Background: an optimization exercise with open tools, aiming at small area, a short achievable clock period and few clock cycles. Do not read the settings as production practice. Function was checked by simulation only, so behaviour that the tests miss may differ from the original. Some runs may be left out. An edit can pass the tests and still lose a function that they never use.

## flow/run.sh

```bash
#!/bin/bash
# synth_recipe.tcl (not shown) runs the flow's synth.tcl, then flattens the netlist and writes it again
# the make line also repeats each setting of config.mk as NAME=value (left out here)
make -C /OpenROAD-flow-scripts/flow DESIGN_CONFIG=/design/flow/config.mk WORK_HOME=/design/flow/orfs CLKGATE_MAP_FILE= SYNTH_SCRIPT=/design/flow/synth_recipe.tcl finish
```

## flow/config.mk

```make
export PLATFORM = sky130hd
export DESIGN_NAME = Controller_module
export DESIGN_NICKNAME = Controller_module
export VERILOG_FILES = /design/flow/design.v
export SDC_FILE = /design/flow/constraint.sdc
export NUM_CORES = 4
export LEC_CHECK = 0
export CAP_MARGIN = 20
export CORE_MARGIN = 2
export CORE_UTILIZATION = 40
export SLEW_MARGIN = 20
```

## flow/constraint.sdc

```tcl
create_clock -name core_clock -period 6.0 [get_ports {working_clock}]
set_input_delay 1.2000 -clock core_clock [delete_from_list [all_inputs] [get_ports {working_clock}]]
set_output_delay 1.2000 -clock core_clock [all_outputs]
set_load 0.01 [all_outputs]
```

## flow/design.v

```verilog
module Tape_module (
    input working_clock,
    input [3:0]tape_new_symbol,
    input tape_set_symbol,
    input tape_move_dir,
    input tape_move,
    output [3:0]tape_symbol,
    input reset,
    input roll_back,
    input tape_delete,
    output reg available,
    output [6:0]tape_address
    );
    reg available_next;
    reg [0:511]tape,tape_next;  
    assign tape_symbol = tape[0:3];
    reg [6:0]counter,counter_next;
    reg [6:0]mov_counter,mov_counter_next;
    assign tape_address = counter;
    parameter hat = 4'b0000,
              add = 4'b0001,
              sub = 4'b0010,
              mol = 4'b0011,
              mor = 4'b0100,
              inp = 4'b0101,
              oup = 4'b0110,
              lol = 4'b0111,
              lor = 4'b1000,
              ceo = 4'b1001,
              zer = 4'b1010,
              pas = 4'b1011;
    parameter INIT = 2'd0,
              WAIT = 2'd1,
              MOVL = 2'd2,
              MOVR = 2'd3;
    reg [1:0]_state;
    reg [1:0]_state_next;
    always@(posedge working_clock) begin
        if(reset) begin
            _state <= INIT;
            available <= 1'b0;
            counter <= 7'd0;
            mov_counter <= 7'd0;
        end else begin
            _state <= _state_next;
            available <= available_next;
            counter <= counter_next;
            mov_counter <= mov_counter_next;
        end
        tape <= tape_next;
    end
    always@(*) begin
        tape_next = tape;
        available_next = 1'b0;
        mov_counter_next = mov_counter;
        counter_next = counter;
        case(_state) 
            INIT: begin
                tape_next = 512'd0;
                _state_next = WAIT;
                available_next = 1'b1;
                counter_next = 7'd0;
                mov_counter_next = 7'd0;
            end
            WAIT: begin
                if(tape_set_symbol) begin
                    tape_next = {tape_new_symbol,tape[4:511]};
                    _state_next = WAIT;
                    available_next = 1'b1;
                end else if(tape_move &&
                            tape_move_dir==1'b1 &&
                            counter<7'd127) begin
                    mov_counter_next = 7'd1;
                    _state_next = MOVR;
                end else if(tape_move &&
                            tape_move_dir==1'b0 &&
                            counter>7'd0) begin
                    mov_counter_next = 7'd1;
                    _state_next = MOVL;
                end else if(roll_back && counter>7'd0) begin
                    _state_next = MOVL;
                    mov_counter_next = counter;
                end else if(tape_delete) begin
                    tape_next = {hat,tape[4:511]};
                    _state_next = WAIT;
                    available_next = 1'b1;
                end else begin
                    _state_next = WAIT;
                    available_next = 1'b1;
                end
            end
            MOVL: begin
                tape_next = {tape[508:511],tape[0:507]};
                if(mov_counter == 7'd1) begin
                    mov_counter_next = 7'd0;
                    _state_next = WAIT;
                    available_next = 1'b1;
                    counter_next = counter - 1;
                end else begin
                    mov_counter_next = mov_counter - 1;
                    counter_next = counter - 1;
                    _state_next = MOVL;
                end
            end
            MOVR: begin
                tape_next = {tape[4:511],tape[0:3]};
                if(mov_counter == 7'd1) begin
                    mov_counter_next = 7'd0;
                    _state_next = WAIT;
                    available_next = 1'b1;
                    counter_next = counter + 1;
                end else begin
                    mov_counter_next = mov_counter - 1;
                    counter_next = counter + 1;
                    _state_next = MOVR;
                end
            end
            default:
                _state_next = INIT;
        endcase
    end
endmodule
module Memory_module (
    input working_clock,
    output [7:0]ptr_value,
    input [7:0]ptr_new_value,
    input ptr_move_dir,
    input ptr_set_value,  
    input ptr_move,  
    input reset,
    input roll_back,
    output [13:0]mem_monitor2,
    output reg available
    );
    reg available_next;
    reg [0:511]memory,memory_next;  
    assign ptr_value = memory[0:7];
    reg [5:0]address;
    reg [5:0]address_next;
    reg [5:0]mov_counter,mov_counter_next;
    assign mem_monitor2 = {address,ptr_value};
    parameter INIT = 2'd0,
              WAIT = 2'd1,
              MOVL = 2'd2,
              MOVR = 2'd3;
    reg [1:0]_state;
    reg [1:0]_state_next;
    always@(posedge working_clock) begin
        if(reset) begin
            _state <= INIT;
            available <= 1'b0;
            address <= 6'd0;
            mov_counter <= 6'd0;
        end else begin
            _state <= _state_next;
            address <= address_next;
            available <= available_next;
            mov_counter <= mov_counter_next;
        end
        memory <= memory_next;
    end
    always@(*) begin
        memory_next = memory;
        address_next = address;
        available_next = 1'b0;
        mov_counter_next = mov_counter;
        case(_state) 
            INIT: begin
                memory_next = 512'd0;
                _state_next = WAIT;
                address_next = 6'd0;
                available_next = 1'b1;
                mov_counter_next = 6'b0;
            end
            WAIT: begin
                if(ptr_set_value) begin
                    memory_next = {ptr_new_value,memory[8:511]};
                    _state_next = WAIT;
                    available_next = 1'b1;
                end else if(ptr_move &&
                        ptr_move_dir==1'b1 &&
                        address < 6'd63) begin
                    mov_counter_next = 6'd1;
                    _state_next = MOVR;
                end else if(ptr_move &&
                        ptr_move_dir==1'b0 &&
                        address > 6'd0) begin
                    mov_counter_next = 6'd1;
                    _state_next = MOVL;
                end else if(roll_back && address>6'd0) begin
                    _state_next = MOVL;
                    mov_counter_next = address;
                end else begin
                    _state_next = WAIT;
                    available_next = 1'b1;
                end
            end
            MOVL: begin
                memory_next = {memory[504:511],memory[0:503]};
                if(mov_counter == 6'd1) begin
                    mov_counter_next = 6'd0;
                    _state_next = WAIT;
                    available_next = 1'b1;
                    address_next = address - 1;
                end else begin
                    mov_counter_next = mov_counter - 1;
                    address_next = address - 1;
                    _state_next = MOVL;
                end
            end
            MOVR: begin
                memory_next = {memory[8:511],memory[0:7]};
                if(mov_counter == 6'd1) begin
                    mov_counter_next = 6'd0;
                    _state_next = WAIT;
                    available_next = 1'b1;
                    address_next = address + 1;
                end else begin
                    mov_counter_next = mov_counter - 1;
                    address_next = address + 1;
                    _state_next = MOVR;
                end
            end
            default:
                _state_next = INIT;
        endcase
    end
endmodule
module Controller_module (
    input working_clock,
    input reset_machine,
    input controller_change_mode,
    input key_valid,
    input [3:0]key_code,
    output key_ack,
    output reg out_valid,
    output reg out_device,
    output reg [7:0]out_char,
    output editing,
    output halted
    );
    reg controller_mode,controller_mode_next;
    parameter hat = 4'b0000,
              add = 4'b0001,
              sub = 4'b0010,
              mol = 4'b0011,
              mor = 4'b0100,
              inp = 4'b0101,
              oup = 4'b0110,
              lol = 4'b0111,
              lor = 4'b1000,
              ceo = 4'b1001,
              zer = 4'b1010,
              pas = 4'b1011;
    reg aux_tape_reset,aux_tape_reset_next;
    reg aux_mem_reset,aux_mem_reset_next;
    wire tape_reset = reset_machine | aux_tape_reset;
    wire mem_reset = reset_machine | aux_mem_reset;
    wire tape_available;
    wire [3:0]tape_symbol;
    wire [6:0]tape_address;
    reg [3:0]tape_new_symbol,   tape_new_symbol_next;
    reg tape_move_dir,      tape_move_dir_next;
    reg tape_set_symbol,    tape_set_symbol_next;
    reg tape_move,          tape_move_next;
    reg tape_roll_back,     tape_roll_back_next;
    reg tape_delete,        tape_delete_next;
    Tape_module tape(
        .working_clock(working_clock),
        .tape_new_symbol(tape_new_symbol),
        .tape_set_symbol(tape_set_symbol),
        .tape_move_dir(tape_move_dir),
        .tape_move(tape_move),
        .tape_symbol(tape_symbol),
        .reset(tape_reset),
        .roll_back(tape_roll_back),
        .tape_delete(tape_delete),
        .available(tape_available),
        .tape_address(tape_address)
        );
    wire tape_ready = tape_available & ~tape_set_symbol & ~tape_move &
                      ~tape_roll_back & ~tape_delete;
    wire mem_available;
    wire [7:0]ptr_value;
    wire [13:0]mem_monitor2;
    reg [7:0]ptr_new_value,     ptr_new_value_next;
    reg ptr_move_dir,       ptr_move_dir_next;
    reg ptr_set_value,      ptr_set_value_next;
    reg ptr_move,           ptr_move_next;
    Memory_module memory(
        .working_clock(working_clock),
        .ptr_value(ptr_value),
        .ptr_new_value(ptr_new_value),
        .ptr_move_dir(ptr_move_dir),
        .ptr_set_value(ptr_set_value),
        .ptr_move(ptr_move),
        .reset(mem_reset),
        .roll_back(1'b0),
        .mem_monitor2(mem_monitor2),
        .available(mem_available)
        );
    wire mem_ready = mem_available & ~ptr_set_value & ~ptr_move;
    reg keypad_available;
    reg [3:0]keypad_key;
    reg keypad_pull_key,        keypad_pull_key_next;
    assign key_ack = keypad_pull_key;
    wire key_ready = keypad_available & ~keypad_pull_key;
    reg edit_symbol_valid;
    reg [3:0]edit_symbol;
    always@(*) begin
        edit_symbol_valid = 1'b1;
        edit_symbol = hat;
        case(keypad_key)
            4'h0: edit_symbol = zer;
            4'h1: edit_symbol = inp;
            4'h2: edit_symbol = oup;
            4'h3: edit_symbol = pas;
            4'h4: edit_symbol = mol;
            4'h5: edit_symbol = sub;
            4'h6: edit_symbol = lol;
            4'h7: edit_symbol = mor;
            4'h8: edit_symbol = add;
            4'h9: edit_symbol = lor;
            4'ha: edit_symbol = ceo;
            4'hb: edit_symbol = hat;
            default: edit_symbol_valid = 1'b0;
        endcase
    end
    reg out_valid_next;
    reg [7:0]out_char_next;
    reg [6:0]tape_address_to_recover,tape_address_to_recover_next;
    reg output_device;
    reg output_device_next;
    reg [3:0]pause_counter;
    reg [3:0]pause_counter_next;
    reg [4:0]search_stack;
    reg [4:0]search_stack_next;
    reg [5:0]_state,_state_next;
    parameter LOR_AUX_MOVE = 6'd0,
              LOR_SUB_SEARCH_STACK = 6'd1,
              LOR_ADD_SEARCH_STACK = 6'd2,
              LOR_SEARCH_NOT_DESIRED = 6'd3,
              LOR_SEARCH_LOL = 6'd4,
              LOR_AUX_TRANS = 6'd5,
              WAIT_TO_LOR_AUX_MOVE = 6'd6,
              WAIT_BACK_TO_LOR = 6'd7,
              BEFORE_LOR_SEARCH_LOL_S3 = 6'd8,
              BEFORE_LOR_MOV_S2 = 6'd9,
              BEFORE_LOR_SEARCH_LOL_S2 = 6'd10,
              BEFORE_LOR_MOV_S1 = 6'd11,
              BEFORE_LOR_SEARCH_LOL_S1 = 6'd12,
              LOL_SUB_SEARCH_STACK = 6'd13,
              LOL_ADD_SEARCH_STACK = 6'd14,
              LOL_SEARCH_NOT_DESIRED = 6'd15,
              LOL_SEARCH_LOR = 6'd16,
              EXE_ADD_LOOP_STACK = 6'd17,
              WAIT_BACK_TO_LOL = 6'd18,
              EXE_WAIT_FOR_ALL = 6'd19,
              EXE_PAUSE = 6'd20,
              EXE_ZER = 6'd21,
              EXE_CEO = 6'd22,
              EXE_OUP = 6'd23,
              EXE_INP = 6'd24,
              EXE_MOR = 6'd25,
              EXE_MOL = 6'd26,
              EXE_SUB = 6'd27,
              EXE_ADD = 6'd28,
              EXE_HALT = 6'd29,
              EXE = 6'd30,
              EXE_TO_EDIT_CHECK = 6'd31,
              EXE_TO_EDIT_RECOVER_TAPE = 6'd32,
              EXE_TO_EDIT = 6'd33,
              EDIT_TO_EXE_S2 = 6'd34,
              EDIT_TO_EXE = 6'd35,
              EDIT_WAIT_ALL = 6'd36,
              EDIT_MOVE_TAPEL = 6'd37,
              EDIT_MOVE_TAPER = 6'd38,
              EDIT_DELETE_SYMBOL = 6'd39,
              EDIT_INSERT_SYMBOL = 6'd40,
              EDIT = 6'd41,
              INIT = 6'd42,
              CHANGE_MODE_AUX = 6'd43;
    assign editing = (_state == EDIT);
    assign halted = (_state == EXE_HALT);
    always@(posedge working_clock) begin
        if(reset_machine)begin
            _state <= INIT;
            keypad_available <= 1'b0;
            keypad_pull_key <= 1'b0;
            tape_set_symbol <= 1'b0;
            tape_move <= 1'b0;
            tape_roll_back <= 1'b0;
            tape_delete <= 1'b0;
            ptr_set_value <= 1'b0;
            ptr_move <= 1'b0;
            out_valid <= 1'b0;
            aux_tape_reset <= 1'b0;
            aux_mem_reset <= 1'b0;
        end else begin
            if(controller_change_mode)
                _state <= CHANGE_MODE_AUX;
            else
                _state <= _state_next;
            keypad_available <= key_valid & ~keypad_pull_key;
            keypad_pull_key <= keypad_pull_key_next;
            tape_set_symbol <= tape_set_symbol_next;
            tape_move <= tape_move_next;
            tape_roll_back <= tape_roll_back_next;
            tape_delete <= tape_delete_next;
            ptr_set_value <= ptr_set_value_next;
            ptr_move <= ptr_move_next;
            out_valid <= out_valid_next;
            aux_tape_reset <= aux_tape_reset_next;
            aux_mem_reset <= aux_mem_reset_next;
        end
        keypad_key <= key_code;
        tape_new_symbol <= tape_new_symbol_next;
        tape_move_dir <= tape_move_dir_next;
        ptr_new_value <= ptr_new_value_next;
        ptr_move_dir <= ptr_move_dir_next;
        out_char <= out_char_next;
        out_device <= output_device;
        tape_address_to_recover <= tape_address_to_recover_next;
        controller_mode <= controller_mode_next;
        output_device <= output_device_next;
        pause_counter <= pause_counter_next;
        search_stack <= search_stack_next;
    end
    always@(*) begin
        aux_tape_reset_next = 1'b0;
        aux_mem_reset_next = 1'b0;
        _state_next = INIT;
        tape_set_symbol_next = 1'b0;
        tape_move_next = 1'b0;
        tape_roll_back_next = 1'b0;
        tape_delete_next = 1'b0;
        ptr_set_value_next = 1'b0;
        ptr_move_next = 1'b0;
        out_valid_next = 1'b0;
        out_char_next = out_char;
        output_device_next = output_device;
        pause_counter_next = pause_counter;
        search_stack_next = search_stack;
        keypad_pull_key_next = 1'b0;
        tape_move_dir_next = tape_move_dir;
        tape_new_symbol_next = tape_new_symbol;
        ptr_move_dir_next = ptr_move_dir;
        ptr_new_value_next = ptr_new_value;
        tape_address_to_recover_next = tape_address_to_recover;
        controller_mode_next = controller_mode;
        case (_state)
            LOR_AUX_MOVE: begin
                tape_move_next = 1'b1;
                tape_move_dir_next = 1'b1;
                _state_next = LOR_AUX_TRANS;
                end
            LOR_SUB_SEARCH_STACK: begin
                search_stack_next = search_stack-1;
                if((search_stack==5'd0)) begin
                    _state_next = WAIT_TO_LOR_AUX_MOVE;
                end else begin
                    _state_next = WAIT_BACK_TO_LOR;
                end
                end
            LOR_ADD_SEARCH_STACK: begin
                search_stack_next = search_stack+1;
                _state_next = WAIT_BACK_TO_LOR;
                end
            LOR_SEARCH_NOT_DESIRED: begin
                _state_next = WAIT_BACK_TO_LOR;
                end
            LOR_SEARCH_LOL: begin
                tape_move_next = 1'b1;
                tape_move_dir_next = 1'b0;
                if((tape_symbol==lor)) begin
                    _state_next = LOR_ADD_SEARCH_STACK;
                end else if((tape_symbol==lol)) begin
                    _state_next = LOR_SUB_SEARCH_STACK;
                end else begin
                    _state_next = LOR_SEARCH_NOT_DESIRED;
                end
                end
            LOR_AUX_TRANS: begin
                if(tape_ready) begin
                    _state_next = EXE;
                end else begin
                    _state_next = LOR_AUX_TRANS;
                end
                end
            WAIT_TO_LOR_AUX_MOVE: begin
                if(tape_ready) begin
                    _state_next = LOR_AUX_MOVE;
                end else begin
                    _state_next = WAIT_TO_LOR_AUX_MOVE;
                end
                end
            WAIT_BACK_TO_LOR: begin
                if(tape_ready) begin
                    _state_next = LOR_SEARCH_LOL;
                end else begin
                    _state_next = WAIT_BACK_TO_LOR;
                end
                end
            BEFORE_LOR_SEARCH_LOL_S3: begin
                if(tape_ready) begin
                    _state_next = LOR_SEARCH_LOL;
                end else begin
                    _state_next = BEFORE_LOR_SEARCH_LOL_S3;
                end
                end
            BEFORE_LOR_MOV_S2: begin
                tape_move_next = 1'b1;
                tape_move_dir_next = 1'b0;
                _state_next = BEFORE_LOR_SEARCH_LOL_S3;
                end
            BEFORE_LOR_SEARCH_LOL_S2: begin
                if(tape_ready) begin
                    _state_next = BEFORE_LOR_MOV_S2;
                end else begin
                    _state_next = BEFORE_LOR_SEARCH_LOL_S2;
                end
                end
            BEFORE_LOR_MOV_S1: begin
                tape_move_next = 1'b1;
                tape_move_dir_next = 1'b0;
                _state_next = BEFORE_LOR_SEARCH_LOL_S2;
                end
            BEFORE_LOR_SEARCH_LOL_S1: begin
                if(tape_ready) begin
                    _state_next = BEFORE_LOR_MOV_S1;
                end else begin
                    _state_next = BEFORE_LOR_SEARCH_LOL_S1;
                end
                end
            LOL_SUB_SEARCH_STACK: begin
                search_stack_next = search_stack-1;
                if((search_stack==5'd0)) begin
                    _state_next = EXE_WAIT_FOR_ALL;
                end else begin
                    _state_next = WAIT_BACK_TO_LOL;
                end
                end
            LOL_ADD_SEARCH_STACK: begin
                search_stack_next = search_stack+1;
                _state_next = WAIT_BACK_TO_LOL;
                end
            LOL_SEARCH_NOT_DESIRED: begin
                _state_next = WAIT_BACK_TO_LOL;
                end
            LOL_SEARCH_LOR: begin
                tape_move_next = 1'b1;
                tape_move_dir_next = 1'b1;
                if((tape_symbol==lor)) begin
                    _state_next = LOL_SUB_SEARCH_STACK;
                end else if((tape_symbol==lol)) begin
                    _state_next = LOL_ADD_SEARCH_STACK;
                end else begin
                    _state_next = LOL_SEARCH_NOT_DESIRED;
                end
                end
            EXE_ADD_LOOP_STACK: begin
                if((ptr_value==8'd0)) begin
                    _state_next = WAIT_BACK_TO_LOL;
                end else begin
                    _state_next = EXE_WAIT_FOR_ALL;
                end
                end
            WAIT_BACK_TO_LOL: begin
                if(tape_ready) begin
                    _state_next = LOL_SEARCH_LOR;
                end else begin
                    _state_next = WAIT_BACK_TO_LOL;
                end
                end
            EXE_WAIT_FOR_ALL: begin
                if(tape_ready && mem_ready) begin
                    _state_next = EXE;
                end else begin
                    _state_next = EXE_WAIT_FOR_ALL;
                end
                end
            EXE_PAUSE: begin
                pause_counter_next = pause_counter+1;
                if((pause_counter==4'b1111)) begin
                    _state_next = EXE_WAIT_FOR_ALL;
                end else begin
                    _state_next = EXE_PAUSE;
                end
                end
            EXE_ZER: begin
                ptr_set_value_next = 1'b1;
                ptr_new_value_next = 8'd0;
                _state_next = EXE_WAIT_FOR_ALL;
                end
            EXE_CEO: begin
                output_device_next = ~output_device;
                _state_next = EXE_WAIT_FOR_ALL;
                end
            EXE_OUP: begin
                out_valid_next = 1'b1;
                out_char_next = ptr_value;
                _state_next = EXE_WAIT_FOR_ALL;
                end
            EXE_INP: begin
                ptr_new_value_next = {4'd0,keypad_key};
                if(key_ready) begin
                    ptr_set_value_next = 1'b1;
                    keypad_pull_key_next = 1'b1;
                    _state_next = EXE_WAIT_FOR_ALL;
                end else begin
                    _state_next = EXE_INP;
                end
                end
            EXE_MOR: begin
                ptr_move_next = 1'b1;
                ptr_move_dir_next = 1'b1;
                _state_next = EXE_WAIT_FOR_ALL;
                end
            EXE_MOL: begin
                ptr_move_next = 1'b1;
                ptr_move_dir_next = 1'b0;
                _state_next = EXE_WAIT_FOR_ALL;
                end
            EXE_SUB: begin
                ptr_set_value_next = 1'b1;
                ptr_new_value_next = ptr_value-1;
                _state_next = EXE_WAIT_FOR_ALL;
                end
            EXE_ADD: begin
                ptr_set_value_next = 1'b1;
                ptr_new_value_next = ptr_value+1;
                _state_next = EXE_WAIT_FOR_ALL;
                end
            EXE_HALT: begin
                _state_next = EXE_HALT;
                end
            EXE: begin
                tape_move_next = 1'b1;
                search_stack_next = 5'd0;
                tape_move_dir_next = 1'b1;
                if((tape_symbol==pas)) begin
                    _state_next = EXE_PAUSE;
                end else if((tape_symbol==zer)) begin
                    _state_next = EXE_ZER;
                end else if((tape_symbol==ceo)) begin
                    _state_next = EXE_CEO;
                end else if((tape_symbol==lor)) begin
                    _state_next = BEFORE_LOR_SEARCH_LOL_S1;
                end else if((tape_symbol==lol)) begin
                    _state_next = EXE_ADD_LOOP_STACK;
                end else if((tape_symbol==oup)) begin
                    _state_next = EXE_OUP;
                end else if((tape_symbol==inp)) begin
                    _state_next = EXE_INP;
                end else if((tape_symbol==mor)) begin
                    _state_next = EXE_MOR;
                end else if((tape_symbol==mol)) begin
                    _state_next = EXE_MOL;
                end else if((tape_symbol==sub)) begin
                    _state_next = EXE_SUB;
                end else if((tape_symbol==add)) begin
                    _state_next = EXE_ADD;
                end else begin
                    _state_next = EXE_HALT;
                end
                end
            EXE_TO_EDIT_CHECK: begin
                if((tape_ready && (tape_address==tape_address_to_recover))) begin
                    _state_next = EDIT;
                    aux_mem_reset_next = 1'b1;
                end else if(!tape_ready) begin
                    _state_next = EXE_TO_EDIT_CHECK;
                end else if((tape_address<tape_address_to_recover)) begin
                    _state_next = EXE_TO_EDIT_RECOVER_TAPE;
                end
                end
            EXE_TO_EDIT_RECOVER_TAPE: begin
                tape_move_next = 1'b1;
                tape_move_dir_next = 1'b1;
                _state_next = EXE_TO_EDIT_CHECK;
                end
            EXE_TO_EDIT: begin
                controller_mode_next = 1'b0;
                _state_next = EXE_TO_EDIT_CHECK;
                end
            EDIT_TO_EXE_S2: begin
                if(tape_ready) begin
                    _state_next = EXE;
                end else begin
                    _state_next = EDIT_TO_EXE_S2;
                end
                end
            EDIT_TO_EXE: begin
                tape_address_to_recover_next = tape_address;
                tape_roll_back_next = 1'b1;
                controller_mode_next = 1'b1;
                _state_next = EDIT_TO_EXE_S2;
                end
            EDIT_WAIT_ALL: begin
                if(tape_ready) begin
                    _state_next = EDIT;
                end else begin
                    _state_next = EDIT_WAIT_ALL;
                end
                end
            EDIT_MOVE_TAPEL: begin
                tape_move_next = 1'b1;
                keypad_pull_key_next = 1'b1;
                tape_move_dir_next = 1'b0;
                _state_next = EDIT_WAIT_ALL;
                end
            EDIT_MOVE_TAPER: begin
                tape_move_next = 1'b1;
                keypad_pull_key_next = 1'b1;
                tape_move_dir_next = 1'b1;
                _state_next = EDIT_WAIT_ALL;
                end
            EDIT_DELETE_SYMBOL: begin
                tape_delete_next = 1'b1;
                _state_next = EDIT_MOVE_TAPEL;
                end
            EDIT_INSERT_SYMBOL: begin
                tape_set_symbol_next = 1'b1;
                tape_new_symbol_next = edit_symbol;
                _state_next = EDIT_MOVE_TAPER;
                end
            EDIT: begin
                if(key_ready && edit_symbol_valid && keypad_key==4'hb) begin
                    _state_next = EDIT_DELETE_SYMBOL;
                end else if(key_ready && edit_symbol_valid) begin
                    _state_next = EDIT_INSERT_SYMBOL;
                end else if(key_ready) begin
                    keypad_pull_key_next = 1'b1;
                    _state_next = EDIT;
                end else begin
                    _state_next = EDIT;
                end
                end
            INIT: begin
                output_device_next = 1'b0;
                pause_counter_next = 4'd0;
                search_stack_next = 5'd0;
                controller_mode_next = 1'b0;
                _state_next = EDIT;
                aux_tape_reset_next = 1'b1;
                aux_mem_reset_next = 1'b1;
                end
            CHANGE_MODE_AUX: begin
                if((controller_mode==1'b1)) begin
                    _state_next = EXE_TO_EDIT;
                end else begin
                    _state_next = EDIT_TO_EXE;
                end
                end
            default: begin
                _state_next = INIT;
                end
        endcase
    end
endmodule
```

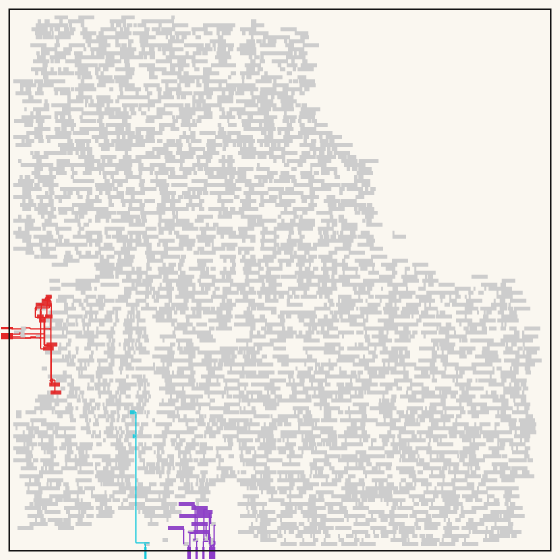
**Above:** run 1 (port wiring).
port	color	bits	direction	edge	end cells	wire
`out_char`	purple	8	output	bottom	8	189 um
`controller_change_mode`	cyan	1	input	bottom	2	104 um
`key_code`	red	4	input	left	19	324 um

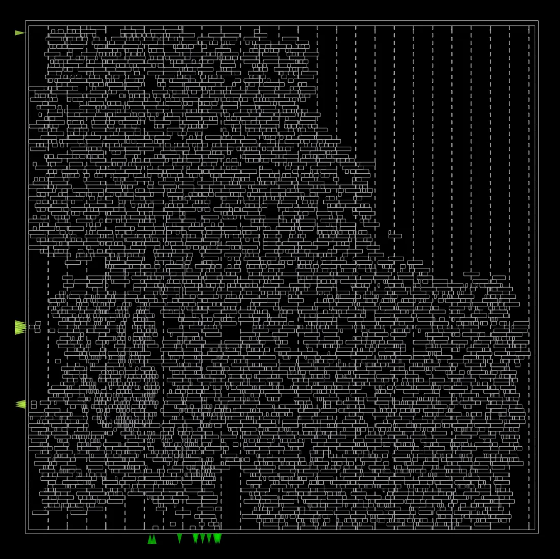
**Above:** run 1 (cell placement).
core box area: 0.131 mm^2
n_taps: 1755
final non-filler cell total: 5776

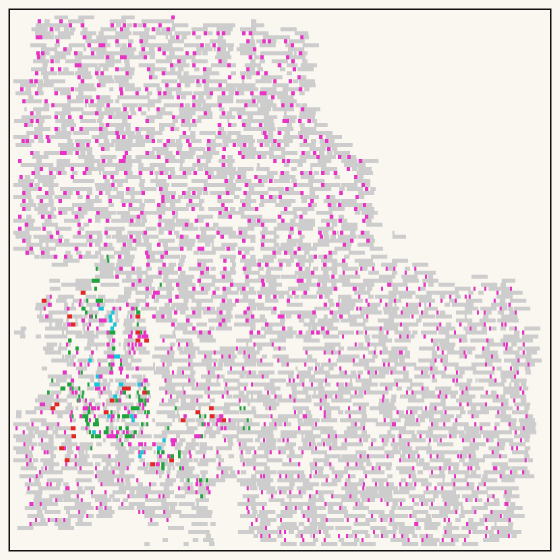
**Above:** run 1 (logic cells by family).
family	color	cells
XOR/XNOR gates	red	25
NAND gates	green	107
NOR gates	magenta	1170
AND and OR gates	cyan	21
fraction of area in multi-input gates: 0.319
most common cell after layout, fill and taps aside: edfxtp_1

-- run 1: layer usage --
metal / vias up / GRT usage
met5: - / 0
met4: 0 / 0.0410
met3: 135 / 0.0240
met2: 349 / 0.184
met1: 13800 / 0.192
li1: 14300 / -
-- run 1: layout make-up --
| class | instances | area [um^2] | area share |
|---|---|---|---|
| antenna | 1 | 2.50 | 0.0000427 |
| clock buffer | 161 | 3280 | 0.0559 |
| clock inverter | 61 | 518 | 0.00883 |
| inverter | 37 | 154 | 0.00262 |
| multi-input combinational | 2574 | 18700 | 0.319 |
| sequential | 1123 | 33100 | 0.565 |
| tap | 1755 | 2200 | 0.0374 |
| timing repair buffer | 64 | 638 | 0.0109 |
-- run 1: worst reg2reg max path, delay by kind of cell, from the launching register on --
kind                   cells  cell delay (ns)
buffers and inverters      2             1.93
DFF                        1             0.90
muxes                      1             0.34
and+or+nand+nor            1             0.07
-- run 1: placed cells by master, fill, tap and decap left out, types with 5 or more instances in the layout --
master           count
a211oi_1            14
a21o_1               9
a21oi_1             44
a31oi_1              8
buf_12               7
buf_4               36
clkbuf_1            30
clkbuf_16          121
clkbuf_8            10
clkdlybuf4s50_1     20
clkinv_1            26
clkinv_16            6
clkinv_2            22
dfxtp_1             56
edfxtp_1          1064
ha_1                34
inv_1               33
mux2i_1           1026
nand2_1             52
nand2b_1            13
nand3_1             24
nand4_1              9
nor2_1             595
nor2b_1            521
nor3_1              35
nor3b_1              6
nor4_1               7
o21a_1               7
o21ai_0             45
o21ai_1              5
xnor2_1             13
xor2_1              11
-- run 1: worst max-delay path by stage --
stage,from,endpoint,cells past startpoint
5_1_grt,_state[0]$_SDFF_PP0_,halted,3
6_report,_state[0]$_SDFF_PP0_,halted,3
2_1_floorplan,tape._state[0]$_SDFF_PP0_,tape.available$_SDFF_PP0_,5
4_1_cts,_state[0]$_SDFF_PP0_,halted,3
3_5_place_dp,reset_machine,tape.counter[6]$_SDFFE_PP0N_,5
3_3_place_gp,reset_machine,tape.counter[6]$_SDFFE_PP0N_,5
-- run 1: registers in the layout (all words and copies together), names as in the netlist, 7 cells and up --
signal                   count
memory.memory              512
tape.tape                  512
out_char                     8
ptr_new_value                8
tape.counter                 7
tape.mov_counter             7
tape_address_to_recover      7
-- run 1: cells by family (layout without fill, tap and decap cells) --
| group | count (synthesis) | count (layout) | synth area share |
|---|---|---|---|
| buf+inv | 303 | 323 | 0.0224 |
| other cells | 0 | 1 | 0 |
| simple gates | 1298 | 1298 | 0.122 |
| xor+xnor | 25 | 25 | 0.00427 |
| fa+ha+maj | 38 | 38 | 0.00953 |
| compound gates | 183 | 183 | 0.0222 |
| flops | 1123 | 1123 | 0.625 |
| mux | 1030 | 1030 | 0.194 |
-- run 1: metrics by stage --
step / TNS [ns] / util / std cells / hold WS [ns] / worst slack, ns
5_1_grt: 0 / 0.446 / 5775 / 0.401 / 1.80
3_3_place_gp: 0 / 0.417 / 5551 / 0.370 / 2.43
2_1_floorplan: -2680.40 / - / 4000 / 0.349 / -3.00
6_report: 0 / 0.446 / 5776 / 0.388 / 1.93
4_1_cts: 0 / 0.446 / 5773 / 0.389 / 1.91
3_5_place_dp: 0 / 0.417 / 5551 / 0.359 / 2.46
-- run 1: synthesized netlist by cell type (all sizes together) (4+ instances only) --
cell type	count	area (um^2)
a211o	4	35.0
a211oi	14	105
a21o	9	67.6
a21oi	44	220
a22oi	4	30.0
a311oi	4	41.3
a31oi	8	50.1
and2	4	25.0
buf	90	389
clkbuf	176	661
dfxtp	59	1180
edfxtp	1064	32000
fa	4	80.1
ha	34	425
inv	36	135
mux2	4	45.0
mux2i	1026	10300
nand2	53	201
nand2b	14	95.1
nand3	24	120
nand4	9	56.3
nor2	596	2240
nor2b	522	3270
nor3	36	185
nor3b	6	45.0
nor4	8	56.3
o211ai	4	30.0
o21a	7	52.6
o21ai	50	250
o31ai	4	30.0
or2	5	33.8
or3	4	25.0
xnor2	14	130
xor2	11	96.3
==> run notes, run 1 <==
- DRT Pass-1 Iters: 5
- Post-DR wirelength/cell: around 15 um
- Crit Reg-Reg Startpoint: tape._state[0]$_SDFF_PP0_
- WL met1: 45900 um
- CP max stage cell: dfxtp_1
- Number of I/O pins: 21
- Dpl cell area: 0.0548 mm^2
- RSZ-0062 raised after global routing: no
- Status: no timing/DRC/antenna violations
- Final #Nets: a little under 4k
- Synthesized instance count: approximately 4k
- Layout cells sized above 1: 0.0592
- CTS tree: built
- GRT Total Usage: 0.127
- Setup Viol. Count Final: 0
- Crit path cell chain: nand2b_1 -> nor3_1 -> clkdlybuf4s50_1
- Max Freq: 245 MHz
- Worst-path clk slew: 0.06 ns
- Critical path required time: between 4 and 5 ns
- Placement Rows: around 130
- CP Max Fanout: 20
- Synth unique cells: between 70 and 80
- CTS H-Tree Depth: 3
- FF+latch count, synth: 1123
- Highest layer used for signal routing: met4
- Met2 wire length: between 30000 and 40000 um
- Hold-fix buffers, CTS: 0
- DR iter-0 viols: 2428
- Crit path launch type: register
- Gr ovfl total: 0
- Initial antenna violation count: 0
- Buf/Inv on CP: 1
- Root buf cell: clkbuf_16
- R2R Path End: tape.tape[263]$_DFFE_PN_
- Number of synthesized flops with an enable pin: 1064
- Crit path capture type: primary output
- Hold Crit Endpoint: out_device$_DFF_P_
Testbench counts for the RTL of run 1, summed over its fixed seeds: cycles 661,476.
## Run 2: files that changed since run 1, shown whole
==> flow/design.v <==
module Controller_module (
    input working_clock,
    input reset_machine,
    input controller_change_mode,
    input key_valid,
    input [3:0]key_code,
    output key_ack,
    output reg out_valid,
    output out_device,
    output [7:0]out_char,
    output editing,
    output halted
    );
    localparam [3:0] S_ZER = 4'h0, S_INP = 4'h1, S_OUP = 4'h2, S_PAS = 4'h3,
                     S_MOL = 4'h4, S_SUB = 4'h5, S_LOL = 4'h6, S_MOR = 4'h7,
                     S_ADD = 4'h8, S_LOR = 4'h9, S_CEO = 4'ha, S_END = 4'hb;
    localparam [2:0] M_EDIT = 3'd0, M_RUN = 3'd1, M_HALT = 3'd2,
                     M_FSCAN = 3'd3, M_BSCAN = 3'd4;
    reg [2:0] mode;
    reg [3:0] tape [0:126];
    reg [6:0] cursor;
    reg [6:0] hw;             
    reg [3:0] kreg;           
    reg kv;
    reg [6:0] pc;
    wire [3:0] rd = (pc < hw) ? tape[pc] : S_END;
    wire edit_we = kv && kreg <= 4'hb && cursor != 7'd127;
    always @(posedge working_clock)
        if (edit_we) tape[cursor] <= kreg;
    reg [7:0] mem [0:63];    
    reg [5:0] ptr;
    wire [7:0] cur = mem[0];
    wire cur_zero = (cur == 8'd0);
    reg dev;
    reg [3:0] ir;             
    reg pred;                 
    reg [6:0] ft;             
    reg [6:0] s0, s1;         
    reg [6:0] d;              
    reg [6:0] cnt;            
    wire run = (mode == M_RUN);
    wire e_inp  = run && ir == S_INP;
    wire stall  = e_inp && !key_valid;
    wire e_push = run && ir == S_LOL && !cur_zero;
    wire e_skip = run && ir == S_LOL && cur_zero;
    wire e_miss = run && ir == S_LOR && pred && cur_zero;
    wire e_pop_u = run && ir == S_LOR && !pred && cur_zero;
    wire e_back = run && ir == S_LOR && !pred && !cur_zero;
    wire e_end  = run && ir == S_END;
    wire e_mor  = run && ir == S_MOR && ptr != 6'd63;
    wire e_mol  = run && ir == S_MOL && ptr != 6'd0;
    wire [6:0] d_eff = e_push ? d + 7'd1 : e_pop_u ? d - 7'd1 : d;
    wire [6:0] top_eff = e_push ? pc : (d_eff == 7'd1) ? s0 : s1;
    wire has_top = (d_eff == 7'd1) || (d_eff == 7'd2);
    assign key_ack = key_valid && (mode == M_EDIT || e_inp);
    assign editing = (mode == M_EDIT) && !kv;
    assign halted = (mode == M_HALT);
    assign out_device = dev;
    assign out_char = cur;
    always @(posedge working_clock) begin
        if (reset_machine) begin
            mode <= M_EDIT;
            cursor <= 7'd0;
            hw <= 7'd0;
            kv <= 1'b0;
            ptr <= 6'd0;
            dev <= 1'b0;
            out_valid <= 1'b0;
            d <= 7'd0;
        end else begin
            out_valid <= run && ir == S_OUP;
            kv <= key_valid && mode == M_EDIT;
            kreg <= key_code;
            if (kv) begin
                if (kreg <= 4'ha) begin
                    if (cursor != 7'd127) cursor <= cursor + 7'd1;
                    if (cursor == hw && cursor != 7'd127) hw <= hw + 7'd1;
                end else if (kreg == 4'hb) begin
                    if (cursor != 7'd0) cursor <= cursor - 7'd1;
                end
            end
            case (mode)
            M_EDIT: if (controller_change_mode) begin
                mode <= M_RUN;
                pc <= 7'd1;
                ir <= rd;    
                pred <= 1'b0;
            end else begin
                pc <= 7'd0;
            end
            M_RUN: begin
                if (e_inp && key_valid) ;
                if (e_mor) ptr <= ptr + 6'd1;
                if (e_mol) ptr <= ptr - 6'd1;
                if (run && ir == S_CEO) dev <= ~dev;
                if (e_push) begin
                    d <= d + 7'd1;
                    if (d == 7'd0) s0 <= pc;
                    if (d == 7'd1) s1 <= pc;
                end
                if (e_miss || e_pop_u) d <= d - 7'd1;
                if (e_end) mode <= M_HALT;
                else if (e_skip) begin
                    mode <= M_FSCAN;
                    cnt <= 7'd0;
                    ir <= S_PAS;
                end else if (e_back) begin
                    mode <= M_BSCAN;
                    cnt <= 7'd0;
                    pc <= pc - 7'd2;
                    ir <= S_PAS;
                end else if (e_miss) begin
                    pc <= ft;
                    ir <= S_PAS;
                    pred <= 1'b0;
                end else if (!stall) begin
                    ir <= rd;
                    if (rd == S_LOR && has_top) begin
                        pc <= top_eff;
                        ft <= pc + 7'd1;
                        pred <= 1'b1;
                    end else begin
                        pc <= pc + 7'd1;
                        pred <= 1'b0;
                    end
                end
            end
            M_FSCAN: begin
                pc <= pc + 7'd1;
                if (rd == S_LOL) cnt <= cnt + 7'd1;
                if (rd == S_LOR) begin
                    cnt <= cnt - 7'd1;
                    if (cnt == 7'd0) mode <= M_RUN;
                end
            end
            M_BSCAN: begin
                pc <= pc - 7'd1;
                if (rd == S_LOR) cnt <= cnt + 7'd1;
                if (rd == S_LOL) begin
                    cnt <= cnt - 7'd1;
                    if (cnt == 7'd0) begin
                        mode <= M_RUN;
                        pc <= pc + 7'd1;
                    end
                end
            end
            default: ;
            endcase
        end
    end
    integer i;
    always @(posedge working_clock) begin
        if (reset_machine) begin
            for (i = 0; i < 64; i = i + 1) mem[i] <= 8'd0;
        end else if (e_mor) begin
            for (i = 0; i < 64; i = i + 1) mem[i] <= mem[(i + 1) % 64];
        end else if (e_mol) begin
            for (i = 0; i < 64; i = i + 1) mem[i] <= mem[(i + 63) % 64];
        end else if (run) begin
            case (ir)
            S_ADD: mem[0] <= cur + 8'd1;
            S_SUB: mem[0] <= cur - 8'd1;
            S_ZER: mem[0] <= 8'd0;
            S_INP: if (key_valid) mem[0] <= {4'd0, key_code};
            default: ;
            endcase
        end
    end
endmodule
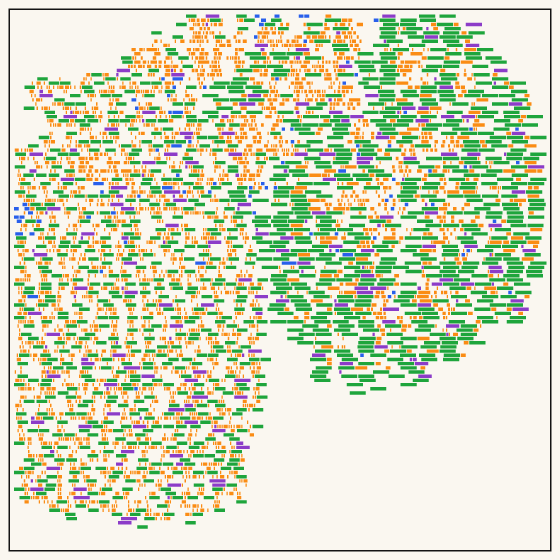
**Above:** run 2 (placed cells, one color a class).
class	color	cells	share of their area
all other logic	orange	3193	37%
flops	green	1104	54%
other buffers and delay cells	blue	89	1.7%
clock drivers and dummy loads	purple	215	7.8%
post-route cell area: 0.0533 mm^2
sequential cell area share: 0.518

==> run 2 against run 1 <==
Worst hold slack improved by 0.078 ns. Setup slack got worse by 0.70 ns. Clock skew fell by 0.033 ns. Cell area fell by 9.1%. Clock-buffer cell count fell by 20. Fmax fell by 15%. Global-route usage rose by 5.9 points. Via count rose by 22%. Non-clock buffer count rose by 25. Largest cell class unchanged.
==> run notes, run 2 <==
- Gr ovfl total: 0 (unchanged)
- Max reg flops: roughly 500
- Layout cells sized above 1: 0.0804 (+0.0212)
- Hold-fix buffers, CTS: 0 (unchanged)
- Status: no timing/DRC/antenna violations
- Crit path launch type: register
- Share of the synthesized area in the top cell type: 0.345 (-0.258)
- Buf/Inv on CP: 2 (+1)
- Synthesized instance count: 4683 (+17%)
- DRT Pass-1 Iters: 7 (+2)
- DR iter-0 viols: 3535 (+46%)
- CP max stage cell: dfxtp_4
- Post-DR wirelength/cell: 18.8 um (+23%)
- Met2 wire length: 53300 um (+41%)
- R2R Path End: cnt[6]$_DFFE_PP_
- Setup Viol. Count Final: 0 (unchanged)
- Final #Nets: 4545 (+15%)
- Critical path required time: 6.44 ns (+1.64 ns)
- Final TNS setup: 0 ns (unchanged)
- RSZ-0062 raised after global routing: no
- CTS H-Tree Depth: 3 (unchanged)
- Number of I/O pins: 21 (unchanged)
- Synth unique cells: 74 (-2.6%)
- WL met1: 53600 um (+17%)
- Ant diodes: 0 (-1)
- GRT Total Usage: 0.186 (+0.0589)
- Count leader, synth: nand2_1
- CP Max Fanout: 38 (+90%)
- Worst-path clk slew: 0.06 ns (about the same)
- Commonest non-fill, non-tap cells in the layout: nand2_1 (1115), nor2_1 (734), edfxtp_1 (552), dfxtp_1 (549), a311oi_1 (506)
- Max Freq: 209 MHz (-15%)
- Placed Cells: 5997 (+8.0%)
Testbench counts for the RTL of run 2, summed over its fixed seeds: cycles 60,167.
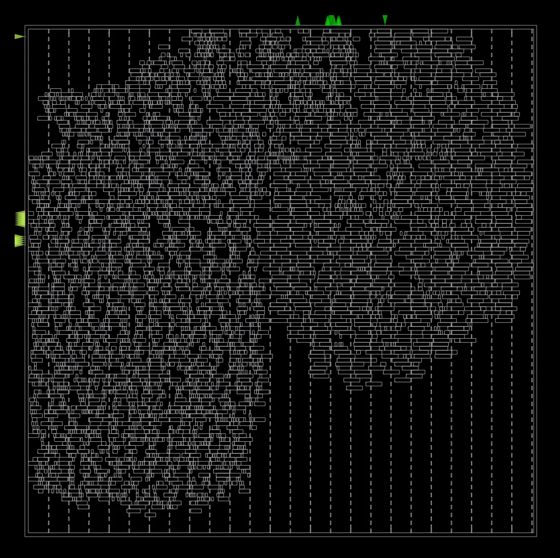
**Above:** run 2 (cell placement).
Placement Rows: 127
FFs & Latches: 1104
# fillers: 11.1k
final non-filler cell total: 6213

==> run 2: cell count changes in the layout (fill, tap and decap cells not counted), moves of 64 or more <==
cell | before | now
nand2_1 | 52 | 1115
mux2i_1 | 1026 | 149
edfxtp_1 | 1064 | 552
nor2b_1 | 521 | 15
a311oi_1 | 3 | 506
dfxtp_1 | 56 | 549
nor2_1 | 595 | 734
mux4_2 | 0 | 64
==> run 2: how the worst max path moves through the flow <==
stage                 startpoint                      to  slack [ns]  depth (start not counted)
6_report                register        cnt[6]$_DFFE_PP_        1.22                         11
5_1_grt                 register        cnt[4]$_DFFE_PP_        0.99                         11
3_3_place_gp            register        cnt[4]$_DFFE_PP_        1.31                         11
4_1_cts                 register        cnt[6]$_DFFE_PP_        1.19                         11
3_5_place_dp            register        cnt[4]$_DFFE_PP_        1.29                         11
2_1_floorplan  kreg[3]$_DFFE_PN_  cursor[6]$_SDFFE_PP0P_        1.98                         11
==> run 2: stage by stage <==
stage | utilization | area (um^2)
floorplan | - | 48100
global placement | 0.412 | 49300
detailed placement | 0.412 | 49300
CTS | 0.445 | 53300
global route | 0.445 | 53300
finish | 0.445 | 53300
==> run 2: kinds of logic after synthesis <==
logic type,after synthesis,share of synthesized area
simple gates,2064,0.172
flops,1104,0.574
compound gates,763,0.129
buf+inv,424,0.0381
mux,234,0.0659
xor+xnor,59,0.0107
fa+ha+maj,35,0.00957
==> run 2: worst reg2reg max path, cell delays in order, from the launching register on <==
cell and delay (ns):
dfxtp_4 0.88, buf_4 0.45, mux4_2 0.54, or2_2 0.28, a21oi_1 0.14, o21ai_0 0.16, a31oi_1 0.43, nor3_1 0.19
nor4_1 0.81, a211oi_1 0.14, a2111oi_2 0.25, buf_4 0.22
==> run 2: cell type report <==
cell class	instances	area (um^2)
Sequential cell	1104	27600
Clock inverter	74	922
Timing Repair Buffer	89	851
Multi-Input combinational cell	3155	18700
Inverter	38	150
Clock buffer	141	3060
Fill cell	11100	66400
Tap cell	1612	2020
==> run 2: routing by layer <==
layer,GRT usage,up-vias
li1,-,16600
met1,0.265,17200
met2,0.293,934
met3,0.0335,179
met4,0.0504,0
met5,0,-
==> run 3, diff against run 2 <==
--- a/flow/config.mk
+++ b/flow/config.mk
@@ -5,7 +5,9 @@
 export SDC_FILE = /design/flow/constraint.sdc
 export NUM_CORES = 4
 export LEC_CHECK = 0
+export ABC_CLOCK_PERIOD_IN_PS = 3000
 export CAP_MARGIN = 20
 export CORE_MARGIN = 2
 export CORE_UTILIZATION = 40
+export SETUP_SLACK_MARGIN = 2.5
 export SLEW_MARGIN = 20
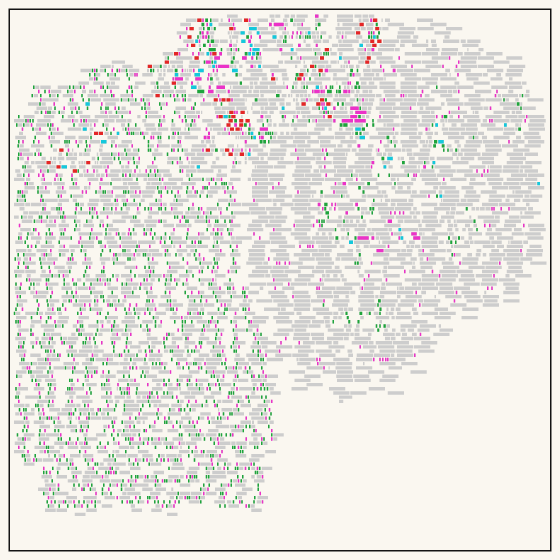
**Above:** run 3 (logic cells by family).
family	color	cells	most used
NOR gates	magenta	800	nor2_1
NAND gates	green	1216	nand2_1
XOR/XNOR gates	red	59	xnor2_1
AND and OR gates	cyan	51	and2_1

==> run 3 against run 2 <==
Setup slack better by 1.0 ns. Cell area is 3.5% higher. Worst hold slack hardly changed. Clock skew is 0.013 ns higher. Die area stayed put. Critical path type unchanged. Critical endpoint is now cnt[2]$_DFFE_PP_.
==> run notes, run 3 <==
- Cells on worst reg2reg path: 14
- Layout cells sized above 1: 0.119 (+0.0382)
- Slew @ Worst Pin: 1.05 ns
- HPWL Detailed: 69200 um
- GRT Total Usage: 0.197 (+0.0103)
- Pin count of the biggest net entering global routing: 245
- Post-Syn Area: between 0.04 and 0.05 mm^2
- Critical path required time: 6.44 ns (about the same)
- CTS H-Tree Depth: 3 (unchanged)
- Placement Rows: 127 (unchanged)
- Final #Nets: 4657 (+2.5%)
- GPL Wtd Cong: between 0.8 and 0.9
- Status: no timing/DRC/antenna violations
- Synthesized instance count: 4683 (unchanged)
- Setup Viol. Count Final: 0 (unchanged)
- Synth Flop Type: edfxtp_1
- Ant diodes: 0 (unchanged)
- Worst-path clk slew: 0.06 ns (about the same)
- Clock sink total: 1104
- Synth unique cells: 74 (unchanged)
- Syn avg cell area: 10.3 um^2
- Commonest non-fill, non-tap cells in the layout: nand2_1 (1116), nor2_1 (729), edfxtp_1 (552), dfxtp_1 (541), a311oi_1 (506)
- Gr ovfl total: 0 (unchanged)
- Hold depth: 2
- Count leader, synth: nand2_1
- # fillers: 11.1k (-0.44%)
- RSZ-0062 raised after global routing: yes
- Share of the synthesized area in the top cell type: 0.345 (unchanged)
- CP Max Fanout: 16 (-58%)
- Final TNS setup: 0 ns (unchanged)
- Post-DR wirelength/cell: 19.9 um (+5.7%)
- CTS buffer count: 114
- DR iter-0 viols: 3674 (+3.9%)
- Final Routed Wirelength: 126000 um
- Synth top cells by count: nand2_1 (1116), nor2_1 (735), dfxtp_1 (552), edfxtp_1 (552), a311oi_1 (506)
- DRT Pass-1 Iters: 6 (-1)
- Placed Cells: 5999 (+0.033%)
- R2R Path End: cnt[2]$_DFFE_PP_
- Routed vias: 36.0k
- Worst slew margin: 0.298
- Crit path launch type: register
- Max reg flops: 512 (unchanged)
- Synth warn: 2
- Final non-filler cell total: 6326 (+1.8%)
- Worst min path class: reg -> reg
- Max Freq: 267 MHz (+28%)
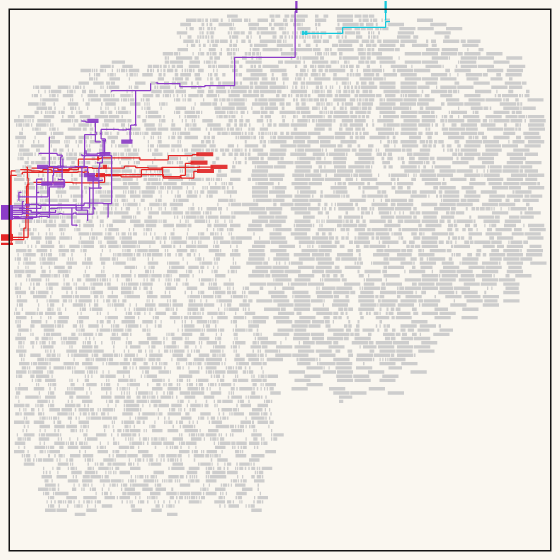
**Above:** run 3 (port wiring).
port	color	bits	direction	edge	end cells	wire
`controller_change_mode`	cyan	1	input	top	2	71.3 um
`out_char`	purple	8	output	7 left, 1 top	8	1090 um
`key_code`	red	4	input	left	8	723 um
IO Port Bufs: 20
number of I/O pins: 21

## run 3: what timing repair did
| action | 4_1_cts | 5_1_grt |
|---|---|---|
| hold buffers | 0 | 0 |
| resized for setup | 115 | 59 |
| setup buffers | 65 | 34 |
| setup endpoints to repair | 471 | 329 |
| gates cloned | 9 | 3 |
| pin swaps | 24 | 34 |
## run 3: final cells by class
cell class	instances	area, um^2	share of cell area
flip-flops and latches	1104	27600	0.501
multi-input cells	3158	19200	0.348
clock buffers	145	3150	0.0570
repair buffers	197	2200	0.0398
well taps	1612	2020	0.0366
clock inverters	71	800	0.0145
inverters	38	159	0.00288
repair inverters	1	8.76	0.000159
## run 3: worst max-delay path, cell delays in order, from the launching register on
cell	delay, ns
dfxtp_1	0.31
buf_4	0.21
nand2b_1	0.39
nor2_1	0.48
nand3_1	0.18
o311ai_2	0.15
nor4_4	0.06
buf_4	0.17
or3_4	0.40
nor4_4	0.32
buf_6	0.18
buf_12	0.11
mux2i_2	0.22
xor2_1	0.18
o22ai_1	0.10
## run 3: worst max-delay path by stage
stage	endpoint	slack [ns]	depth (start not counted)
2_1_floorplan	cursor[5]$_SDFFE_PP0P_	2.15	11
3_5_place_dp	cnt[3]$_DFFE_PP_	1.19	10
4_1_cts	cnt[6]$_DFFE_PP_	2.39	12
6_report	cnt[2]$_DFFE_PP_	2.26	14
3_3_place_gp	cnt[3]$_DFFE_PP_	1.22	10
5_1_grt	cnt[2]$_DFFE_PP_	2.23	14
## run 3: cells by family after synthesis
| family | share of synthesized area |
|---|---|
| simple gates | 0.172 |
| flops | 0.574 |
| compound gates | 0.129 |
| buf+inv | 0.0381 |
| mux | 0.0659 |
| xor+xnor | 0.0107 |
| fa+ha+maj | 0.00957 |
## run 3: per-layer routing
metal	track usage	routed length [um]	up-vias	part of all wire
li1	-	-	16900	-
met1	0.282	56800	17900	0.45
met2	0.312	58700	1057	0.47
met3	0.0296	7710	186	0.061
met4	0.0509	2720	0	0.022
met5	0	0	-	0
## run 3: per-stage QoR
stage	setup slack [ns]	utilization	instance area [um^2]
2_1_floorplan	2.15	-	48100
3_3_place_gp	1.22	0.412	49300
3_5_place_dp	1.19	0.412	49300
4_1_cts	2.39	0.456	54500
5_1_grt	2.23	0.461	55200
6_report	2.26	0.461	55200
--- run 4 (changed files replaced; the others as in run 3) ---
==> flow/design.v <==
module Controller_module (
    input working_clock,
    input reset_machine,
    input controller_change_mode,
    input key_valid,
    input [3:0]key_code,
    output key_ack,
    output reg out_valid,
    output reg out_device,
    output reg [7:0]out_char,
    output editing,
    output halted
    );
    localparam [3:0] S_ZER = 4'h0, S_INP = 4'h1, S_OUP = 4'h2, S_PAS = 4'h3,
                     S_MOL = 4'h4, S_SUB = 4'h5, S_LOL = 4'h6, S_MOR = 4'h7,
                     S_ADD = 4'h8, S_LOR = 4'h9, S_CEO = 4'ha, S_END = 4'hb;
    localparam [2:0] M_EDIT = 3'd0, M_RUN = 3'd1, M_HALT = 3'd2,
                     M_FSCAN = 3'd3, M_BSCAN = 3'd4;
    localparam [2:0] O_ID = 3'd0, O_INC = 3'd1, O_DEC = 3'd2, O_ZER = 3'd3, O_KEY = 3'd4;
    localparam [1:0] K_NOP = 2'd0, K_OPS = 2'd1, K_LOL = 2'd2, K_END = 2'd3;
    reg [2:0] mode;
    wire run = (mode == M_RUN);
    reg [3:0] bank0 [0:31];
    reg [3:0] bank1 [0:31];
    reg [3:0] bank2 [0:31];
    reg [3:0] bank3 [0:30];   
    reg [6:0] cursor;
    reg [6:0] hw;             
    reg [3:0] kreg;           
    reg kv;
    wire [6:0] waddr = kv ? cursor : hw;
    wire [3:0] wdata = kv ? kreg : S_END;
    wire we = (mode == M_EDIT) && (kv ? (kreg <= 4'hb) : 1'b1) && waddr != 7'd127;
    always @(posedge working_clock) begin
        if (we && waddr[1:0] == 2'd0) bank0[waddr[6:2]] <= wdata;
        if (we && waddr[1:0] == 2'd1) bank1[waddr[6:2]] <= wdata;
        if (we && waddr[1:0] == 2'd2) bank2[waddr[6:2]] <= wdata;
        if (we && waddr[1:0] == 2'd3) bank3[waddr[6:2]] <= wdata;
    end
    reg [6:0] pc;
    wire [4:0] q0 = pc[6:2];
    wire [4:0] q1 = pc[6:2] + 5'd1;
    wire [3:0] r0 = bank0[(pc[1:0] > 2'd0) ? q1 : q0];
    wire [3:0] r1 = bank1[(pc[1:0] > 2'd1) ? q1 : q0];
    wire [3:0] r2 = bank2[(pc[1:0] > 2'd2) ? q1 : q0];
    wire [4:0] i3 = q0;
    wire [3:0] r3 = (i3 == 5'd31) ? S_END : bank3[i3];
    reg [3:0] w0, w1, w2, w3;    
    always @(*) begin
        case (pc[1:0])
        2'd0: begin w0 = r0; w1 = r1; w2 = r2; w3 = r3; end
        2'd1: begin w0 = r1; w1 = r2; w2 = r3; w3 = r0; end
        2'd2: begin w0 = r2; w1 = r3; w2 = r0; w3 = r1; end
        default: begin w0 = r3; w1 = r0; w2 = r1; w3 = r2; end
        endcase
    end
    function is_op(input [3:0] s);
        is_op = (s == S_ADD) || (s == S_SUB) || (s == S_ZER) || (s == S_INP) ||
                (s == S_OUP) || (s == S_CEO) || (s == S_PAS);
    endfunction
    function is_mv(input [3:0] s);
        is_mv = (s == S_MOL) || (s == S_MOR);
    endfunction
    function [2:0] op_of(input [3:0] s);
        case (s)
        S_ADD: op_of = O_INC;
        S_SUB: op_of = O_DEC;
        S_ZER: op_of = O_ZER;
        S_INP: op_of = O_KEY;
        default: op_of = O_ID;
        endcase
    endfunction
    reg [3:0] sa, sm, sb, sr;
    reg has_a, has_m, has_b, has_r;
    reg [2:0] f_len;
    reg [1:0] f_kind;
    always @(*) begin
        has_a = is_op(w0);
        sa = w0;
        sm = has_a ? w1 : w0;
        has_m = is_mv(sm);
        case ({has_a, has_m})
        2'b00: sb = w0;
        2'b01, 2'b10: sb = w1;
        default: sb = w2;
        endcase
        has_b = (has_a || has_m) && is_op(sb) &&
                !(has_a && sa == S_INP && sb == S_INP) &&
                !(has_a && sa == S_OUP && sb == S_OUP);
        case ({1'b0, has_a} + {1'b0, has_m} + {1'b0, has_b})
        2'd0: sr = w0;
        2'd1: sr = w1;
        2'd2: sr = w2;
        default: sr = w3;
        endcase
        has_r = (sr == S_LOR);
        f_len = {2'b0, has_a} + {2'b0, has_m} + {2'b0, has_b} + {2'b0, has_r};
        if (w0 == S_LOL) begin
            f_kind = K_LOL;
            f_len = 3'd1;
        end else if (f_len == 3'd0) begin
            f_kind = K_END;
        end else begin
            f_kind = K_OPS;
        end
    end
    wire [2:0] f_aop = has_a ? op_of(sa) : O_ID;
    wire [2:0] f_bop = has_b ? op_of(sb) : O_ID;
    wire f_aout = has_a && sa == S_OUP;
    wire f_bout = has_b && sb == S_OUP;
    wire f_asw = has_a && sa == S_CEO;
    wire f_bsw = has_b && sb == S_CEO;
    wire f_inp = (has_a && sa == S_INP) || (has_b && sb == S_INP);
    wire [1:0] f_mv = !has_m ? 2'd0 : (sm == S_MOR) ? 2'd2 : 2'd1;
    reg [1:0] f_csrc;         
    reg [2:0] f_cdel;         
    always @(*) begin
        if (f_bop == O_ZER || f_bop == O_KEY) begin
            f_csrc = (f_bop == O_ZER) ? 2'd1 : 2'd2;
            f_cdel = 3'd0;
        end else begin
            f_cdel = (f_bop == O_INC) ? 3'd1 : (f_bop == O_DEC) ? 3'b111 : 3'd0;
            if (f_aop == O_ZER || f_aop == O_KEY)
                f_csrc = (f_aop == O_ZER) ? 2'd1 : 2'd2;
            else begin
                f_csrc = 2'd0;
                f_cdel = f_cdel + ((f_aop == O_INC) ? 3'd1 : (f_aop == O_DEC) ? 3'b111 : 3'd0);
            end
        end
    end
    reg [1:0] u_kind;
    reg [2:0] u_aop, u_bop;
    reg [1:0] u_mv;
    reg u_aout, u_bout, u_asw, u_bsw, u_inp, u_br, u_pred;
    reg [1:0] u_csrc;
    reg [2:0] u_cdel;
    reg [6:0] ft;             
    reg [6:0] s0, s1;         
    reg [6:0] d;              
    reg [6:0] cnt;            
    reg [7:0] mem [0:63];    
    reg [5:0] ptr;
    reg dev;
    wire [7:0] cur = mem[0];
    wire active = run && u_kind == K_OPS;
    wire stall = active && u_inp && !key_valid;
    wire go = active && !stall;
    wire [7:0] key8 = {4'd0, key_code};
    function [7:0] apply(input [2:0] op, input [7:0] x);
        case (op)
        O_INC: apply = x + 8'd1;
        O_DEC: apply = x - 8'd1;
        O_ZER: apply = 8'd0;
        O_KEY: apply = key8;
        default: apply = x;
        endcase
    endfunction
    wire moved = (u_mv == 2'd2 && ptr != 6'd63) || (u_mv == 2'd1 && ptr != 6'd0);
    wire [7:0] nb = (u_mv == 2'd2) ? mem[1] : mem[63];
    wire [7:0] v0 = apply(u_aop, cur);
    wire [7:0] vb = apply(u_bop, nb);
    wire [7:0] csrc = (u_csrc == 2'd0) ? cur : (u_csrc == 2'd2) ? key8 : 8'd0;
    wire [7:0] vc = csrc + {{5{u_cdel[2]}}, u_cdel};
    wire [7:0] v1 = moved ? vb : vc;
    wire z1 = (v1 == 8'd0);
    wire cur_zero = (cur == 8'd0);
    wire e_push = run && u_kind == K_LOL && !cur_zero;
    wire e_skip = run && u_kind == K_LOL && cur_zero;
    wire e_miss = go && u_br && u_pred && z1;
    wire e_pop_u = go && u_br && !u_pred && z1;
    wire e_back = go && u_br && !u_pred && !z1;
    wire e_end = run && u_kind == K_END;
    wire [6:0] d_eff = e_push ? d + 7'd1 : e_pop_u ? d - 7'd1 : d;
    wire [6:0] top_eff = e_push ? pc : (d_eff == 7'd1) ? s0 : s1;
    wire has_top = (d_eff == 7'd1) || (d_eff == 7'd2);
    assign key_ack = key_valid && (mode == M_EDIT || (active && u_inp));
    assign editing = (mode == M_EDIT) && !kv;
    assign halted = (mode == M_HALT);
    task load_bundle;
        begin
            u_kind <= f_kind;
            u_aop <= f_aop; u_bop <= f_bop; u_mv <= f_mv;
            u_aout <= f_aout; u_bout <= f_bout; u_asw <= f_asw; u_bsw <= f_bsw;
            u_inp <= f_inp; u_br <= has_r && f_kind == K_OPS;
            u_csrc <= f_csrc; u_cdel <= f_cdel;
        end
    endtask
    always @(posedge working_clock) begin
        if (reset_machine) begin
            mode <= M_EDIT;
            cursor <= 7'd0;
            hw <= 7'd0;
            kv <= 1'b0;
            ptr <= 6'd0;
            dev <= 1'b0;
            out_valid <= 1'b0;
            d <= 7'd0;
            u_kind <= K_NOP;
        end else begin
            out_valid <= go && (u_aout || u_bout);
            kv <= key_valid && mode == M_EDIT;
            kreg <= key_code;
            if (kv) begin
                if (kreg <= 4'ha) begin
                    if (cursor != 7'd127) cursor <= cursor + 7'd1;
                    if (cursor == hw && cursor != 7'd127) hw <= hw + 7'd1;
                end else if (kreg == 4'hb) begin
                    if (cursor != 7'd0) cursor <= cursor - 7'd1;
                end
            end
            if (go) begin
                if (moved && u_mv == 2'd2) ptr <= ptr + 6'd1;
                if (moved && u_mv == 2'd1) ptr <= ptr - 6'd1;
                dev <= dev ^ u_asw ^ u_bsw;
            end
            if (e_push) begin
                d <= d + 7'd1;
                if (d == 7'd0) s0 <= pc;
                if (d == 7'd1) s1 <= pc;
            end
            if (e_miss || e_pop_u) d <= d - 7'd1;
            case (mode)
            M_EDIT: if (controller_change_mode) begin
                mode <= M_RUN;
                load_bundle;
                u_pred <= 1'b0;
                pc <= {4'd0, f_len};    
            end else begin
                pc <= 7'd0;
            end
            M_RUN: begin
                if (e_end) mode <= M_HALT;
                else if (e_skip) begin
                    mode <= M_FSCAN;
                    cnt <= 7'd0;
                    u_kind <= K_NOP;
                end else if (e_back) begin
                    mode <= M_BSCAN;
                    cnt <= 7'd0;
                    pc <= pc - 7'd2;
                    u_kind <= K_NOP;
                end else if (e_miss) begin
                    pc <= ft;
                    u_kind <= K_NOP;
                end else if (!stall) begin
                    load_bundle;
                    if (f_kind == K_OPS && has_r && has_top) begin
                        pc <= top_eff;
                        ft <= pc + {4'd0, f_len};
                        u_pred <= 1'b1;
                    end else begin
                        pc <= pc + {4'd0, f_len};
                        u_pred <= 1'b0;
                    end
                end
            end
            M_FSCAN: begin
                pc <= pc + 7'd1;
                if (w0 == S_LOL) cnt <= cnt + 7'd1;
                if (w0 == S_LOR) begin
                    cnt <= cnt - 7'd1;
                    if (cnt == 7'd0) mode <= M_RUN;
                end
            end
            M_BSCAN: begin
                pc <= pc - 7'd1;
                if (w0 == S_LOR) cnt <= cnt + 7'd1;
                if (w0 == S_LOL) begin
                    cnt <= cnt - 7'd1;
                    if (cnt == 7'd0) begin
                        mode <= M_RUN;
                        pc <= pc + 7'd1;
                    end
                end
            end
            default: ;
            endcase
        end
        if (go && (u_aout || u_bout)) begin
            out_char <= u_aout ? cur : moved ? nb : v0;
            out_device <= u_aout ? dev : dev ^ u_asw;
        end
    end
    integer i;
    always @(posedge working_clock) begin
        if (reset_machine) begin
            for (i = 0; i < 64; i = i + 1) mem[i] <= 8'd0;
        end else if (go && moved && u_mv == 2'd2) begin
            for (i = 0; i < 63; i = i + 1) mem[i] <= mem[i + 1];
            mem[0] <= v1;
            mem[63] <= v0;
        end else if (go && moved) begin
            for (i = 2; i < 64; i = i + 1) mem[i] <= mem[i - 1];
            mem[0] <= v1;
            mem[1] <= v0;
        end else if (go) begin
            mem[0] <= v1;
        end
    end
endmodule
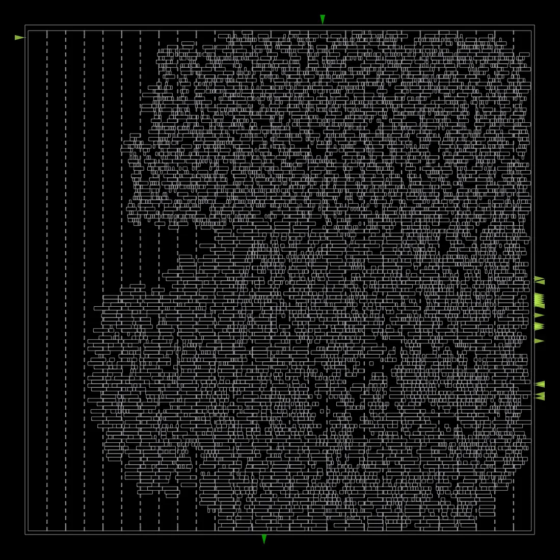
**Above:** run 4 (cell placement).
# fillers: 12.6k
sequential cell area share: 0.428
FFs & Latches: 1128
n_taps: 1794
core box area: 0.138 mm^2

==> run 4 against run 3 <==
The layout now fails its checks (setup timing). Global-route usage increased by 1.7 points. Worst hold slack improved by 0.0057 ns. Register-to-register slack got worse by 4.6 ns. Cell area increased by 20%. Sequential share of layout area decreased by 7.3 points. Clock-buffer cell count decreased by 2. Setup slack got worse by 4.6 ns. Routed wire length increased by 24%. Critical path type unchanged. Largest cell class unchanged.
==> run notes, run 4 <==
- Critical path required time: 6.63 ns (+0.19 ns)
- Share of the synthesized area in the top cell type: 0.311 (-0.0336)
- Clock sink total: 1128 (+2.2%)
- CP peak stage delay: 0.55 ns (+0.07 ns)
- Synth top cells by count: nand2_1 (1187), nor2_1 (750), edfxtp_1 (576), dfxtp_1 (552), a311oi_1 (499)
- Final #Nets: 5959 (+28%)
- GRT Total Usage: 0.214 (+0.0175)
- CTS buffer count: 118 (+3.5%)
- Status: finished with violations
- Final non-filler cell total: 7776 (+23%)
- IO Port Bufs: 20 (unchanged)
- Post-DR wirelength/cell: 20.0 um (+0.60%)
- Max Freq: 119 MHz (-55%)
- HPWL Detailed: 102000 um (+48%)
- Placement Rows: 136 (+7.1%)
- Gr ovfl total: 0 (unchanged)
- Worst setup margin: -2.39 ns (-4.64 ns)
- Setup Viol. Count Final: 41 (+41)
- Synth unique cells: 110 (+49%)
- CTS H-Tree Depth: 3 (unchanged)
- Synthesized instance count: 5704 (+22%)
- Layout Utilization: 0.481 (+0.0201)
- Most Frequent Cell on Critical Path: ha_4
- Worst slew margin: 0.127 (-0.172)
- Crit path launch type: register
- RSZ-0062 raised after global routing: yes
- Routed vias: 44.7k (+24%)
- CP max stage cell: mux4_2
- Number of I/O pins: 21 (unchanged)
- Syn avg cell area: 9.75 um^2 (-5.1%)
- DR iter-0 viols: 4598 (+25%)
- Pin count of the biggest net entering global routing: 229 (-6.5%)
- Max reg flops: 512 (unchanged)
- Layout cells sized above 1: 0.178 (+0.0591)
- Fail Reasons: setup timing
- Commonest non-fill, non-tap cells in the layout: nand2_1 (1170), nor2_1 (739), edfxtp_1 (576), dfxtp_1 (550), a311oi_1 (499)
- Post-Syn Area: 0.0556 mm^2 (+16%)
Testbench counts for the RTL of run 4, summed over its fixed seeds: cycles 34,830.
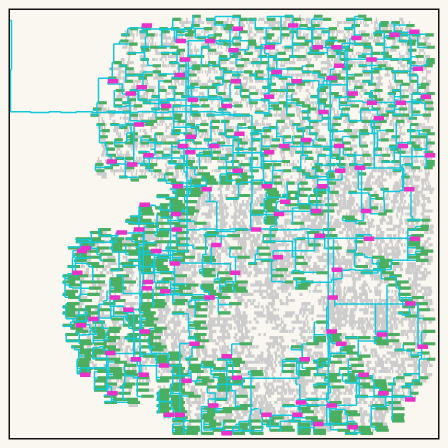
**Above:** run 4 (clock network drawn from the DEF).
[flip-flops] green | count: 1128
[cells driving clock nets] magenta | count: 118
[clock wires] cyan | length: 14500 um
routed clock nets	119

[run 4: stage by stage]
stage	setup TNS, ns	hold slack (ns)	cell area [um^2]	setup slack [ns]
after floorplan	-78.47	0.457	56100	-2.55
after global placement	-84.53	0.476	60100	-2.75
after detailed placement	-89.68	0.482	60100	-2.88
after CTS	-66.90	0.468	65600	-2.22
after global routing	-85.82	0.488	66200	-2.73
final	-72.37	0.471	66200	-2.39
[run 4: critical path: cells and delay by family, from the launching register on]
kind	cells	cell delay [ns]
AND/OR/NAND/NOR	13	2.16
AO/OA/AOI/OAI	12	1.96
multiplexers	3	1.30
adder cells (fa/ha/maj)	6	1.30
buffers and inverters	7	0.99
flip-flops	1	0.38
XOR/XNOR	1	0.17
[run 4: worst paths after layout]
kind,slack (ns),cells after the start,endpoint,start
max,-2.39,42,register,pc[2]$_DFFE_PN_
min,0.47,2,mem[30][4]$_SDFFE_PP0P_,mem[29][4]$_SDFFE_PP0P_
max reg2reg,-2.39,42,register,pc[2]$_DFFE_PN_
min reg2reg,0.47,2,mem[30][4]$_SDFFE_PP0P_,mem[29][4]$_SDFFE_PP0P_
[run 4: logic make-up (layout without fill, tap and decap cells)]
| family | after synthesis | in the layout | share of synthesized area |
|---|---|---|---|
| compound gates | 1166 | 1166 | 0.163 |
| fa+ha+maj | 65 | 65 | 0.0157 |
| other cells | 0 | 1 | 0 |
| buf+inv | 541 | 818 | 0.0413 |
| flops | 1128 | 1128 | 0.510 |
| mux | 385 | 385 | 0.0826 |
| xor+xnor | 77 | 77 | 0.0129 |
| simple gates | 2342 | 2342 | 0.175 |
[run 4: area by class of cell]
type	instances	area, um^2	area share
clock buffers	143	3130	0.0472
flip-flops and latches	1128	28300	0.428
multi-input cells	4035	26300	0.397
inverters	65	270	0.00408
repair buffers	538	5060	0.0765
diodes	1	2.50	0.0000378
well taps	1794	2240	0.0339
clock inverters	72	852	0.0129
[run 4: metal layers]
| layer | global-route usage | up-vias | share of wire |
|---|---|---|---|
| met2 | 0.324 | 1375 | 0.44 |
| met3 | 0.0366 | 239 | 0.069 |
| met4 | 0.0676 | 2 | 0.027 |
| li1 | - | 21300 | - |
| met5 | 0 | - | 0.00010 |
| met1 | 0.311 | 21800 | 0.46 |
[run 4: timing repair]
item / in CTS / in global routing
cloned: 5 / 2
pin swaps: 64 / 36
hold buffers: 0 / 0
setup endpoints to repair: 303 / 457
resized for setup: 159 / 108
buffers inserted: 72 / 20
--- run 5 (changed files replaced; the others as in run 4) ---
==> flow/design.v <==
module Controller_module (
    input working_clock,
    input reset_machine,
    input controller_change_mode,
    input key_valid,
    input [3:0]key_code,
    output key_ack,
    output reg out_valid,
    output reg out_device,
    output reg [7:0]out_char,
    output editing,
    output halted
    );
    localparam [3:0] S_PAS = 4'b1000, S_CEO = 4'b1001, S_OUP = 4'b1010, S_INP = 4'b1011,
                     S_ADD = 4'b1100, S_SUB = 4'b1101, S_ZER = 4'b1110,
                     S_MOL = 4'b0100, S_MOR = 4'b0101, S_LOL = 4'b0010, S_LOR = 4'b0011,
                     S_END = 4'b0000;
    localparam [2:0] M_EDIT = 3'd0, M_RUN = 3'd1, M_HALT = 3'd2,
                     M_FSCAN = 3'd3, M_BSCAN = 3'd4;
    localparam [2:0] O_ID = 3'd0, O_INC = 3'd1, O_DEC = 3'd2, O_ZER = 3'd3, O_KEY = 3'd4;
    localparam [1:0] K_NOP = 2'd0, K_OPS = 2'd1, K_END = 2'd3;
    reg [2:0] mode;
    wire run = (mode == M_RUN);
    reg [3:0] bank0 [0:31];
    reg [3:0] bank1 [0:31];
    reg [3:0] bank2 [0:31];
    reg [3:0] bank3 [0:30];   
    reg [6:0] cursor;
    reg [6:0] hw;             
    reg [3:0] kreg;           
    reg kv;
    wire [6:0] waddr = kv ? cursor : hw;
    reg [3:0] ksym;
    always @(*) begin
        case (kreg)
        4'h0: ksym = S_ZER;
        4'h1: ksym = S_INP;
        4'h2: ksym = S_OUP;
        4'h3: ksym = S_PAS;
        4'h4: ksym = S_MOL;
        4'h5: ksym = S_SUB;
        4'h6: ksym = S_LOL;
        4'h7: ksym = S_MOR;
        4'h8: ksym = S_ADD;
        4'h9: ksym = S_LOR;
        4'ha: ksym = S_CEO;
        default: ksym = S_END;
        endcase
    end
    wire [3:0] wdata = kv ? ksym : S_END;
    wire we = (mode == M_EDIT) && (kv ? (kreg <= 4'hb) : 1'b1) && waddr != 7'd127;
    always @(posedge working_clock) begin
        if (we && waddr[1:0] == 2'd0) bank0[waddr[6:2]] <= wdata;
        if (we && waddr[1:0] == 2'd1) bank1[waddr[6:2]] <= wdata;
        if (we && waddr[1:0] == 2'd2) bank2[waddr[6:2]] <= wdata;
        if (we && waddr[1:0] == 2'd3) bank3[waddr[6:2]] <= wdata;
    end
    reg [6:0] pc;
    reg [19:0] ib;
    wire [3:0] r0 = bank0[ib[19:15]];
    wire [3:0] r1 = bank1[ib[14:10]];
    wire [3:0] r2 = bank2[ib[9:5]];
    wire [3:0] r3 = (ib[4:0] == 5'd31) ? S_END : bank3[ib[4:0]];
    wire [7:0] pcx = {1'b0, pc};
    wire [4:0] qm2 = (pcx - 8'd2) >> 2, qm1 = (pcx - 8'd1) >> 2, qp0 = pcx >> 2,
               qp1 = (pcx + 8'd1) >> 2, qp2 = (pcx + 8'd2) >> 2, qp3 = (pcx + 8'd3) >> 2,
               qp4 = (pcx + 8'd4) >> 2, qp5 = (pcx + 8'd5) >> 2, qp6 = (pcx + 8'd6) >> 2,
               qp7 = (pcx + 8'd7) >> 2;
    wire [19:0] ib_m2 = {qp1, qp0, qm1, qm2};
    wire [19:0] ib_m1 = {qp2, qp1, qp0, qm1};
    wire [19:0] ib_p1 = {qp4, qp3, qp2, qp1};
    wire [19:0] ib_p2 = {qp5, qp4, qp3, qp2};
    wire [19:0] ib_p3 = {qp6, qp5, qp4, qp3};
    wire [19:0] ib_p4 = {qp7, qp6, qp5, qp4};
    reg [3:0] w0, w1, w2, w3;    
    always @(*) begin
        case (pc[1:0])
        2'd0: begin w0 = r0; w1 = r1; w2 = r2; w3 = r3; end
        2'd1: begin w0 = r1; w1 = r2; w2 = r3; w3 = r0; end
        2'd2: begin w0 = r2; w1 = r3; w2 = r0; w3 = r1; end
        default: begin w0 = r3; w1 = r0; w2 = r1; w3 = r2; end
        endcase
    end
    function is_op(input [3:0] s);
        is_op = s[3];
    endfunction
    function is_mv(input [3:0] s);
        is_mv = !s[3] && s[2];
    endfunction
    function is_lor(input [3:0] s);
        is_lor = !s[3] && !s[2] && s[1] && s[0];
    endfunction
    function is_lol(input [3:0] s);
        is_lol = !s[3] && !s[2] && s[1] && !s[0];
    endfunction
    function [2:0] op_of(input [3:0] s);
        case (s[2:0])
        3'b100: op_of = O_INC;
        3'b101: op_of = O_DEC;
        3'b110, 3'b111: op_of = O_ZER;
        3'b011: op_of = O_KEY;
        default: op_of = O_ID;
        endcase
    endfunction
    wire op0 = is_op(w0), op1 = is_op(w1), op2 = is_op(w2);
    wire mv0 = is_mv(w0), mv1 = is_mv(w1);
    wire ok01 = !(w0[2:1] == 2'b01 && w1[2:1] == 2'b01 && w0[0] == w1[0]);
    wire ok02 = !(w0[2:1] == 2'b01 && w2[2:1] == 2'b01 && w0[0] == w2[0]);
    wire m_at0 = mv0;
    wire m_at1 = op0 && mv1;
    wire b_at1 = (op0 && op1 && ok01) || (mv0 && op1);
    wire b_at2 = op0 && mv1 && op2 && ok02;
    wire e3 = b_at2;
    wire e2 = (m_at1 && !b_at2) || b_at1;
    wire e1 = (op0 && !mv1 && !b_at1) || (mv0 && !op1);
    wire e0 = !op0 && !mv0;
    wire [3:0] we_ = e0 ? w0 : e1 ? w1 : e2 ? w2 : w3;
    wire has_r = is_lor(we_);
    wire has_l = is_lol(we_);
    wire has_br = has_r || has_l;
    wire f_end = e0 && !has_br;
    wire l1 = (e0 && has_br) || (e1 && !has_br);
    wire l2 = (e1 && has_br) || (e2 && !has_br);
    wire l3 = (e2 && has_br) || (e3 && !has_br);
    wire l4 = e3 && has_br;
    wire [1:0] f_kind = f_end ? K_END : K_OPS;
    wire [6:0] pc1 = pc + 7'd1, pc2 = pc + 7'd2, pc3 = pc + 7'd3, pc4 = pc + 7'd4;
    wire [6:0] pc_seq = l1 ? pc1 : l2 ? pc2 : l3 ? pc3 : l4 ? pc4 : pc;
    wire [19:0] ib_seq = l1 ? ib_p1 : l2 ? ib_p2 : l3 ? ib_p3 : l4 ? ib_p4 : ib;
    wire [2:0] f_aop = op0 ? op_of(w0) : O_ID;
    wire [2:0] f_bop = b_at1 ? op_of(w1) : b_at2 ? op_of(w2) : O_ID;
    wire f_aout = op0 && w0[2:0] == 3'b010;
    wire f_bout = (b_at1 && w1[2:0] == 3'b010) || (b_at2 && w2[2:0] == 3'b010);
    wire f_asw = op0 && w0[2:0] == 3'b001;
    wire f_bsw = (b_at1 && w1[2:0] == 3'b001) || (b_at2 && w2[2:0] == 3'b001);
    wire f_inp = (op0 && w0[2:0] == 3'b011) || (b_at1 && w1[2:0] == 3'b011) ||
                 (b_at2 && w2[2:0] == 3'b011);
    wire [1:0] f_mv = m_at0 ? (w0[0] ? 2'd2 : 2'd1) :
                      m_at1 ? (w1[0] ? 2'd2 : 2'd1) : 2'd0;
    reg [1:0] f_csrc;         
    reg [2:0] f_cdel;         
    always @(*) begin
        case (f_bop)
        O_ZER: begin f_csrc = 2'd1; f_cdel = 3'd0; end
        O_KEY: begin f_csrc = 2'd2; f_cdel = 3'd0; end
        default: begin
            case (f_aop)
            O_ZER: f_csrc = 2'd1;
            O_KEY: f_csrc = 2'd2;
            default: f_csrc = 2'd0;
            endcase
            case ({f_aop, f_bop})
            {O_INC, O_INC}: f_cdel = 3'd2;
            {O_DEC, O_DEC}: f_cdel = 3'b110;
            {O_INC, O_ID}, {O_ID, O_INC}, {O_ZER, O_INC}, {O_KEY, O_INC}: f_cdel = 3'd1;
            {O_DEC, O_ID}, {O_ID, O_DEC}, {O_ZER, O_DEC}, {O_KEY, O_DEC}: f_cdel = 3'b111;
            default: f_cdel = 3'd0;
            endcase
        end
        endcase
    end
    reg [1:0] u_kind;
    reg [2:0] u_aop, u_bop;
    reg [1:0] u_mv;
    reg u_aout, u_bout, u_asw, u_bsw, u_inp, u_br, u_lol, u_pred;
    reg [1:0] u_csrc;
    reg [2:0] u_cdel;
    reg [6:0] ft;             
    reg [19:0] ft_ib;
    reg [6:0] s0, s1;         
    reg [19:0] s0_ib, s1_ib;
    reg [6:0] d;              
    reg [6:0] cnt;            
    reg [7:0] mem [0:63];    
    reg [5:0] ptr;
    reg dev;
    wire [7:0] cur = mem[0];
    wire active = run && u_kind == K_OPS;
    wire stall = active && u_inp && !key_valid;
    wire go = active && !stall;
    wire [7:0] key8 = {4'd0, key_code};
    function [7:0] apply(input [2:0] op, input [7:0] x);
        case (op)
        O_INC: apply = x + 8'd1;
        O_DEC: apply = x - 8'd1;
        O_ZER: apply = 8'd0;
        O_KEY: apply = key8;
        default: apply = x;
        endcase
    endfunction
    wire moved = (u_mv == 2'd2 && ptr != 6'd63) || (u_mv == 2'd1 && ptr != 6'd0);
    wire [7:0] nb = (u_mv == 2'd2) ? mem[1] : mem[63];
    wire [7:0] v0 = apply(u_aop, cur);
    wire [7:0] vb = apply(u_bop, nb);
    wire [7:0] csrc = (u_csrc == 2'd0) ? cur : (u_csrc == 2'd2) ? key8 : 8'd0;
    wire [7:0] vc = csrc + {{5{u_cdel[2]}}, u_cdel};
    wire [7:0] v1 = moved ? vb : vc;
    reg zb, zc;
    always @(*) begin
        case (u_bop)
        O_INC: zb = (nb == 8'd255);
        O_DEC: zb = (nb == 8'd1);
        O_ZER: zb = 1'b1;
        O_KEY: zb = (key_code == 4'd0);
        default: zb = (nb == 8'd0);
        endcase
        case (u_csrc)
        2'd0: case (u_cdel)
              3'd1: zc = (cur == 8'd255);
              3'd2: zc = (cur == 8'd254);
              3'b111: zc = (cur == 8'd1);
              3'b110: zc = (cur == 8'd2);
              default: zc = (cur == 8'd0);
              endcase
        2'd2: case (u_cdel)
              3'd0: zc = (key_code == 4'd0);
              3'b111: zc = (key_code == 4'd1);
              default: zc = 1'b0;
              endcase
        default: zc = (u_cdel == 3'd0);
        endcase
    end
    wire z1 = moved ? zb : zc;
    wire e_lol = active && u_lol;    
    wire e_push = go && u_lol && !z1;
    wire e_skip = go && u_lol && z1;
    wire e_miss = go && u_br && u_pred && z1;
    wire e_pop_u = go && u_br && !u_pred && z1;
    wire e_back = go && u_br && !u_pred && !z1;
    wire e_end = run && u_kind == K_END;
    wire e_ubr = active && u_br && !u_pred;
    wire top1 = e_lol ? (d == 7'd0) : (d == 7'd1);
    wire top2 = e_lol ? (d == 7'd1) : (d == 7'd2);
    wire has_top = !e_ubr && (top1 || top2);
    wire [6:0] top_eff = e_lol ? pc : top1 ? s0 : s1;
    wire [19:0] top_ib = e_lol ? ib : top1 ? s0_ib : s1_ib;
    assign key_ack = key_valid && (mode == M_EDIT || (active && u_inp));
    assign editing = (mode == M_EDIT) && !kv;
    assign halted = (mode == M_HALT);
    always @(posedge working_clock) begin
        if (!stall) begin
            u_aop <= f_aop; u_bop <= f_bop; u_mv <= f_mv;
            u_aout <= f_aout; u_bout <= f_bout; u_asw <= f_asw; u_bsw <= f_bsw;
            u_inp <= f_inp; u_br <= has_r; u_lol <= has_l;
            u_csrc <= f_csrc; u_cdel <= f_cdel;
            u_pred <= has_r && has_top && mode == M_RUN;
            ft <= pc_seq;
            ft_ib <= ib_seq;
        end
    end
    always @(posedge working_clock) begin
        if (reset_machine) begin
            mode <= M_EDIT;
            cursor <= 7'd0;
            hw <= 7'd0;
            kv <= 1'b0;
            ptr <= 6'd0;
            dev <= 1'b0;
            out_valid <= 1'b0;
            d <= 7'd0;
            u_kind <= K_NOP;
        end else begin
            out_valid <= go && (u_aout || u_bout);
            kv <= key_valid && mode == M_EDIT;
            kreg <= key_code;
            if (kv) begin
                if (kreg <= 4'ha) begin
                    if (cursor != 7'd127) cursor <= cursor + 7'd1;
                    if (cursor == hw && cursor != 7'd127) hw <= hw + 7'd1;
                end else if (kreg == 4'hb) begin
                    if (cursor != 7'd0) cursor <= cursor - 7'd1;
                end
            end
            if (go) begin
                if (moved && u_mv == 2'd2) ptr <= ptr + 6'd1;
                if (moved && u_mv == 2'd1) ptr <= ptr - 6'd1;
                dev <= dev ^ u_asw ^ u_bsw;
            end
            if (e_push) begin
                d <= d + 7'd1;
                if (d == 7'd0) begin s0 <= pc; s0_ib <= ib; end
                if (d == 7'd1) begin s1 <= pc; s1_ib <= ib; end
            end
            if (e_miss || e_pop_u) d <= d - 7'd1;
            case (mode)
            M_EDIT: if (controller_change_mode) begin
                mode <= M_RUN;
                u_kind <= f_kind;
                pc <= pc_seq;    
                ib <= ib_seq;
            end else begin
                pc <= 7'd0;
                ib <= 20'd0;
            end
            M_RUN: begin
                if (e_end) mode <= M_HALT;
                else if (e_skip) begin
                    mode <= M_FSCAN;
                    cnt <= 7'd0;
                    u_kind <= K_NOP;
                end else if (e_back) begin
                    mode <= M_BSCAN;
                    cnt <= 7'd0;
                    pc <= pc - 7'd2;
                    ib <= ib_m2;
                    u_kind <= K_NOP;
                end else if (e_miss) begin
                    pc <= ft;
                    ib <= ft_ib;
                    u_kind <= K_NOP;
                end else if (!stall) begin
                    u_kind <= f_kind;
                    if (has_r && has_top) begin
                        pc <= top_eff;
                        ib <= top_ib;
                    end else begin
                        pc <= pc_seq;
                        ib <= ib_seq;
                    end
                end
            end
            M_FSCAN: begin
                pc <= pc + 7'd1;
                ib <= ib_p1;
                if (is_lol(w0)) cnt <= cnt + 7'd1;
                if (is_lor(w0)) begin
                    cnt <= cnt - 7'd1;
                    if (cnt == 7'd0) mode <= M_RUN;
                end
            end
            M_BSCAN: begin
                pc <= pc - 7'd1;
                ib <= ib_m1;
                if (is_lor(w0)) cnt <= cnt + 7'd1;
                if (is_lol(w0)) begin
                    cnt <= cnt - 7'd1;
                    if (cnt == 7'd0) begin
                        mode <= M_RUN;
                        pc <= pc + 7'd1;
                        ib <= ib_p1;
                    end
                end
            end
            default: ;
            endcase
        end
        if (go && (u_aout || u_bout)) begin
            out_char <= u_aout ? cur : moved ? nb : v0;
            out_device <= u_aout ? dev : dev ^ u_asw;
        end
    end
    integer i;
    always @(posedge working_clock) begin
        if (reset_machine) begin
            for (i = 0; i < 64; i = i + 1) mem[i] <= 8'd0;
        end else if (go && moved && u_mv == 2'd2) begin
            for (i = 0; i < 63; i = i + 1) mem[i] <= mem[i + 1];
            mem[0] <= v1;
            mem[63] <= v0;
        end else if (go && moved) begin
            for (i = 2; i < 64; i = i + 1) mem[i] <= mem[i - 1];
            mem[0] <= v1;
            mem[1] <= v0;
        end else if (go) begin
            mem[0] <= v1;
        end
    end
endmodule
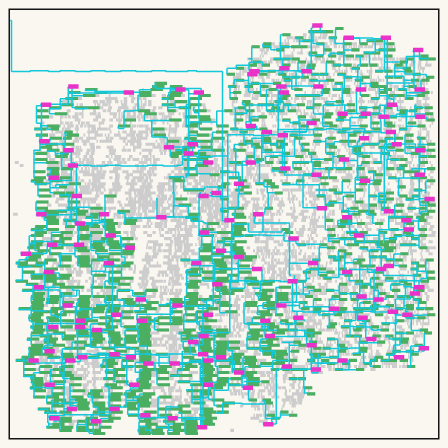
**Above:** run 5 (clock network drawn from the DEF).
[clock wires] cyan | length: 15800 um
[cells driving clock nets] magenta | count: 137
[flip-flops] green | count: 1228
routed clock nets	138
Clock Skew: 0.0312 ns
Worst-Skew Late Latency: 0.78 ns

==> run 5 against run 4 <==
Now clean on timing, DRC and antenna. Register-to-register slack gained 3.5 ns. Worst hold slack improved by 0.0038 ns. Largest cell class unchanged. Flip-flop and latch count rose by 100. Highest routed layer unchanged. Clock skew fell by 0.015 ns. Die area grew 3.0%. Cell area grew 3.0%. Sequential share of layout area rose by 2.9 points. Via count increased by 0.42%. Core utilization about the same.
==> run notes, run 5 <==
- Final TNS setup: 0 ns (+72.37 ns)
- GRT met3 Usage: 0.0366 (about the same)
- Pin count of the biggest net entering global routing: 224 (-2.2%)
- Crit path launch type: register
- Met1 Track Usage GR: 0.298 (-0.0136)
- Post-Syn Area: 0.0573 mm^2 (+3.0%)
- Gr ovfl total: 0 (unchanged)
- HPWL Detailed: 97900 um (-4.4%)
- Layout cells sized above 1: 0.159 (-0.0184)
- Max Freq: 204 MHz (+71%)
- M2 GR Usage: 0.335 (+0.0115)
- DR iter-0 viols: 4178 (-9.1%)
- Setup Viol. Count Final: 0 (-100%)
- Routed vias: 44.9k (+0.42%)
- Dpl cell area: 0.0596 mm^2 (-0.81%)
- Worst slew margin: 0.256 (+0.129)
- Synth unique cells: 105 (-4.5%)
- CP max stage cell: or4b_4
- CTS buffer count: 137 (+16%)
- Status: no timing/DRC/antenna violations
- Number of I/O pins: 21 (unchanged)
- Synth top cells by count: nand2_1 (1218), nor2_1 (743), edfxtp_1 (657), dfxtp_1 (571), a311oi_1 (498)
- Commonest non-fill, non-tap cells in the layout: nand2_1 (1201), nor2_1 (721), edfxtp_1 (657), dfxtp_1 (555), a311oi_1 (498)
- RSZ-0062 raised after global routing: yes
- Share of the synthesized area in the top cell type: 0.344 (+0.0333)
- Post-DR wirelength/cell: 20.7 um (+3.5%)
Testbench counts for the RTL of run 5, summed over its fixed seeds: cycles 33,395.
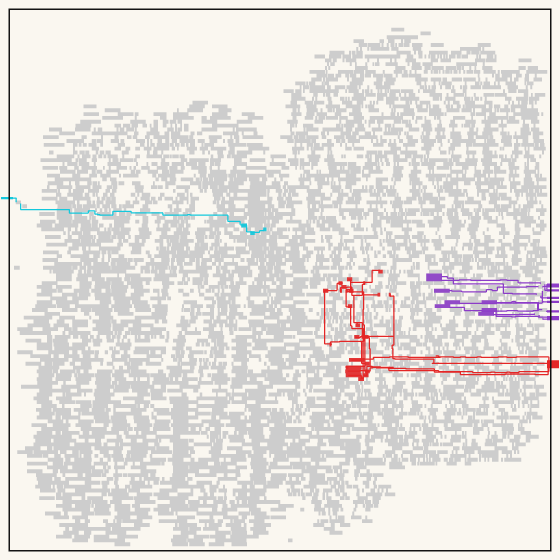
**Above:** run 5 (port wiring).
port	color	bits	direction	edge	end cells	wire
`out_char`	purple	8	output	right	8	515 um
`controller_change_mode`	cyan	1	input	left	4	211 um
`key_code`	red	4	input	right	26	1090 um

[run 5: cell count changes after synthesis, sizes merged, moves of 12 or more]
| cell | change |
|---|---|
| a22oi | -47 |
| mux2i | -72 |
| nor3 | +51 |
| dfxtp | +19 |
| nand2 | +31 |
| a211oi | -16 |
| o21ai | +25 |
| xnor2 | +13 |
| edfxtp | +81 |
| nand4 | -13 |
| or2 | -12 |
| clkbuf | +28 |
| a21oi | +29 |
| buf | -23 |
[run 5: final timing paths]
kind                      startpoint                 endpoint  slack [ns]  cells past startpoint
max reg2reg                 register                 register        1.11                     17
max                         register                 register        1.11                     17
min          mem[63][4]$_SDFFE_PP0P_  mem[63][4]$_SDFFE_PP0P_        0.47                      2
min reg2reg  mem[63][4]$_SDFFE_PP0P_  mem[63][4]$_SDFFE_PP0P_        0.47                      2
[run 5: cell families after synthesis]
kind of cell	share of synthesized area
AOI/OAI and AO/OA	0.156
buffers and inverters	0.0378
adders and majority gates	0.0111
and+or+nand+nor	0.170
muxes	0.0672
xor gates and xnor gates	0.0136
DFF	0.544
[run 5: cell type report]
type | instances | area (um^2)
fill | 12900 | 73700
sequential | 1228 | 31200
multi-input combinational | 3995 | 26000
clock buffer | 182 | 3800
timing repair buffer | 341 | 3680
tap | 1890 | 2360
clock inverter | 68 | 957
inverter | 58 | 256
timing repair inverter | 2 | 17.5
antenna | 3 | 7.51
[run 5: per-stage QoR]
stage	util	setup slack (ns)	hold slack, ns
after floorplan	-	1.37	0.443
after global placement	0.420	0.306	0.461
after detailed placement	0.420	0.387	0.464
after CTS	0.473	1.09	0.476
after global routing	0.481	0.985	0.504
final	0.481	1.11	0.475
[run 5: what timing repair did]
item | CTS | global route
buffers inserted | 119 | 42
setup endpoints to repair | 749 | 379
resized for setup | 327 | 135
cloned | 11 | 4
pin swaps | 114 | 81
hold endpoints to repair | 0 | 0
[run 5: metal layers]
layer / part of all wire / vias up
met5: 0.000081 / -
met4: 0.032 / 2
met3: 0.062 / 292
met2: 0.46 / 1290
met1: 0.45 / 22200
li1: - / 21200
[run 5: critical path: cells and delay by family, from the launching register on]
| kind | cells | cell delay [ns] |
|---|---|---|
| AND/OR/NAND/NOR | 4 | 1.22 |
| multiplexers | 3 | 1.34 |
| flip-flops | 1 | 0.36 |
| AO/OA/AOI/OAI | 7 | 1.48 |
| buffers and inverters | 3 | 0.41 |
==> run 6, diff against run 5 <==
--- a/flow/design.v
+++ b/flow/design.v
@@ -349,20 +349,16 @@
             out_device <= u_aout ? dev : dev ^ u_asw;
         end
     end
+    wire rot_r = !reset_machine && go && moved && u_mv == 2'd2;
+    wire rot_l = !reset_machine && go && moved && u_mv == 2'd1;
+    wire keep = !reset_machine && !(go && moved);
+    wire set0 = !reset_machine && go;
     integer i;
     always @(posedge working_clock) begin
-        if (reset_machine) begin
-            for (i = 0; i < 64; i = i + 1) mem[i] <= 8'd0;
-        end else if (go && moved && u_mv == 2'd2) begin
-            for (i = 0; i < 63; i = i + 1) mem[i] <= mem[i + 1];
-            mem[0] <= v1;
-            mem[63] <= v0;
-        end else if (go && moved) begin
-            for (i = 2; i < 64; i = i + 1) mem[i] <= mem[i - 1];
-            mem[0] <= v1;
-            mem[1] <= v0;
-        end else if (go) begin
-            mem[0] <= v1;
-        end
+        for (i = 2; i < 63; i = i + 1)
+            mem[i] <= ({8{rot_r}} & mem[i + 1]) | ({8{rot_l}} & mem[i - 1]) | ({8{keep}} & mem[i]);
+        mem[63] <= ({8{rot_r}} & v0) | ({8{rot_l}} & mem[62]) | ({8{keep}} & mem[63]);
+        mem[1] <= ({8{rot_r}} & mem[2]) | ({8{rot_l}} & v0) | ({8{keep}} & mem[1]);
+        mem[0] <= set0 ? v1 : reset_machine ? 8'd0 : mem[0];
     end
 endmodule
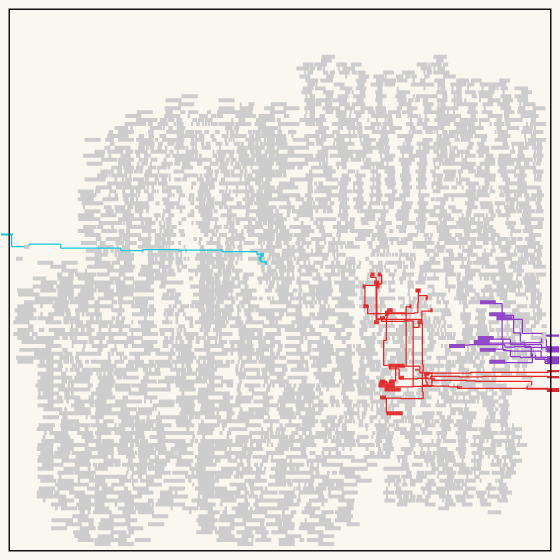
**Above:** run 6 (port wiring).
port	color	bits	direction	edge	end cells	wire
`key_code`	red	4	input	right	25	1010 um
`out_char`	purple	8	output	right	8	390 um
`controller_change_mode`	cyan	1	input	left	3	195 um

==> run 6 against run 5 <==
Global-route usage shrank 0.81 points. Still clean. Clock skew fell by 0.0045 ns. Largest cell class unchanged. Cell count decreased by 16%.
==> run notes, run 6 <==
- Layout cells sized above 1: 0.180 (+0.0207)
- Share of the synthesized area in the top cell type: 0.371 (+0.0269)
- HPWL Detailed: 88000 um (-10%)
- Final #Nets: 4748
- Commonest non-fill, non-tap cells in the layout: edfxtp_1 (665), dfxtp_1 (550), inv_1 (545), a222oi_1 (500), mux2i_1 (219)
- Area of the multi-input gates: 0.0206 mm^2 (-21%)
- Synth unique cells: 108 (+2.9%)
- Initial antenna violation count: 6
- Most common cell after layout, fill and taps aside: edfxtp_1
- Setup Viol. Count Final: 0 (unchanged)
- IO Port Bufs: 20
- DR iter-0 viols: 5832 (+40%)
- CP max stage cell: or4_4
- Register area: 0.0313 mm^2 (+0.24%)
- Gr ovfl total: 0 (unchanged)
- Worst slew margin: 0.208 (-0.0476)
- Pin count of the biggest net entering global routing: 272 (+21%)
- Number of I/O pins: 21 (unchanged)
- Syn avg cell area: 11.7 um^2
- CTS buffer count: 132 (-3.6%)
- Status: no timing/DRC/antenna violations
- Final non-filler cell total: 6558
- Post-Syn Area: 0.0538 mm^2 (-6.1%)
- Post-DR wirelength/cell: 22.3 um (+7.8%)
- Placed Cells: slightly above 6k
- Crit path launch type: register
- Synth top cells by count: edfxtp_1 (665), dfxtp_1 (563), inv_1 (552), a222oi_1 (500), clkbuf_1 (290)
- RSZ-0062 raised after global routing: yes
- Routed vias: 39.6k (-12%)
- Final TNS setup: 0 ns (unchanged)
- # fillers: 12.0k (-7.7%)
Testbench counts for the RTL of run 6, summed over its fixed seeds: cycles 33,395.
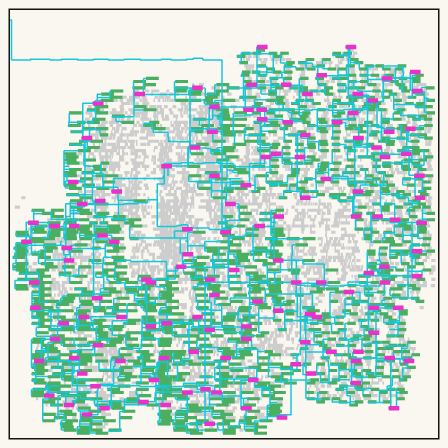
**Above:** run 6 (clock network drawn from the DEF).
[cells driving clock nets] magenta | count: 132
[clock wires] cyan | length: 15100 um
[flip-flops] green | count: 1228
routed clock nets	133
Clock Skew: 0.0267 ns
Worst-Skew Late Latency: 0.76 ns

## run 6: changes by cell type in the layout (fill, tap and decap cells not counted), moves of 14 or more
| cell | previous run | this run |
|---|---|---|
| o211ai_1 | 30 | 16 |
| inv_1 | 50 | 545 |
| a22oi_1 | 63 | 85 |
| buf_4 | 204 | 189 |
| a222oi_1 | 7 | 500 |
| nand2_1 | 1201 | 151 |
| nor2_1 | 721 | 202 |
| a311oi_1 | 498 | 3 |
| a21oi_2 | 21 | 3 |
| mux2_2 | 10 | 34 |
## run 6: cell families after synthesis
kind of cell | count (synthesis) | synth area share
fa+ha+maj | 49 | 0.0118
compound gates | 1167 | 0.179
mux | 316 | 0.0717
buf+inv | 913 | 0.0660
simple gates | 820 | 0.0745
xor+xnor | 100 | 0.0163
flops | 1228 | 0.581
## run 6: path summary, 6_finish.rpt
path                                    startpoint            endpoint  slack (ns)  depth (start not counted)
worst min register to register  mem[26][7]$_DFF_P_  mem[25][7]$_DFF_P_        0.48                          2
worst min-delay path            mem[26][7]$_DFF_P_  mem[25][7]$_DFF_P_        0.48                          2
worst max register to register            register     ib[8]$_DFFE_PP_        0.64                         17
worst max-delay path                      register     ib[8]$_DFFE_PP_        0.64                         17
## run 6: through the flow
| stage | setup WS, ns | utilization | cell area (um^2) | hold slack, ns |
|---|---|---|---|---|
| final | 0.641 | 0.477 | 63700 | 0.479 |
| after floorplan | 0.959 | - | 54000 | 0.443 |
| after global routing | 0.522 | 0.477 | 63700 | 0.496 |
| after CTS | 0.691 | 0.467 | 62300 | 0.479 |
| after global placement | 0.0594 | 0.422 | 56300 | 0.470 |
| after detailed placement | 0.0210 | 0.422 | 56300 | 0.480 |
## run 6: timing repair
action | CTS | global route
gates cloned | 12 | 4
buffers inserted | 99 | 46
endpoints found under the setup margin | 768 | 695
hold endpoints to repair | 0 | 0
pin swaps | 58 | 79
gates resized for setup | 177 | 178
## run 6: layout make-up
| cell class | count | share of cell area |
|---|---|---|
| Clock inverter | 55 | 0.00857 |
| Inverter | 556 | 0.0329 |
| Sequential cell | 1228 | 0.491 |
| Tap cell | 1768 | 0.0347 |
| Clock buffer | 176 | 0.0578 |
| Timing Repair Buffer | 314 | 0.0518 |
| Multi-Input combinational cell | 2459 | 0.323 |
| Antenna cell | 2 | 0.0000786 |
## run 6: per-layer routing
layer / global-route usage / up-vias / wire length [um]
met5: 0 / - / 29
met4: 0.0792 / 4 / 5320
met3: 0.0431 / 341 / 11300
met2: 0.315 / 1629 / 65600
met1: 0.284 / 19700 / 64200
li1: - / 18000 / -
## run 6: critical path, delay by kind of cell (launching register included)
| family | cells | cell delay [ns] |
|---|---|---|
| and+or+nand+nor | 5 | 2.04 |
| buffers and inverters | 3 | 0.54 |
| muxes | 1 | 0.11 |
| AOI/OAI and AO/OA | 8 | 1.90 |
| DFF | 1 | 0.47 |
--- run 7: outline of the changes from run 6 ---
flow/design.v: 364 -> 431 lines; modules unchanged: 0
  Controller_module: edited, 364 -> 431 lines
--- a/flow/config.mk
+++ b/flow/config.mk
@@ -6,8 +6,9 @@
 export NUM_CORES = 4
 export LEC_CHECK = 0
+export ABC_AREA = 1
 export ABC_CLOCK_PERIOD_IN_PS = 3000
 export CAP_MARGIN = 20
 export CORE_MARGIN = 2
 export CORE_UTILIZATION = 40
-export SETUP_SLACK_MARGIN = 2.5
+export SETUP_SLACK_MARGIN = 1.0
 export SLEW_MARGIN = 20
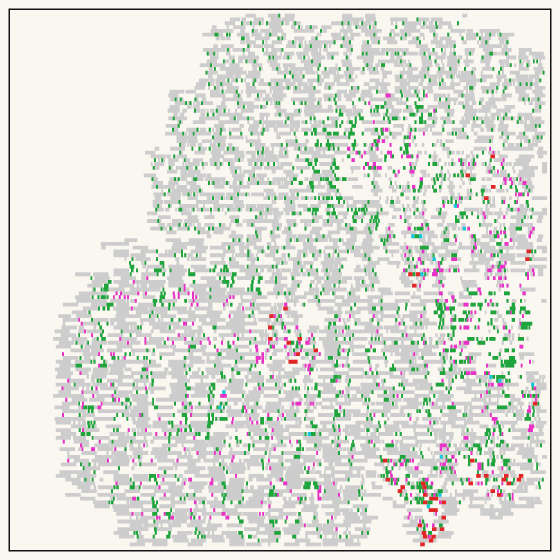
**Above:** run 7 (logic cells by family).
family	color	cells
XOR/XNOR gates	red	53
AND and OR gates	cyan	15
NAND gates	green	1891
NOR gates	magenta	533

==> run 7 against run 6 <==
Critical path depth grew 3. Highest routed layer unchanged. Still clean. Critical endpoint is now ri[3]$_SDFFE_PP0P_. Global-route usage grew 0.37 points. Register-to-register slack gained 0.67 ns.
==> run notes, run 7 <==
- Syn avg cell area: 9.15 um^2 (-22%)
- DR iter-0 viols: 4656 (-20%)
- Cells on worst reg2reg path: 20 (+3)
- CTS buffer count: 141 (+6.8%)
- Crit path launch type: register
- Layout Utilization: 0.449 (-0.0283)
- Hold depth: 2 (unchanged)
- Placed Cells: 8036 (+30%)
- Worst setup margin: 1.31 ns (+0.672 ns)
- HP Start: pr[8][3]$_DFF_P_
- Worst slew margin: 0.187 (-0.0206)
- R2R Path End: ri[3]$_SDFFE_PP0P_
- Commonest non-fill, non-tap cells in the layout: nand2_1 (1561), edfxtp_1 (729), inv_1 (722), dfxtp_1 (558), o221ai_1 (479)
- Layout cells sized above 1: 0.0688 (-0.111)
- Clock Skew: 0.0524 ns (+0.0256 ns)
- Final non-filler cell total: 8302 (+27%)
- Setup Viol. Count Final: 0 (unchanged)
- Pre-CTS WS: 0.609 ns (+0.588 ns)
- Routed vias: 45.8k (+16%)
- Status: no timing/DRC/antenna violations
- Register-to-register setup slack: 1.31 ns (+0.67 ns)
- Gr ovfl total: 0 (unchanged)
- RSZ-0062 raised after global routing: no
- CP max stage cell: nor3b_1
- HPWL Detailed: 100000 um (+14%)
- Ant diodes: 0 (-2)
- Post-DR wirelength/cell: 19.1 um (-14%)
- Pin count of the biggest net entering global routing: 224 (-18%)
Testbench counts for the RTL of run 7, summed over its fixed seeds: cycles 29,576.
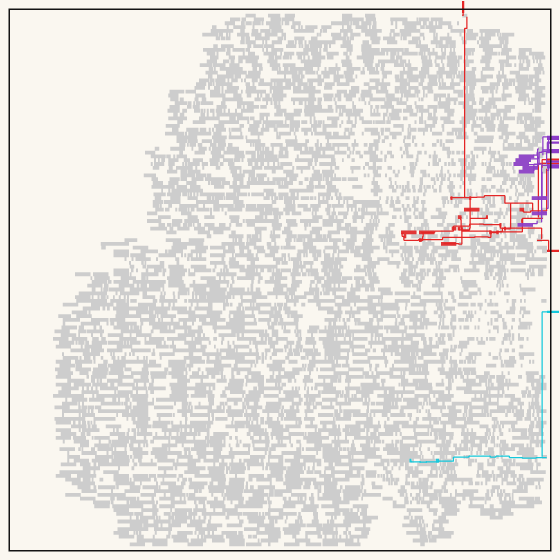
**Above:** run 7 (port wiring).
port	color	bits	direction	edge	end cells	wire
`controller_change_mode`	cyan	1	input	right	2	214 um
`out_char`	purple	8	output	right	8	229 um
`key_code`	red	4	input	3 right, 1 top	19	704 um

run 7: cell count changes in the layout (fill, tap and decap cells not counted), sizes merged, moves of 221 or more:
cell    before   now
o221ai      13   480
nor2       231   465
mux2i      222     1
nand2      169  1600
a222oi     500     0
o21ai      118   355
run 7: critical path: cells and delay by family (launching register included):
kind | cells | cell delay, ns
and+or+nand+nor | 10 | 1.58
AOI/OAI and AO/OA | 7 | 1.25
buffers and inverters | 3 | 1.24
DFF | 1 | 0.48
run 7: area by class of cell:
cell class,instances,area [um^2]
Timing Repair Buffer,112,1060
Multi-Input combinational cell,3965,21100
Inverter,754,2900
Clock buffer,194,3860
Tap cell,1917,2400
Clock inverter,66,741
Sequential cell,1294,33200
Fill cell,13800,80100
run 7: repair_timing:
item	4_1_cts	5_1_grt
gates resized for setup	14	40
endpoints found under the setup margin	192	167
pin swaps	0	1
setup buffers	0	6
run 7: kinds of logic after synthesis:
kind of cell	after synthesis	synth area share
adder cells (fa/ha/maj)	62	0.0137
flip-flops	1294	0.568
AO/OA/AOI/OAI	1406	0.165
other	1	0.0000642
AND/OR/NAND/NOR	2439	0.170
buffers and inverters	1129	0.0745
XOR/XNOR	53	0.00794
multiplexers	1	0.000171
run 7: worst max-delay path by stage:
stage	endpoint	slack [ns]	cells after the start
floorplan	s0[0]$_DFFE_PP_	0.37	16
global placement	q[1]$_DFFE_PP_	0.59	29
detailed placement	q[1]$_DFFE_PP_	0.61	29
CTS	pr[31][6]$_DFF_P_	1.04	28
global route	pr[2][6]$_DFF_P_	0.98	27
finish	ri[3]$_SDFFE_PP0P_	1.31	20
run 7: per-layer routing:
layer | part of all wire | GRT usage
met2 | 0.44 | 0.319
met1 | 0.46 | 0.302
met4 | 0.024 | 0.0600
met5 | 0.00016 | 0
met3 | 0.071 | 0.0390
run 7: through the flow:
stage	hold WS (ns)	cell area (um^2)
2_1_floorplan	0.436	58400
3_3_place_gp	0.446	60400
3_5_place_dp	0.449	60400
4_1_cts	0.466	65100
5_1_grt	0.477	65300
6_report	0.463	65300
==> run 8, diff against run 7 <==
--- a/flow/design.v
+++ b/flow/design.v
@@ -170,12 +170,13 @@
     reg [1:0] u_kind;
     reg [2:0] u_aop, u_bop;
     reg [2:0] u_mv;
-    reg u_aout, u_bout, u_asw, u_bsw, u_inp, u_br, u_lol, u_pred;
+    reg u_aout, u_bout, u_asw, u_bsw, u_inp, u_br, u_lol, u_pred, u_pex;
     reg [1:0] u_csrc;
     reg [2:0] u_cdel;
     reg [38:0] ft;            
     reg [38:0] s0, s1;        
     reg [4:0] ft_ri, s0_ri, s1_ri;    
+    reg [7:0] rem0, rem1;     
     reg [6:0] sp;             
     reg [6:0] d;              
     reg [6:0] cnt;            
@@ -198,18 +199,25 @@
         endcase
     endfunction
     reg at0, at1, at62, at63;           
-    wire mv_r = u_mv[0] && u_mv[1], mv_l = u_mv[0] && !u_mv[1];
-    wire r2 = mv_r && u_mv[2] && !at62 && !at63;
-    wire r1 = mv_r && !at63 && !r2;
-    wire l2 = mv_l && u_mv[2] && !at0 && !at1;
-    wire l1 = mv_l && !at0 && !l2;
-    wire moved = r2 || r1 || l2 || l1;
-    wire tm2 = l2 && !h;
-    wire tm1 = (l2 && h) || (l1 && !h);
-    wire t0 = (!moved && !h) || (l1 && h);
-    wire t1 = (!moved && h) || (r1 && !h);
-    wire t2 = (r1 && h) || (r2 && !h);
-    wire t3 = r2 && h;
+    function [9:0] msel(input [2:0] mv, input hh, input a0, input a1, input a62, input a63);
+        reg mr, ml, rr2, rr1, ll2, ll1, mvd;
+        begin
+            mr = mv[0] && mv[1];
+            ml = mv[0] && !mv[1];
+            rr2 = mr && mv[2] && !a62 && !a63;
+            rr1 = mr && !a63 && !rr2;
+            ll2 = ml && mv[2] && !a0 && !a1;
+            ll1 = ml && !a0 && !ll2;
+            mvd = rr2 || rr1 || ll2 || ll1;
+            msel = {rr2, rr1, ll1, ll2,
+                    ll2 && !hh, (ll2 && hh) || (ll1 && !hh), (!mvd && !hh) || (ll1 && hh),
+                    (!mvd && hh) || (rr1 && !hh), (rr1 && hh) || (rr2 && !hh), rr2 && hh};
+        end
+    endfunction
+    reg [9:0] u_sel;
+    wire r2 = u_sel[9], r1 = u_sel[8], l1 = u_sel[7], l2 = u_sel[6];
+    wire tm2 = u_sel[5], tm1 = u_sel[4], t0 = u_sel[3], t1 = u_sel[2], t2 = u_sel[1], t3 = u_sel[0];
+    wire moved = !(t0 && !h) && !(t1 && h);
     wire [7:0] nb = ({8{tm2}} & pr[31][7:0]) | ({8{tm1}} & pr[31][15:8]) |
                     ({8{t0}} & pr[0][7:0]) | ({8{t1}} & pr[0][15:8]) |
                     ({8{t2}} & pr[1][7:0]) | ({8{t3}} & pr[1][15:8]);
@@ -253,14 +261,25 @@
     wire e_lol = active && u_lol;    
     wire e_push = go && u_lol && !z1;
     wire e_skip = go && u_lol && z1;
-    wire e_miss = go && u_br && u_pred && z1;
-    wire e_pop_u = go && u_br && !u_pred && z1;
-    wire e_back = go && u_br && !u_pred && !z1;
+    wire e_miss = go && u_br && u_pred && z1;        
+    wire e_taken = go && u_br && u_pred && !z1;
+    wire e_xok = go && u_br && u_pex && z1;          
+    wire e_xmiss = go && u_br && u_pex && !z1;       
+    wire e_pop_u = go && u_br && !u_pred && !u_pex && z1;
+    wire e_back = go && u_br && !u_pred && !u_pex && !z1;
     wire e_end = run && u_kind == K_END;
-    wire e_ubr = active && u_br && !u_pred;
-    wire top1 = e_lol ? (d == 7'd0) : (d == 7'd1);
-    wire top2 = e_lol ? (d == 7'd1) : (d == 7'd2);
+    wire e_ubr = active && u_br && !u_pred && !u_pex;
+    wire e_tbr = active && u_br && u_pred;
+    wire e_xbr = active && u_br && u_pex;
+    wire top1 = e_lol ? (d == 7'd0) : e_xbr ? (d == 7'd2) : (d == 7'd1);
+    wire top2 = e_lol ? (d == 7'd1) : e_xbr ? (d == 7'd3) : (d == 7'd2);
     wire has_top = !e_ubr && (top1 || top2);
+    wire [7:0] rem_top = top1 ? rem0 : rem1;
+    wire last = !e_lol && (e_tbr ? (rem_top == 8'd2) : (rem_top == 8'd1));
+    wire f_pt = has_r && has_top && !last;
+    wire f_pex = has_r && has_top && last;
+    wire [38:0] cur_top = (d == 7'd1) ? s0 : s1;
+    wire [4:0] cur_top_ri = (d == 7'd1) ? s0_ri : s1_ri;
     wire [38:0] top_eff = e_lol ? qs_cur : top1 ? s0 : s1;
     wire [4:0] top_ri = e_lol ? g2 : top1 ? s0_ri : s1_ri;
     wire [6:0] pc_m2 = pc - 7'd2;
@@ -280,10 +299,13 @@
     always @(posedge working_clock) begin
         if (!stall) begin
             u_aop <= f_aop; u_bop <= f_bop; u_mv <= f_mv;
+            u_sel <= go ? msel(f_mv, ptr_n[0], ptr_n == 6'd0, ptr_n == 6'd1, ptr_n == 6'd62, ptr_n == 6'd63)
+                        : msel(f_mv, h, at0, at1, at62, at63);
             u_aout <= f_aout; u_bout <= f_bout; u_asw <= f_asw; u_bsw <= f_bsw;
             u_inp <= f_inp; u_br <= has_r; u_lol <= has_l;
             u_csrc <= f_csrc; u_cdel <= f_cdel;
-            u_pred <= has_r && has_top && mode == M_RUN;
+            u_pred <= f_pt && mode == M_RUN;
+            u_pex <= f_pex && mode == M_RUN;
             ft <= qs_seq;
             ft_ri <= ri_seq;
         end
@@ -320,10 +342,14 @@
             end
             if (e_push) begin
                 d <= d + 7'd1;
-                if (d == 7'd0) begin s0 <= qs_cur; s0_ri <= g2; end
-                if (d == 7'd1) begin s1 <= qs_cur; s1_ri <= g2; end
+                if (d == 7'd0) begin s0 <= qs_cur; s0_ri <= g2; rem0 <= v1; end
+                if (d == 7'd1) begin s1 <= qs_cur; s1_ri <= g2; rem1 <= v1; end
             end
-            if (e_miss || e_pop_u) d <= d - 7'd1;
+            if (e_taken || e_xmiss) begin
+                if (d == 7'd1) rem0 <= rem0 - 8'd1;
+                if (d == 7'd2) rem1 <= rem1 - 8'd1;
+            end
+            if (e_miss || e_xok || e_pop_u) d <= d - 7'd1;
             case (mode)
             M_EDIT: begin
                 ri <= {4'd0, ~ri[0]};
@@ -353,9 +379,13 @@
                     {g, o, q} <= ft;
                     ri <= ft_ri;
                     u_kind <= K_NOP;
+                end else if (e_xmiss) begin
+                    {g, o, q} <= cur_top;
+                    ri <= cur_top_ri;
+                    u_kind <= K_NOP;
                 end else if (!stall) begin
                     u_kind <= f_kind;
-                    if (has_r && has_top) begin
+                    if (f_pt) begin
                         {g, o, q} <= top_eff;
                         ri <= top_ri;
                     end else begin
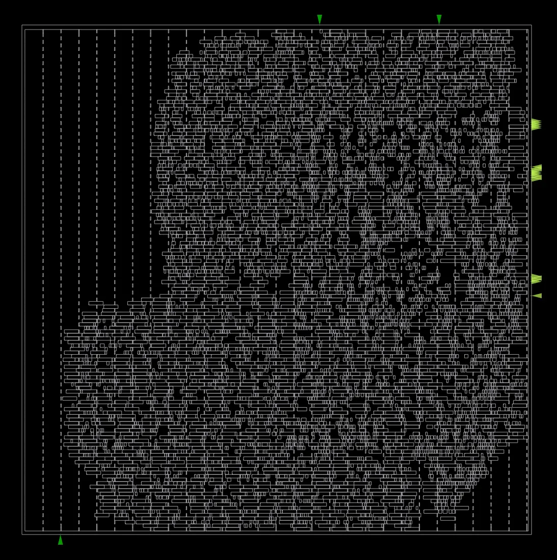
**Above:** run 8 (cell placement).
core box area: 0.150 mm^2
n_taps: 2016
Placement Rows: 142

==> run 8 against run 7 <==
Still clean. Clock-buffer cell count fell by 3. Critical path depth rose by 5. Cell area grew 3.4%. Sequential share of layout area is 0.58 points lower. Die area increased by 3.3%. Cell count up 2.6%. Fmax down 0.85%. Setup slack lost 0.040 ns. Flip-flop and latch count increased by 24. Register-to-register slack lost 0.04 ns. Worst hold slack gained 0.0069 ns. Critical endpoint is now q[19]$_DFFE_PP_.
==> run notes, run 8 <==
- Largest family of logic cells by synthesized area: compound AO/OA/AOI/OAI gates
- Crit path launch type: register
- Top Family by Delay on Critical Path: simple AND/OR/NAND/NOR gates
- Buf/Inv on CP: 2 (-1)
- Post-route cell area: 0.0675 mm^2 (+3.4%)
- Worst slew margin: 0.0361 (-0.151)
- Share of the synthesized area in the top cell type: 0.375
- Worst-Skew Late Latency: 0.80 ns
- Simple-gate share of the synthesized area: 0.146 (-0.0238)
- Setup Viol. Count Final: 0 (unchanged)
- Routed vias: 47.9k (+4.5%)
- Clock Skew: 0.0406 ns (-0.0118 ns)
- CP max stage cell: edfxtp_1
- Dpl cell area: 0.0625 mm^2 (+3.4%)
- Status: no timing/DRC/antenna violations
- Maximum buffer depth of the clock tree: 3
- Commonest non-fill, non-tap cells in the layout: nand2_1 (1317), edfxtp_1 (753), inv_1 (595), dfxtp_1 (557), o21ai_0 (541)
- First-pass GRT wire length: 264000 um
- CTS buffer count: 143 (+1.4%)
- GRT Total Usage: 0.216
- Final non-filler cell total: 8518 (+2.6%)
- RSZ-0062 raised after global routing: no
- Compound-cell area share of the yosys netlist: 0.202 (+0.0362)
- Hold-fix buffers, CTS: 0
- Pin count of the biggest net entering global routing: 238 (+6.3%)
- HPWL Detailed: 106000 um (+5.6%)
- Post-synthesis xor/xnor area fraction: 0.00943 (+0.00149)
- Placed Cells: 8248 (+2.6%)
- Gr ovfl total: 0 (unchanged)
- DR iter-0 viols: 4846 (+4.1%)
- Syn avg cell area: 9.27 um^2 (+1.3%)
- Ant diodes: 0 (unchanged)
- Layout cells sized above 1: 0.0689 (+0.000147)
- # fillers: 14.2k (+2.6%)
- Multiplexer area fraction after synthesis: 0.000166 (-0.00000549)
- Register-to-register setup slack: 1.27 ns (-0.04 ns)
- Post-Synth Adder-Cell Area: 0.0136 (-0.0000235)
- Final Cycle Share: 0.788
- Pre-CTS WS: 0.730 ns (+0.121 ns)
- Layout Utilization: 0.450 (+0.00151)
- Worst setup margin: 1.27 ns (-0.0402 ns)
- Post-DR wirelength/cell: 19.9 um (+3.8%)
Testbench counts for the RTL of run 8, summed over its fixed seeds: cycles 28,171.
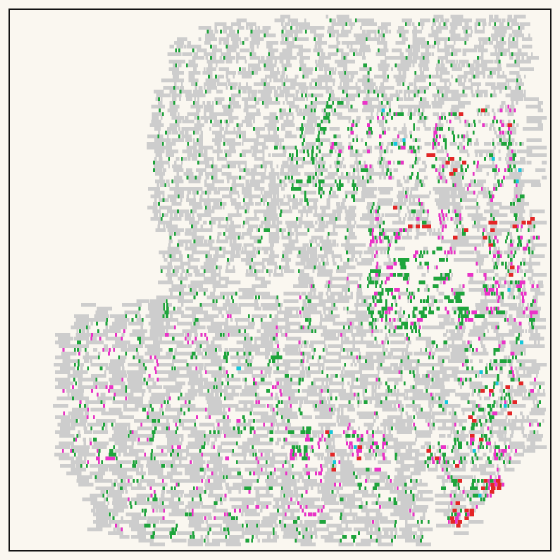
**Above:** run 8 (logic cells by family).
family	color	cells	most used
NAND gates	green	1554	nand2_1
XOR/XNOR gates	red	65	xor2_1
NOR gates	magenta	571	nor2_1
AND and OR gates	cyan	18	or2_2

[run 8: cell types whose count changed after synthesis, sizes merged, moves of 24 or more]
cell	previous run	this run
a21oi	255	403
nand2	1600	1344
edfxtp	729	753
o21bai	39	8
o221ai	480	262
nand3	257	180
o211ai	36	112
inv	748	611
buf	74	99
a31oi	38	9
a22oi	68	292
o21ai	355	642
[run 8: routing by layer]
metal  vias to the layer above  GRT usage  part of all wire
met5                         -          0          0.000077
li1                      22800          -                 -
met3                       242     0.0399             0.070
met1                     23300      0.309              0.46
met2                      1549      0.330              0.45
met4                         2     0.0644             0.024
[run 8: final timing paths]
path,start,end,cells after the start
hold reg to reg,pr[28][12]$_DFF_P_,pr[28][12]$_DFF_P_,2
setup reg to reg,o[0]$_DFFE_PP_,q[19]$_DFFE_PP_,25
setup / recovery,o[0]$_DFFE_PP_,q[19]$_DFFE_PP_,25
hold / removal,pr[28][12]$_DFF_P_,pr[28][12]$_DFF_P_,2
[run 8: final cells by class]
class | instances | area [um^2] | share of cell area
Sequential cell | 1318 | 34000 | 0.503
Multi-Input combinational cell | 4181 | 22600 | 0.335
Clock buffer | 191 | 3980 | 0.0590
Tap cell | 2016 | 2520 | 0.0374
Inverter | 619 | 2380 | 0.0353
Timing Repair Buffer | 124 | 1260 | 0.0186
Clock inverter | 69 | 777 | 0.0115
[run 8: kinds of logic after synthesis]
group,after synthesis
adders and majority gates,64
DFF,1318
AOI/OAI and AO/OA,1904
xor gates and xnor gates,65
buffers and inverters,1016
and+or+nand+nor,2143
muxes,1
other,1
[run 8: worst register-to-register path, cell delays in order (launching register included)]
cell and delay [ns]:
edfxtp_1 0.56, ha_2 0.45, inv_8 0.15, nand2_1 0.17, nor2_1 0.07, nor2_1 0.23
nand2_1 0.16, nor2_2 0.15, nand2_4 0.11, nand2_4 0.10, nand2_4 0.10, nand2_4 0.11
nand2_1 0.05, nand3_1 0.09, nand2_2 0.07, nand2_4 0.09, nand3_4 0.11, a211oi_4 0.34
nand2_1 0.09, nor2_1 0.31, nand3_1 0.12, nand3_1 0.14, nor2_1 0.06, o21a_1 0.23
o21a_1 0.17, buf_4 0.22
[run 8: what timing repair did]
action                                  4_1_cts  5_1_grt
pin swaps                                     0        1
resized for setup                             7       23
setup buffers                                 0        8
endpoints found under the setup margin       57      100
[run 8: per-stage QoR]
step | hold slack [ns]
global route | 0.494
global placement | 0.456
CTS | 0.472
floorplan | 0.441
detailed placement | 0.463
finish | 0.470
==> run 9: too many edits to list; what changed since run 8 <==
flow/design.v: 461 -> 453 lines; modules unchanged: 0
  Controller_module: edited, 461 -> 453 lines
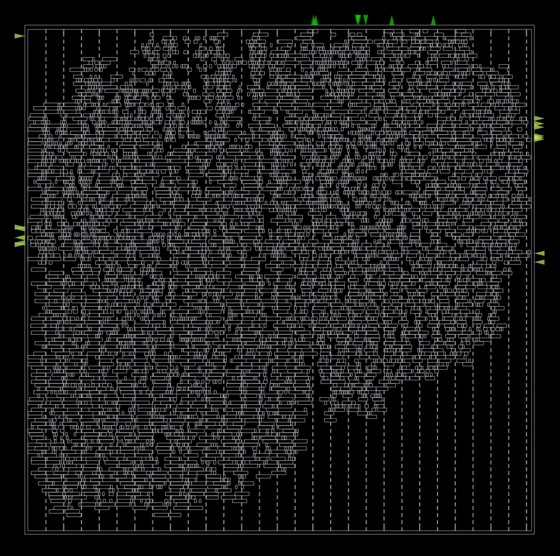
**Above:** run 9 (cell placement).
final non-filler cell total: 8642
Layout Utilization: 0.458
Placement Rows: 143

==> run 9 against run 8 <==
Sequential share of layout area decreased by 0.88 points. Critical path depth up 7. Clock-buffer cell count shrank 2. Critical endpoint is now u_cneg[6]$_DFFE_PN_. Die area grew 1.3%. Register-to-register slack got worse by 0.23 ns. Flip-flop and latch count grew 14. Highest routed layer unchanged. Core utilization rose by 0.72 points. Synthesized cell count rose by 0.64%.
==> run notes, run 9 <==
- Status: no timing/DRC/antenna violations
- DR iter-0 viols: 4744 (-2.1%)
- Final Cycle Share: 0.826 (+0.0380)
- Core box area: 0.152 mm^2 (+1.4%)
- Layout cells sized above 1: 0.0932 (+0.0243)
- Maximum buffer depth of the clock tree: 3 (unchanged)
- RSZ-0062 raised after global routing: yes
- Pin count of the biggest net entering global routing: 196 (-18%)
- Commonest non-fill, non-tap cells in the layout: nand2_1 (1432), edfxtp_1 (767), inv_1 (588), dfxtp_1 (558), o21ai_0 (493)
- Hold slack: 0.465 ns (-0.00505 ns)
- Ys async rst share: 0
- Clock Skew: 0.0634 ns (+0.0228 ns)
- Post-detailed-route via-to-cell ratio: 5.60
- CP max stage cell: fa_1
- Synth unique cells: between 70 and 80
- Cells on worst reg2reg path: 32 (+28%)
- Placed Cells: 8316 (+0.82%)
- Setup Viol. Count Final: 0 (unchanged)
- HPWL Detailed: 106000 um (about the same)
- Register area: 0.0344 mm^2 (+1.2%)
- Slew @ Worst Pin: 1.08 ns
- # fillers: 14.3k (+0.90%)
- Hold-fix buffers, CTS: 0 (unchanged)
- Dpl cell area: 0.0633 mm^2 (+1.4%)
- GRT Total Usage: 0.211 (-0.00421)
- Gr ovfl total: 0 (unchanged)
- Post-DR wirelength/cell: 19.7 um (-0.67%)
- Max Freq: 202 MHz
- Max reg flops: 512
- Share of the synthesized area in the top cell type: 0.377 (+0.00205)
- Worst slew margin: 0.283 (+0.247)
- Area of the multi-input gates: 0.0234 mm^2 (+3.7%)
- CP Class: reg -> reg
- Number of I/O pins: 21
- Crit path launch type: register
- Hold depth: 2 (unchanged)
- First-pass GRT wire length: 267000 um (+1.2%)
- Syn avg cell area: 9.33 um^2 (+0.66%)
- Final worst path period need: around 5 ns
- Post-route cell area: 0.0695 mm^2 (+3.0%)
- Worst-Skew Late Latency: 0.80 ns (about the same)
- CTS buffer count: 146 (+2.1%)
- Worst min path class: reg -> reg
- Routed vias: 48.4k (+1.1%)
Testbench counts for the RTL of run 9, summed over its fixed seeds: cycles 24,989.
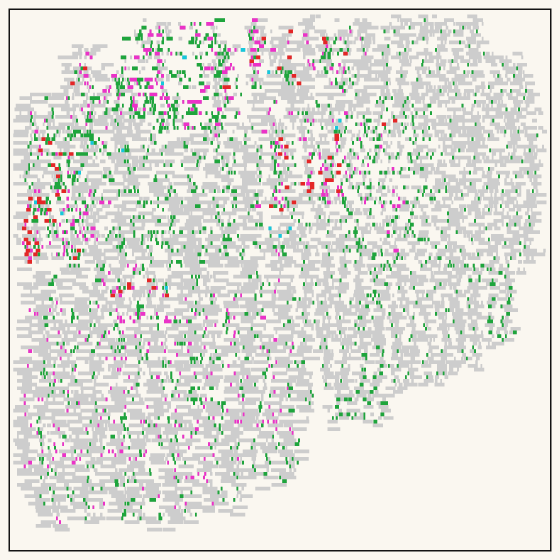
**Above:** run 9 (logic cells by family).
family	color	cells	most used
XOR/XNOR gates	red	77	xor2_1
AND and OR gates	cyan	15	or2_2
NAND gates	green	1707	nand2_1
NOR gates	magenta	508	nor2_1
fraction of area in multi-input gates: 0.337
most common cell after layout, fill and taps aside: nand2_1

==> run 9: repair_timing <==
action,in CTS,in global routing
buffers inserted,18,39
hold endpoints to repair,0,0
pin swaps,21,52
resized for setup,66,126
endpoints found under the setup margin,60,97
cloned,1,2
==> run 9: cell families (layout without fill, tap and decap cells) <==
kind of cell,Yosys count,after routing,share of synthesized area
AND/OR/NAND/NOR,2230,2230,0.148
adder cells (fa/ha/maj),79,79,0.0171
flip-flops,1332,1332,0.562
buffers and inverters,1032,1086,0.0658
XOR/XNOR,77,77,0.0110
other,1,5,0.0000613
AO/OA/AOI/OAI,1803,1803,0.196
==> run 9: worst paths after layout <==
| kind | to | from | slack (ns) |
|---|---|---|---|
| max | u_cneg[6]$_DFFE_PN_ | o[1]$_DFFE_PP_ | 1.04 |
| min | pr[10][13]$_DFF_P_ | pr[10][13]$_DFF_P_ | 0.46 |
| max reg2reg | u_cneg[6]$_DFFE_PN_ | o[1]$_DFFE_PP_ | 1.04 |
| min reg2reg | pr[10][13]$_DFF_P_ | pr[10][13]$_DFF_P_ | 0.46 |
==> run 9: through the flow <==
stage / setup WS, ns / util
2_1_floorplan: 1.09 / -
3_3_place_gp: 0.241 / 0.417
3_5_place_dp: 0.291 / 0.417
4_1_cts: 0.999 / 0.453
5_1_grt: 0.793 / 0.458
6_report: 1.04 / 0.458
==> run 9: cell type report <==
| cell class | count | share of cell area |
|---|---|---|
| multi-input combinational | 4193 | 0.337 |
| tap | 2030 | 0.0365 |
| clock inverter | 76 | 0.0139 |
| inverter | 639 | 0.0358 |
| antenna | 1 | 0.0000360 |
| timing repair inverter | 2 | 0.000252 |
| clock buffer | 189 | 0.0578 |
| sequential | 1332 | 0.494 |
| timing repair buffer | 180 | 0.0244 |
==> run 9: critical path: cells and delay by family (launching register included) <==
kind	cells	cell delay, ns
compound gates	5	0.74
flops	1	0.44
fa+ha+maj	4	1.35
buf+inv	10	0.99
simple gates	13	1.19
==> run 9: layer usage <==
layer | vias to the layer above | GRT usage | share of wire
li1 | 23100 | - | -
met1 | 23500 | 0.291 | 0.45
met4 | 2 | 0.0660 | 0.027
met5 | - | 0 | 0.000082
met3 | 270 | 0.0314 | 0.058
met2 | 1493 | 0.343 | 0.47

[re-timing with driven ports]
No port has a modelled driver above. Below, the same layouts with a new extraction and two added sets of constraints.
Step 1 (the two cells are an assumption about what drives the block):
set clk [get_ports {working_clock}]
set_driving_cell -lib_cell sky130_fd_sc_hd__clkbuf_16 $clk
set_driving_cell -lib_cell sky130_fd_sc_hd__buf_2 [delete_from_list [all_inputs] $clk]
Step 2 also shifts input and output timing later by t, the mid clock arrival at the registers, as if the neighbouring blocks saw the same clock.
Three values: ideal, step 1, step 2; two values: the first two.
run	t (ns)	slack for setup (ns)	hold slack, ns
run 1	0.797	1.926 / 1.858 / 2.389	0.388 / 0.388 / 0.388
run 2	0.774	1.223 / 1.223 / 1.223	0.466 / 0.466 / 0.466
run 3	0.770	2.257 / 2.257 / 2.257	0.465 / 0.465 / 0.465
run 4	0.831	-2.387 / -2.387 / -2.387	0.471 / 0.471 / 0.471
run 5	0.833	1.106 / 1.106 / 0.734	0.475 / 0.475 / 0.475
run 6	0.831	0.641 / 0.641 / 0.641	0.479 / 0.479 / 0.479
run 7	0.849	1.313 / 1.313 / 1.133	0.463 / 0.463 / 0.463
run 8	0.848	1.273 / 1.273 / 0.840	0.470 / 0.470 / 0.470
run 9	0.841	1.045 / 1.045 / 0.663	0.465 / 0.465 / 0.465
For run 8, which loses most, drivers alone change the setup slack by 0.000 ns; drivers and shift together by -0.433 ns.
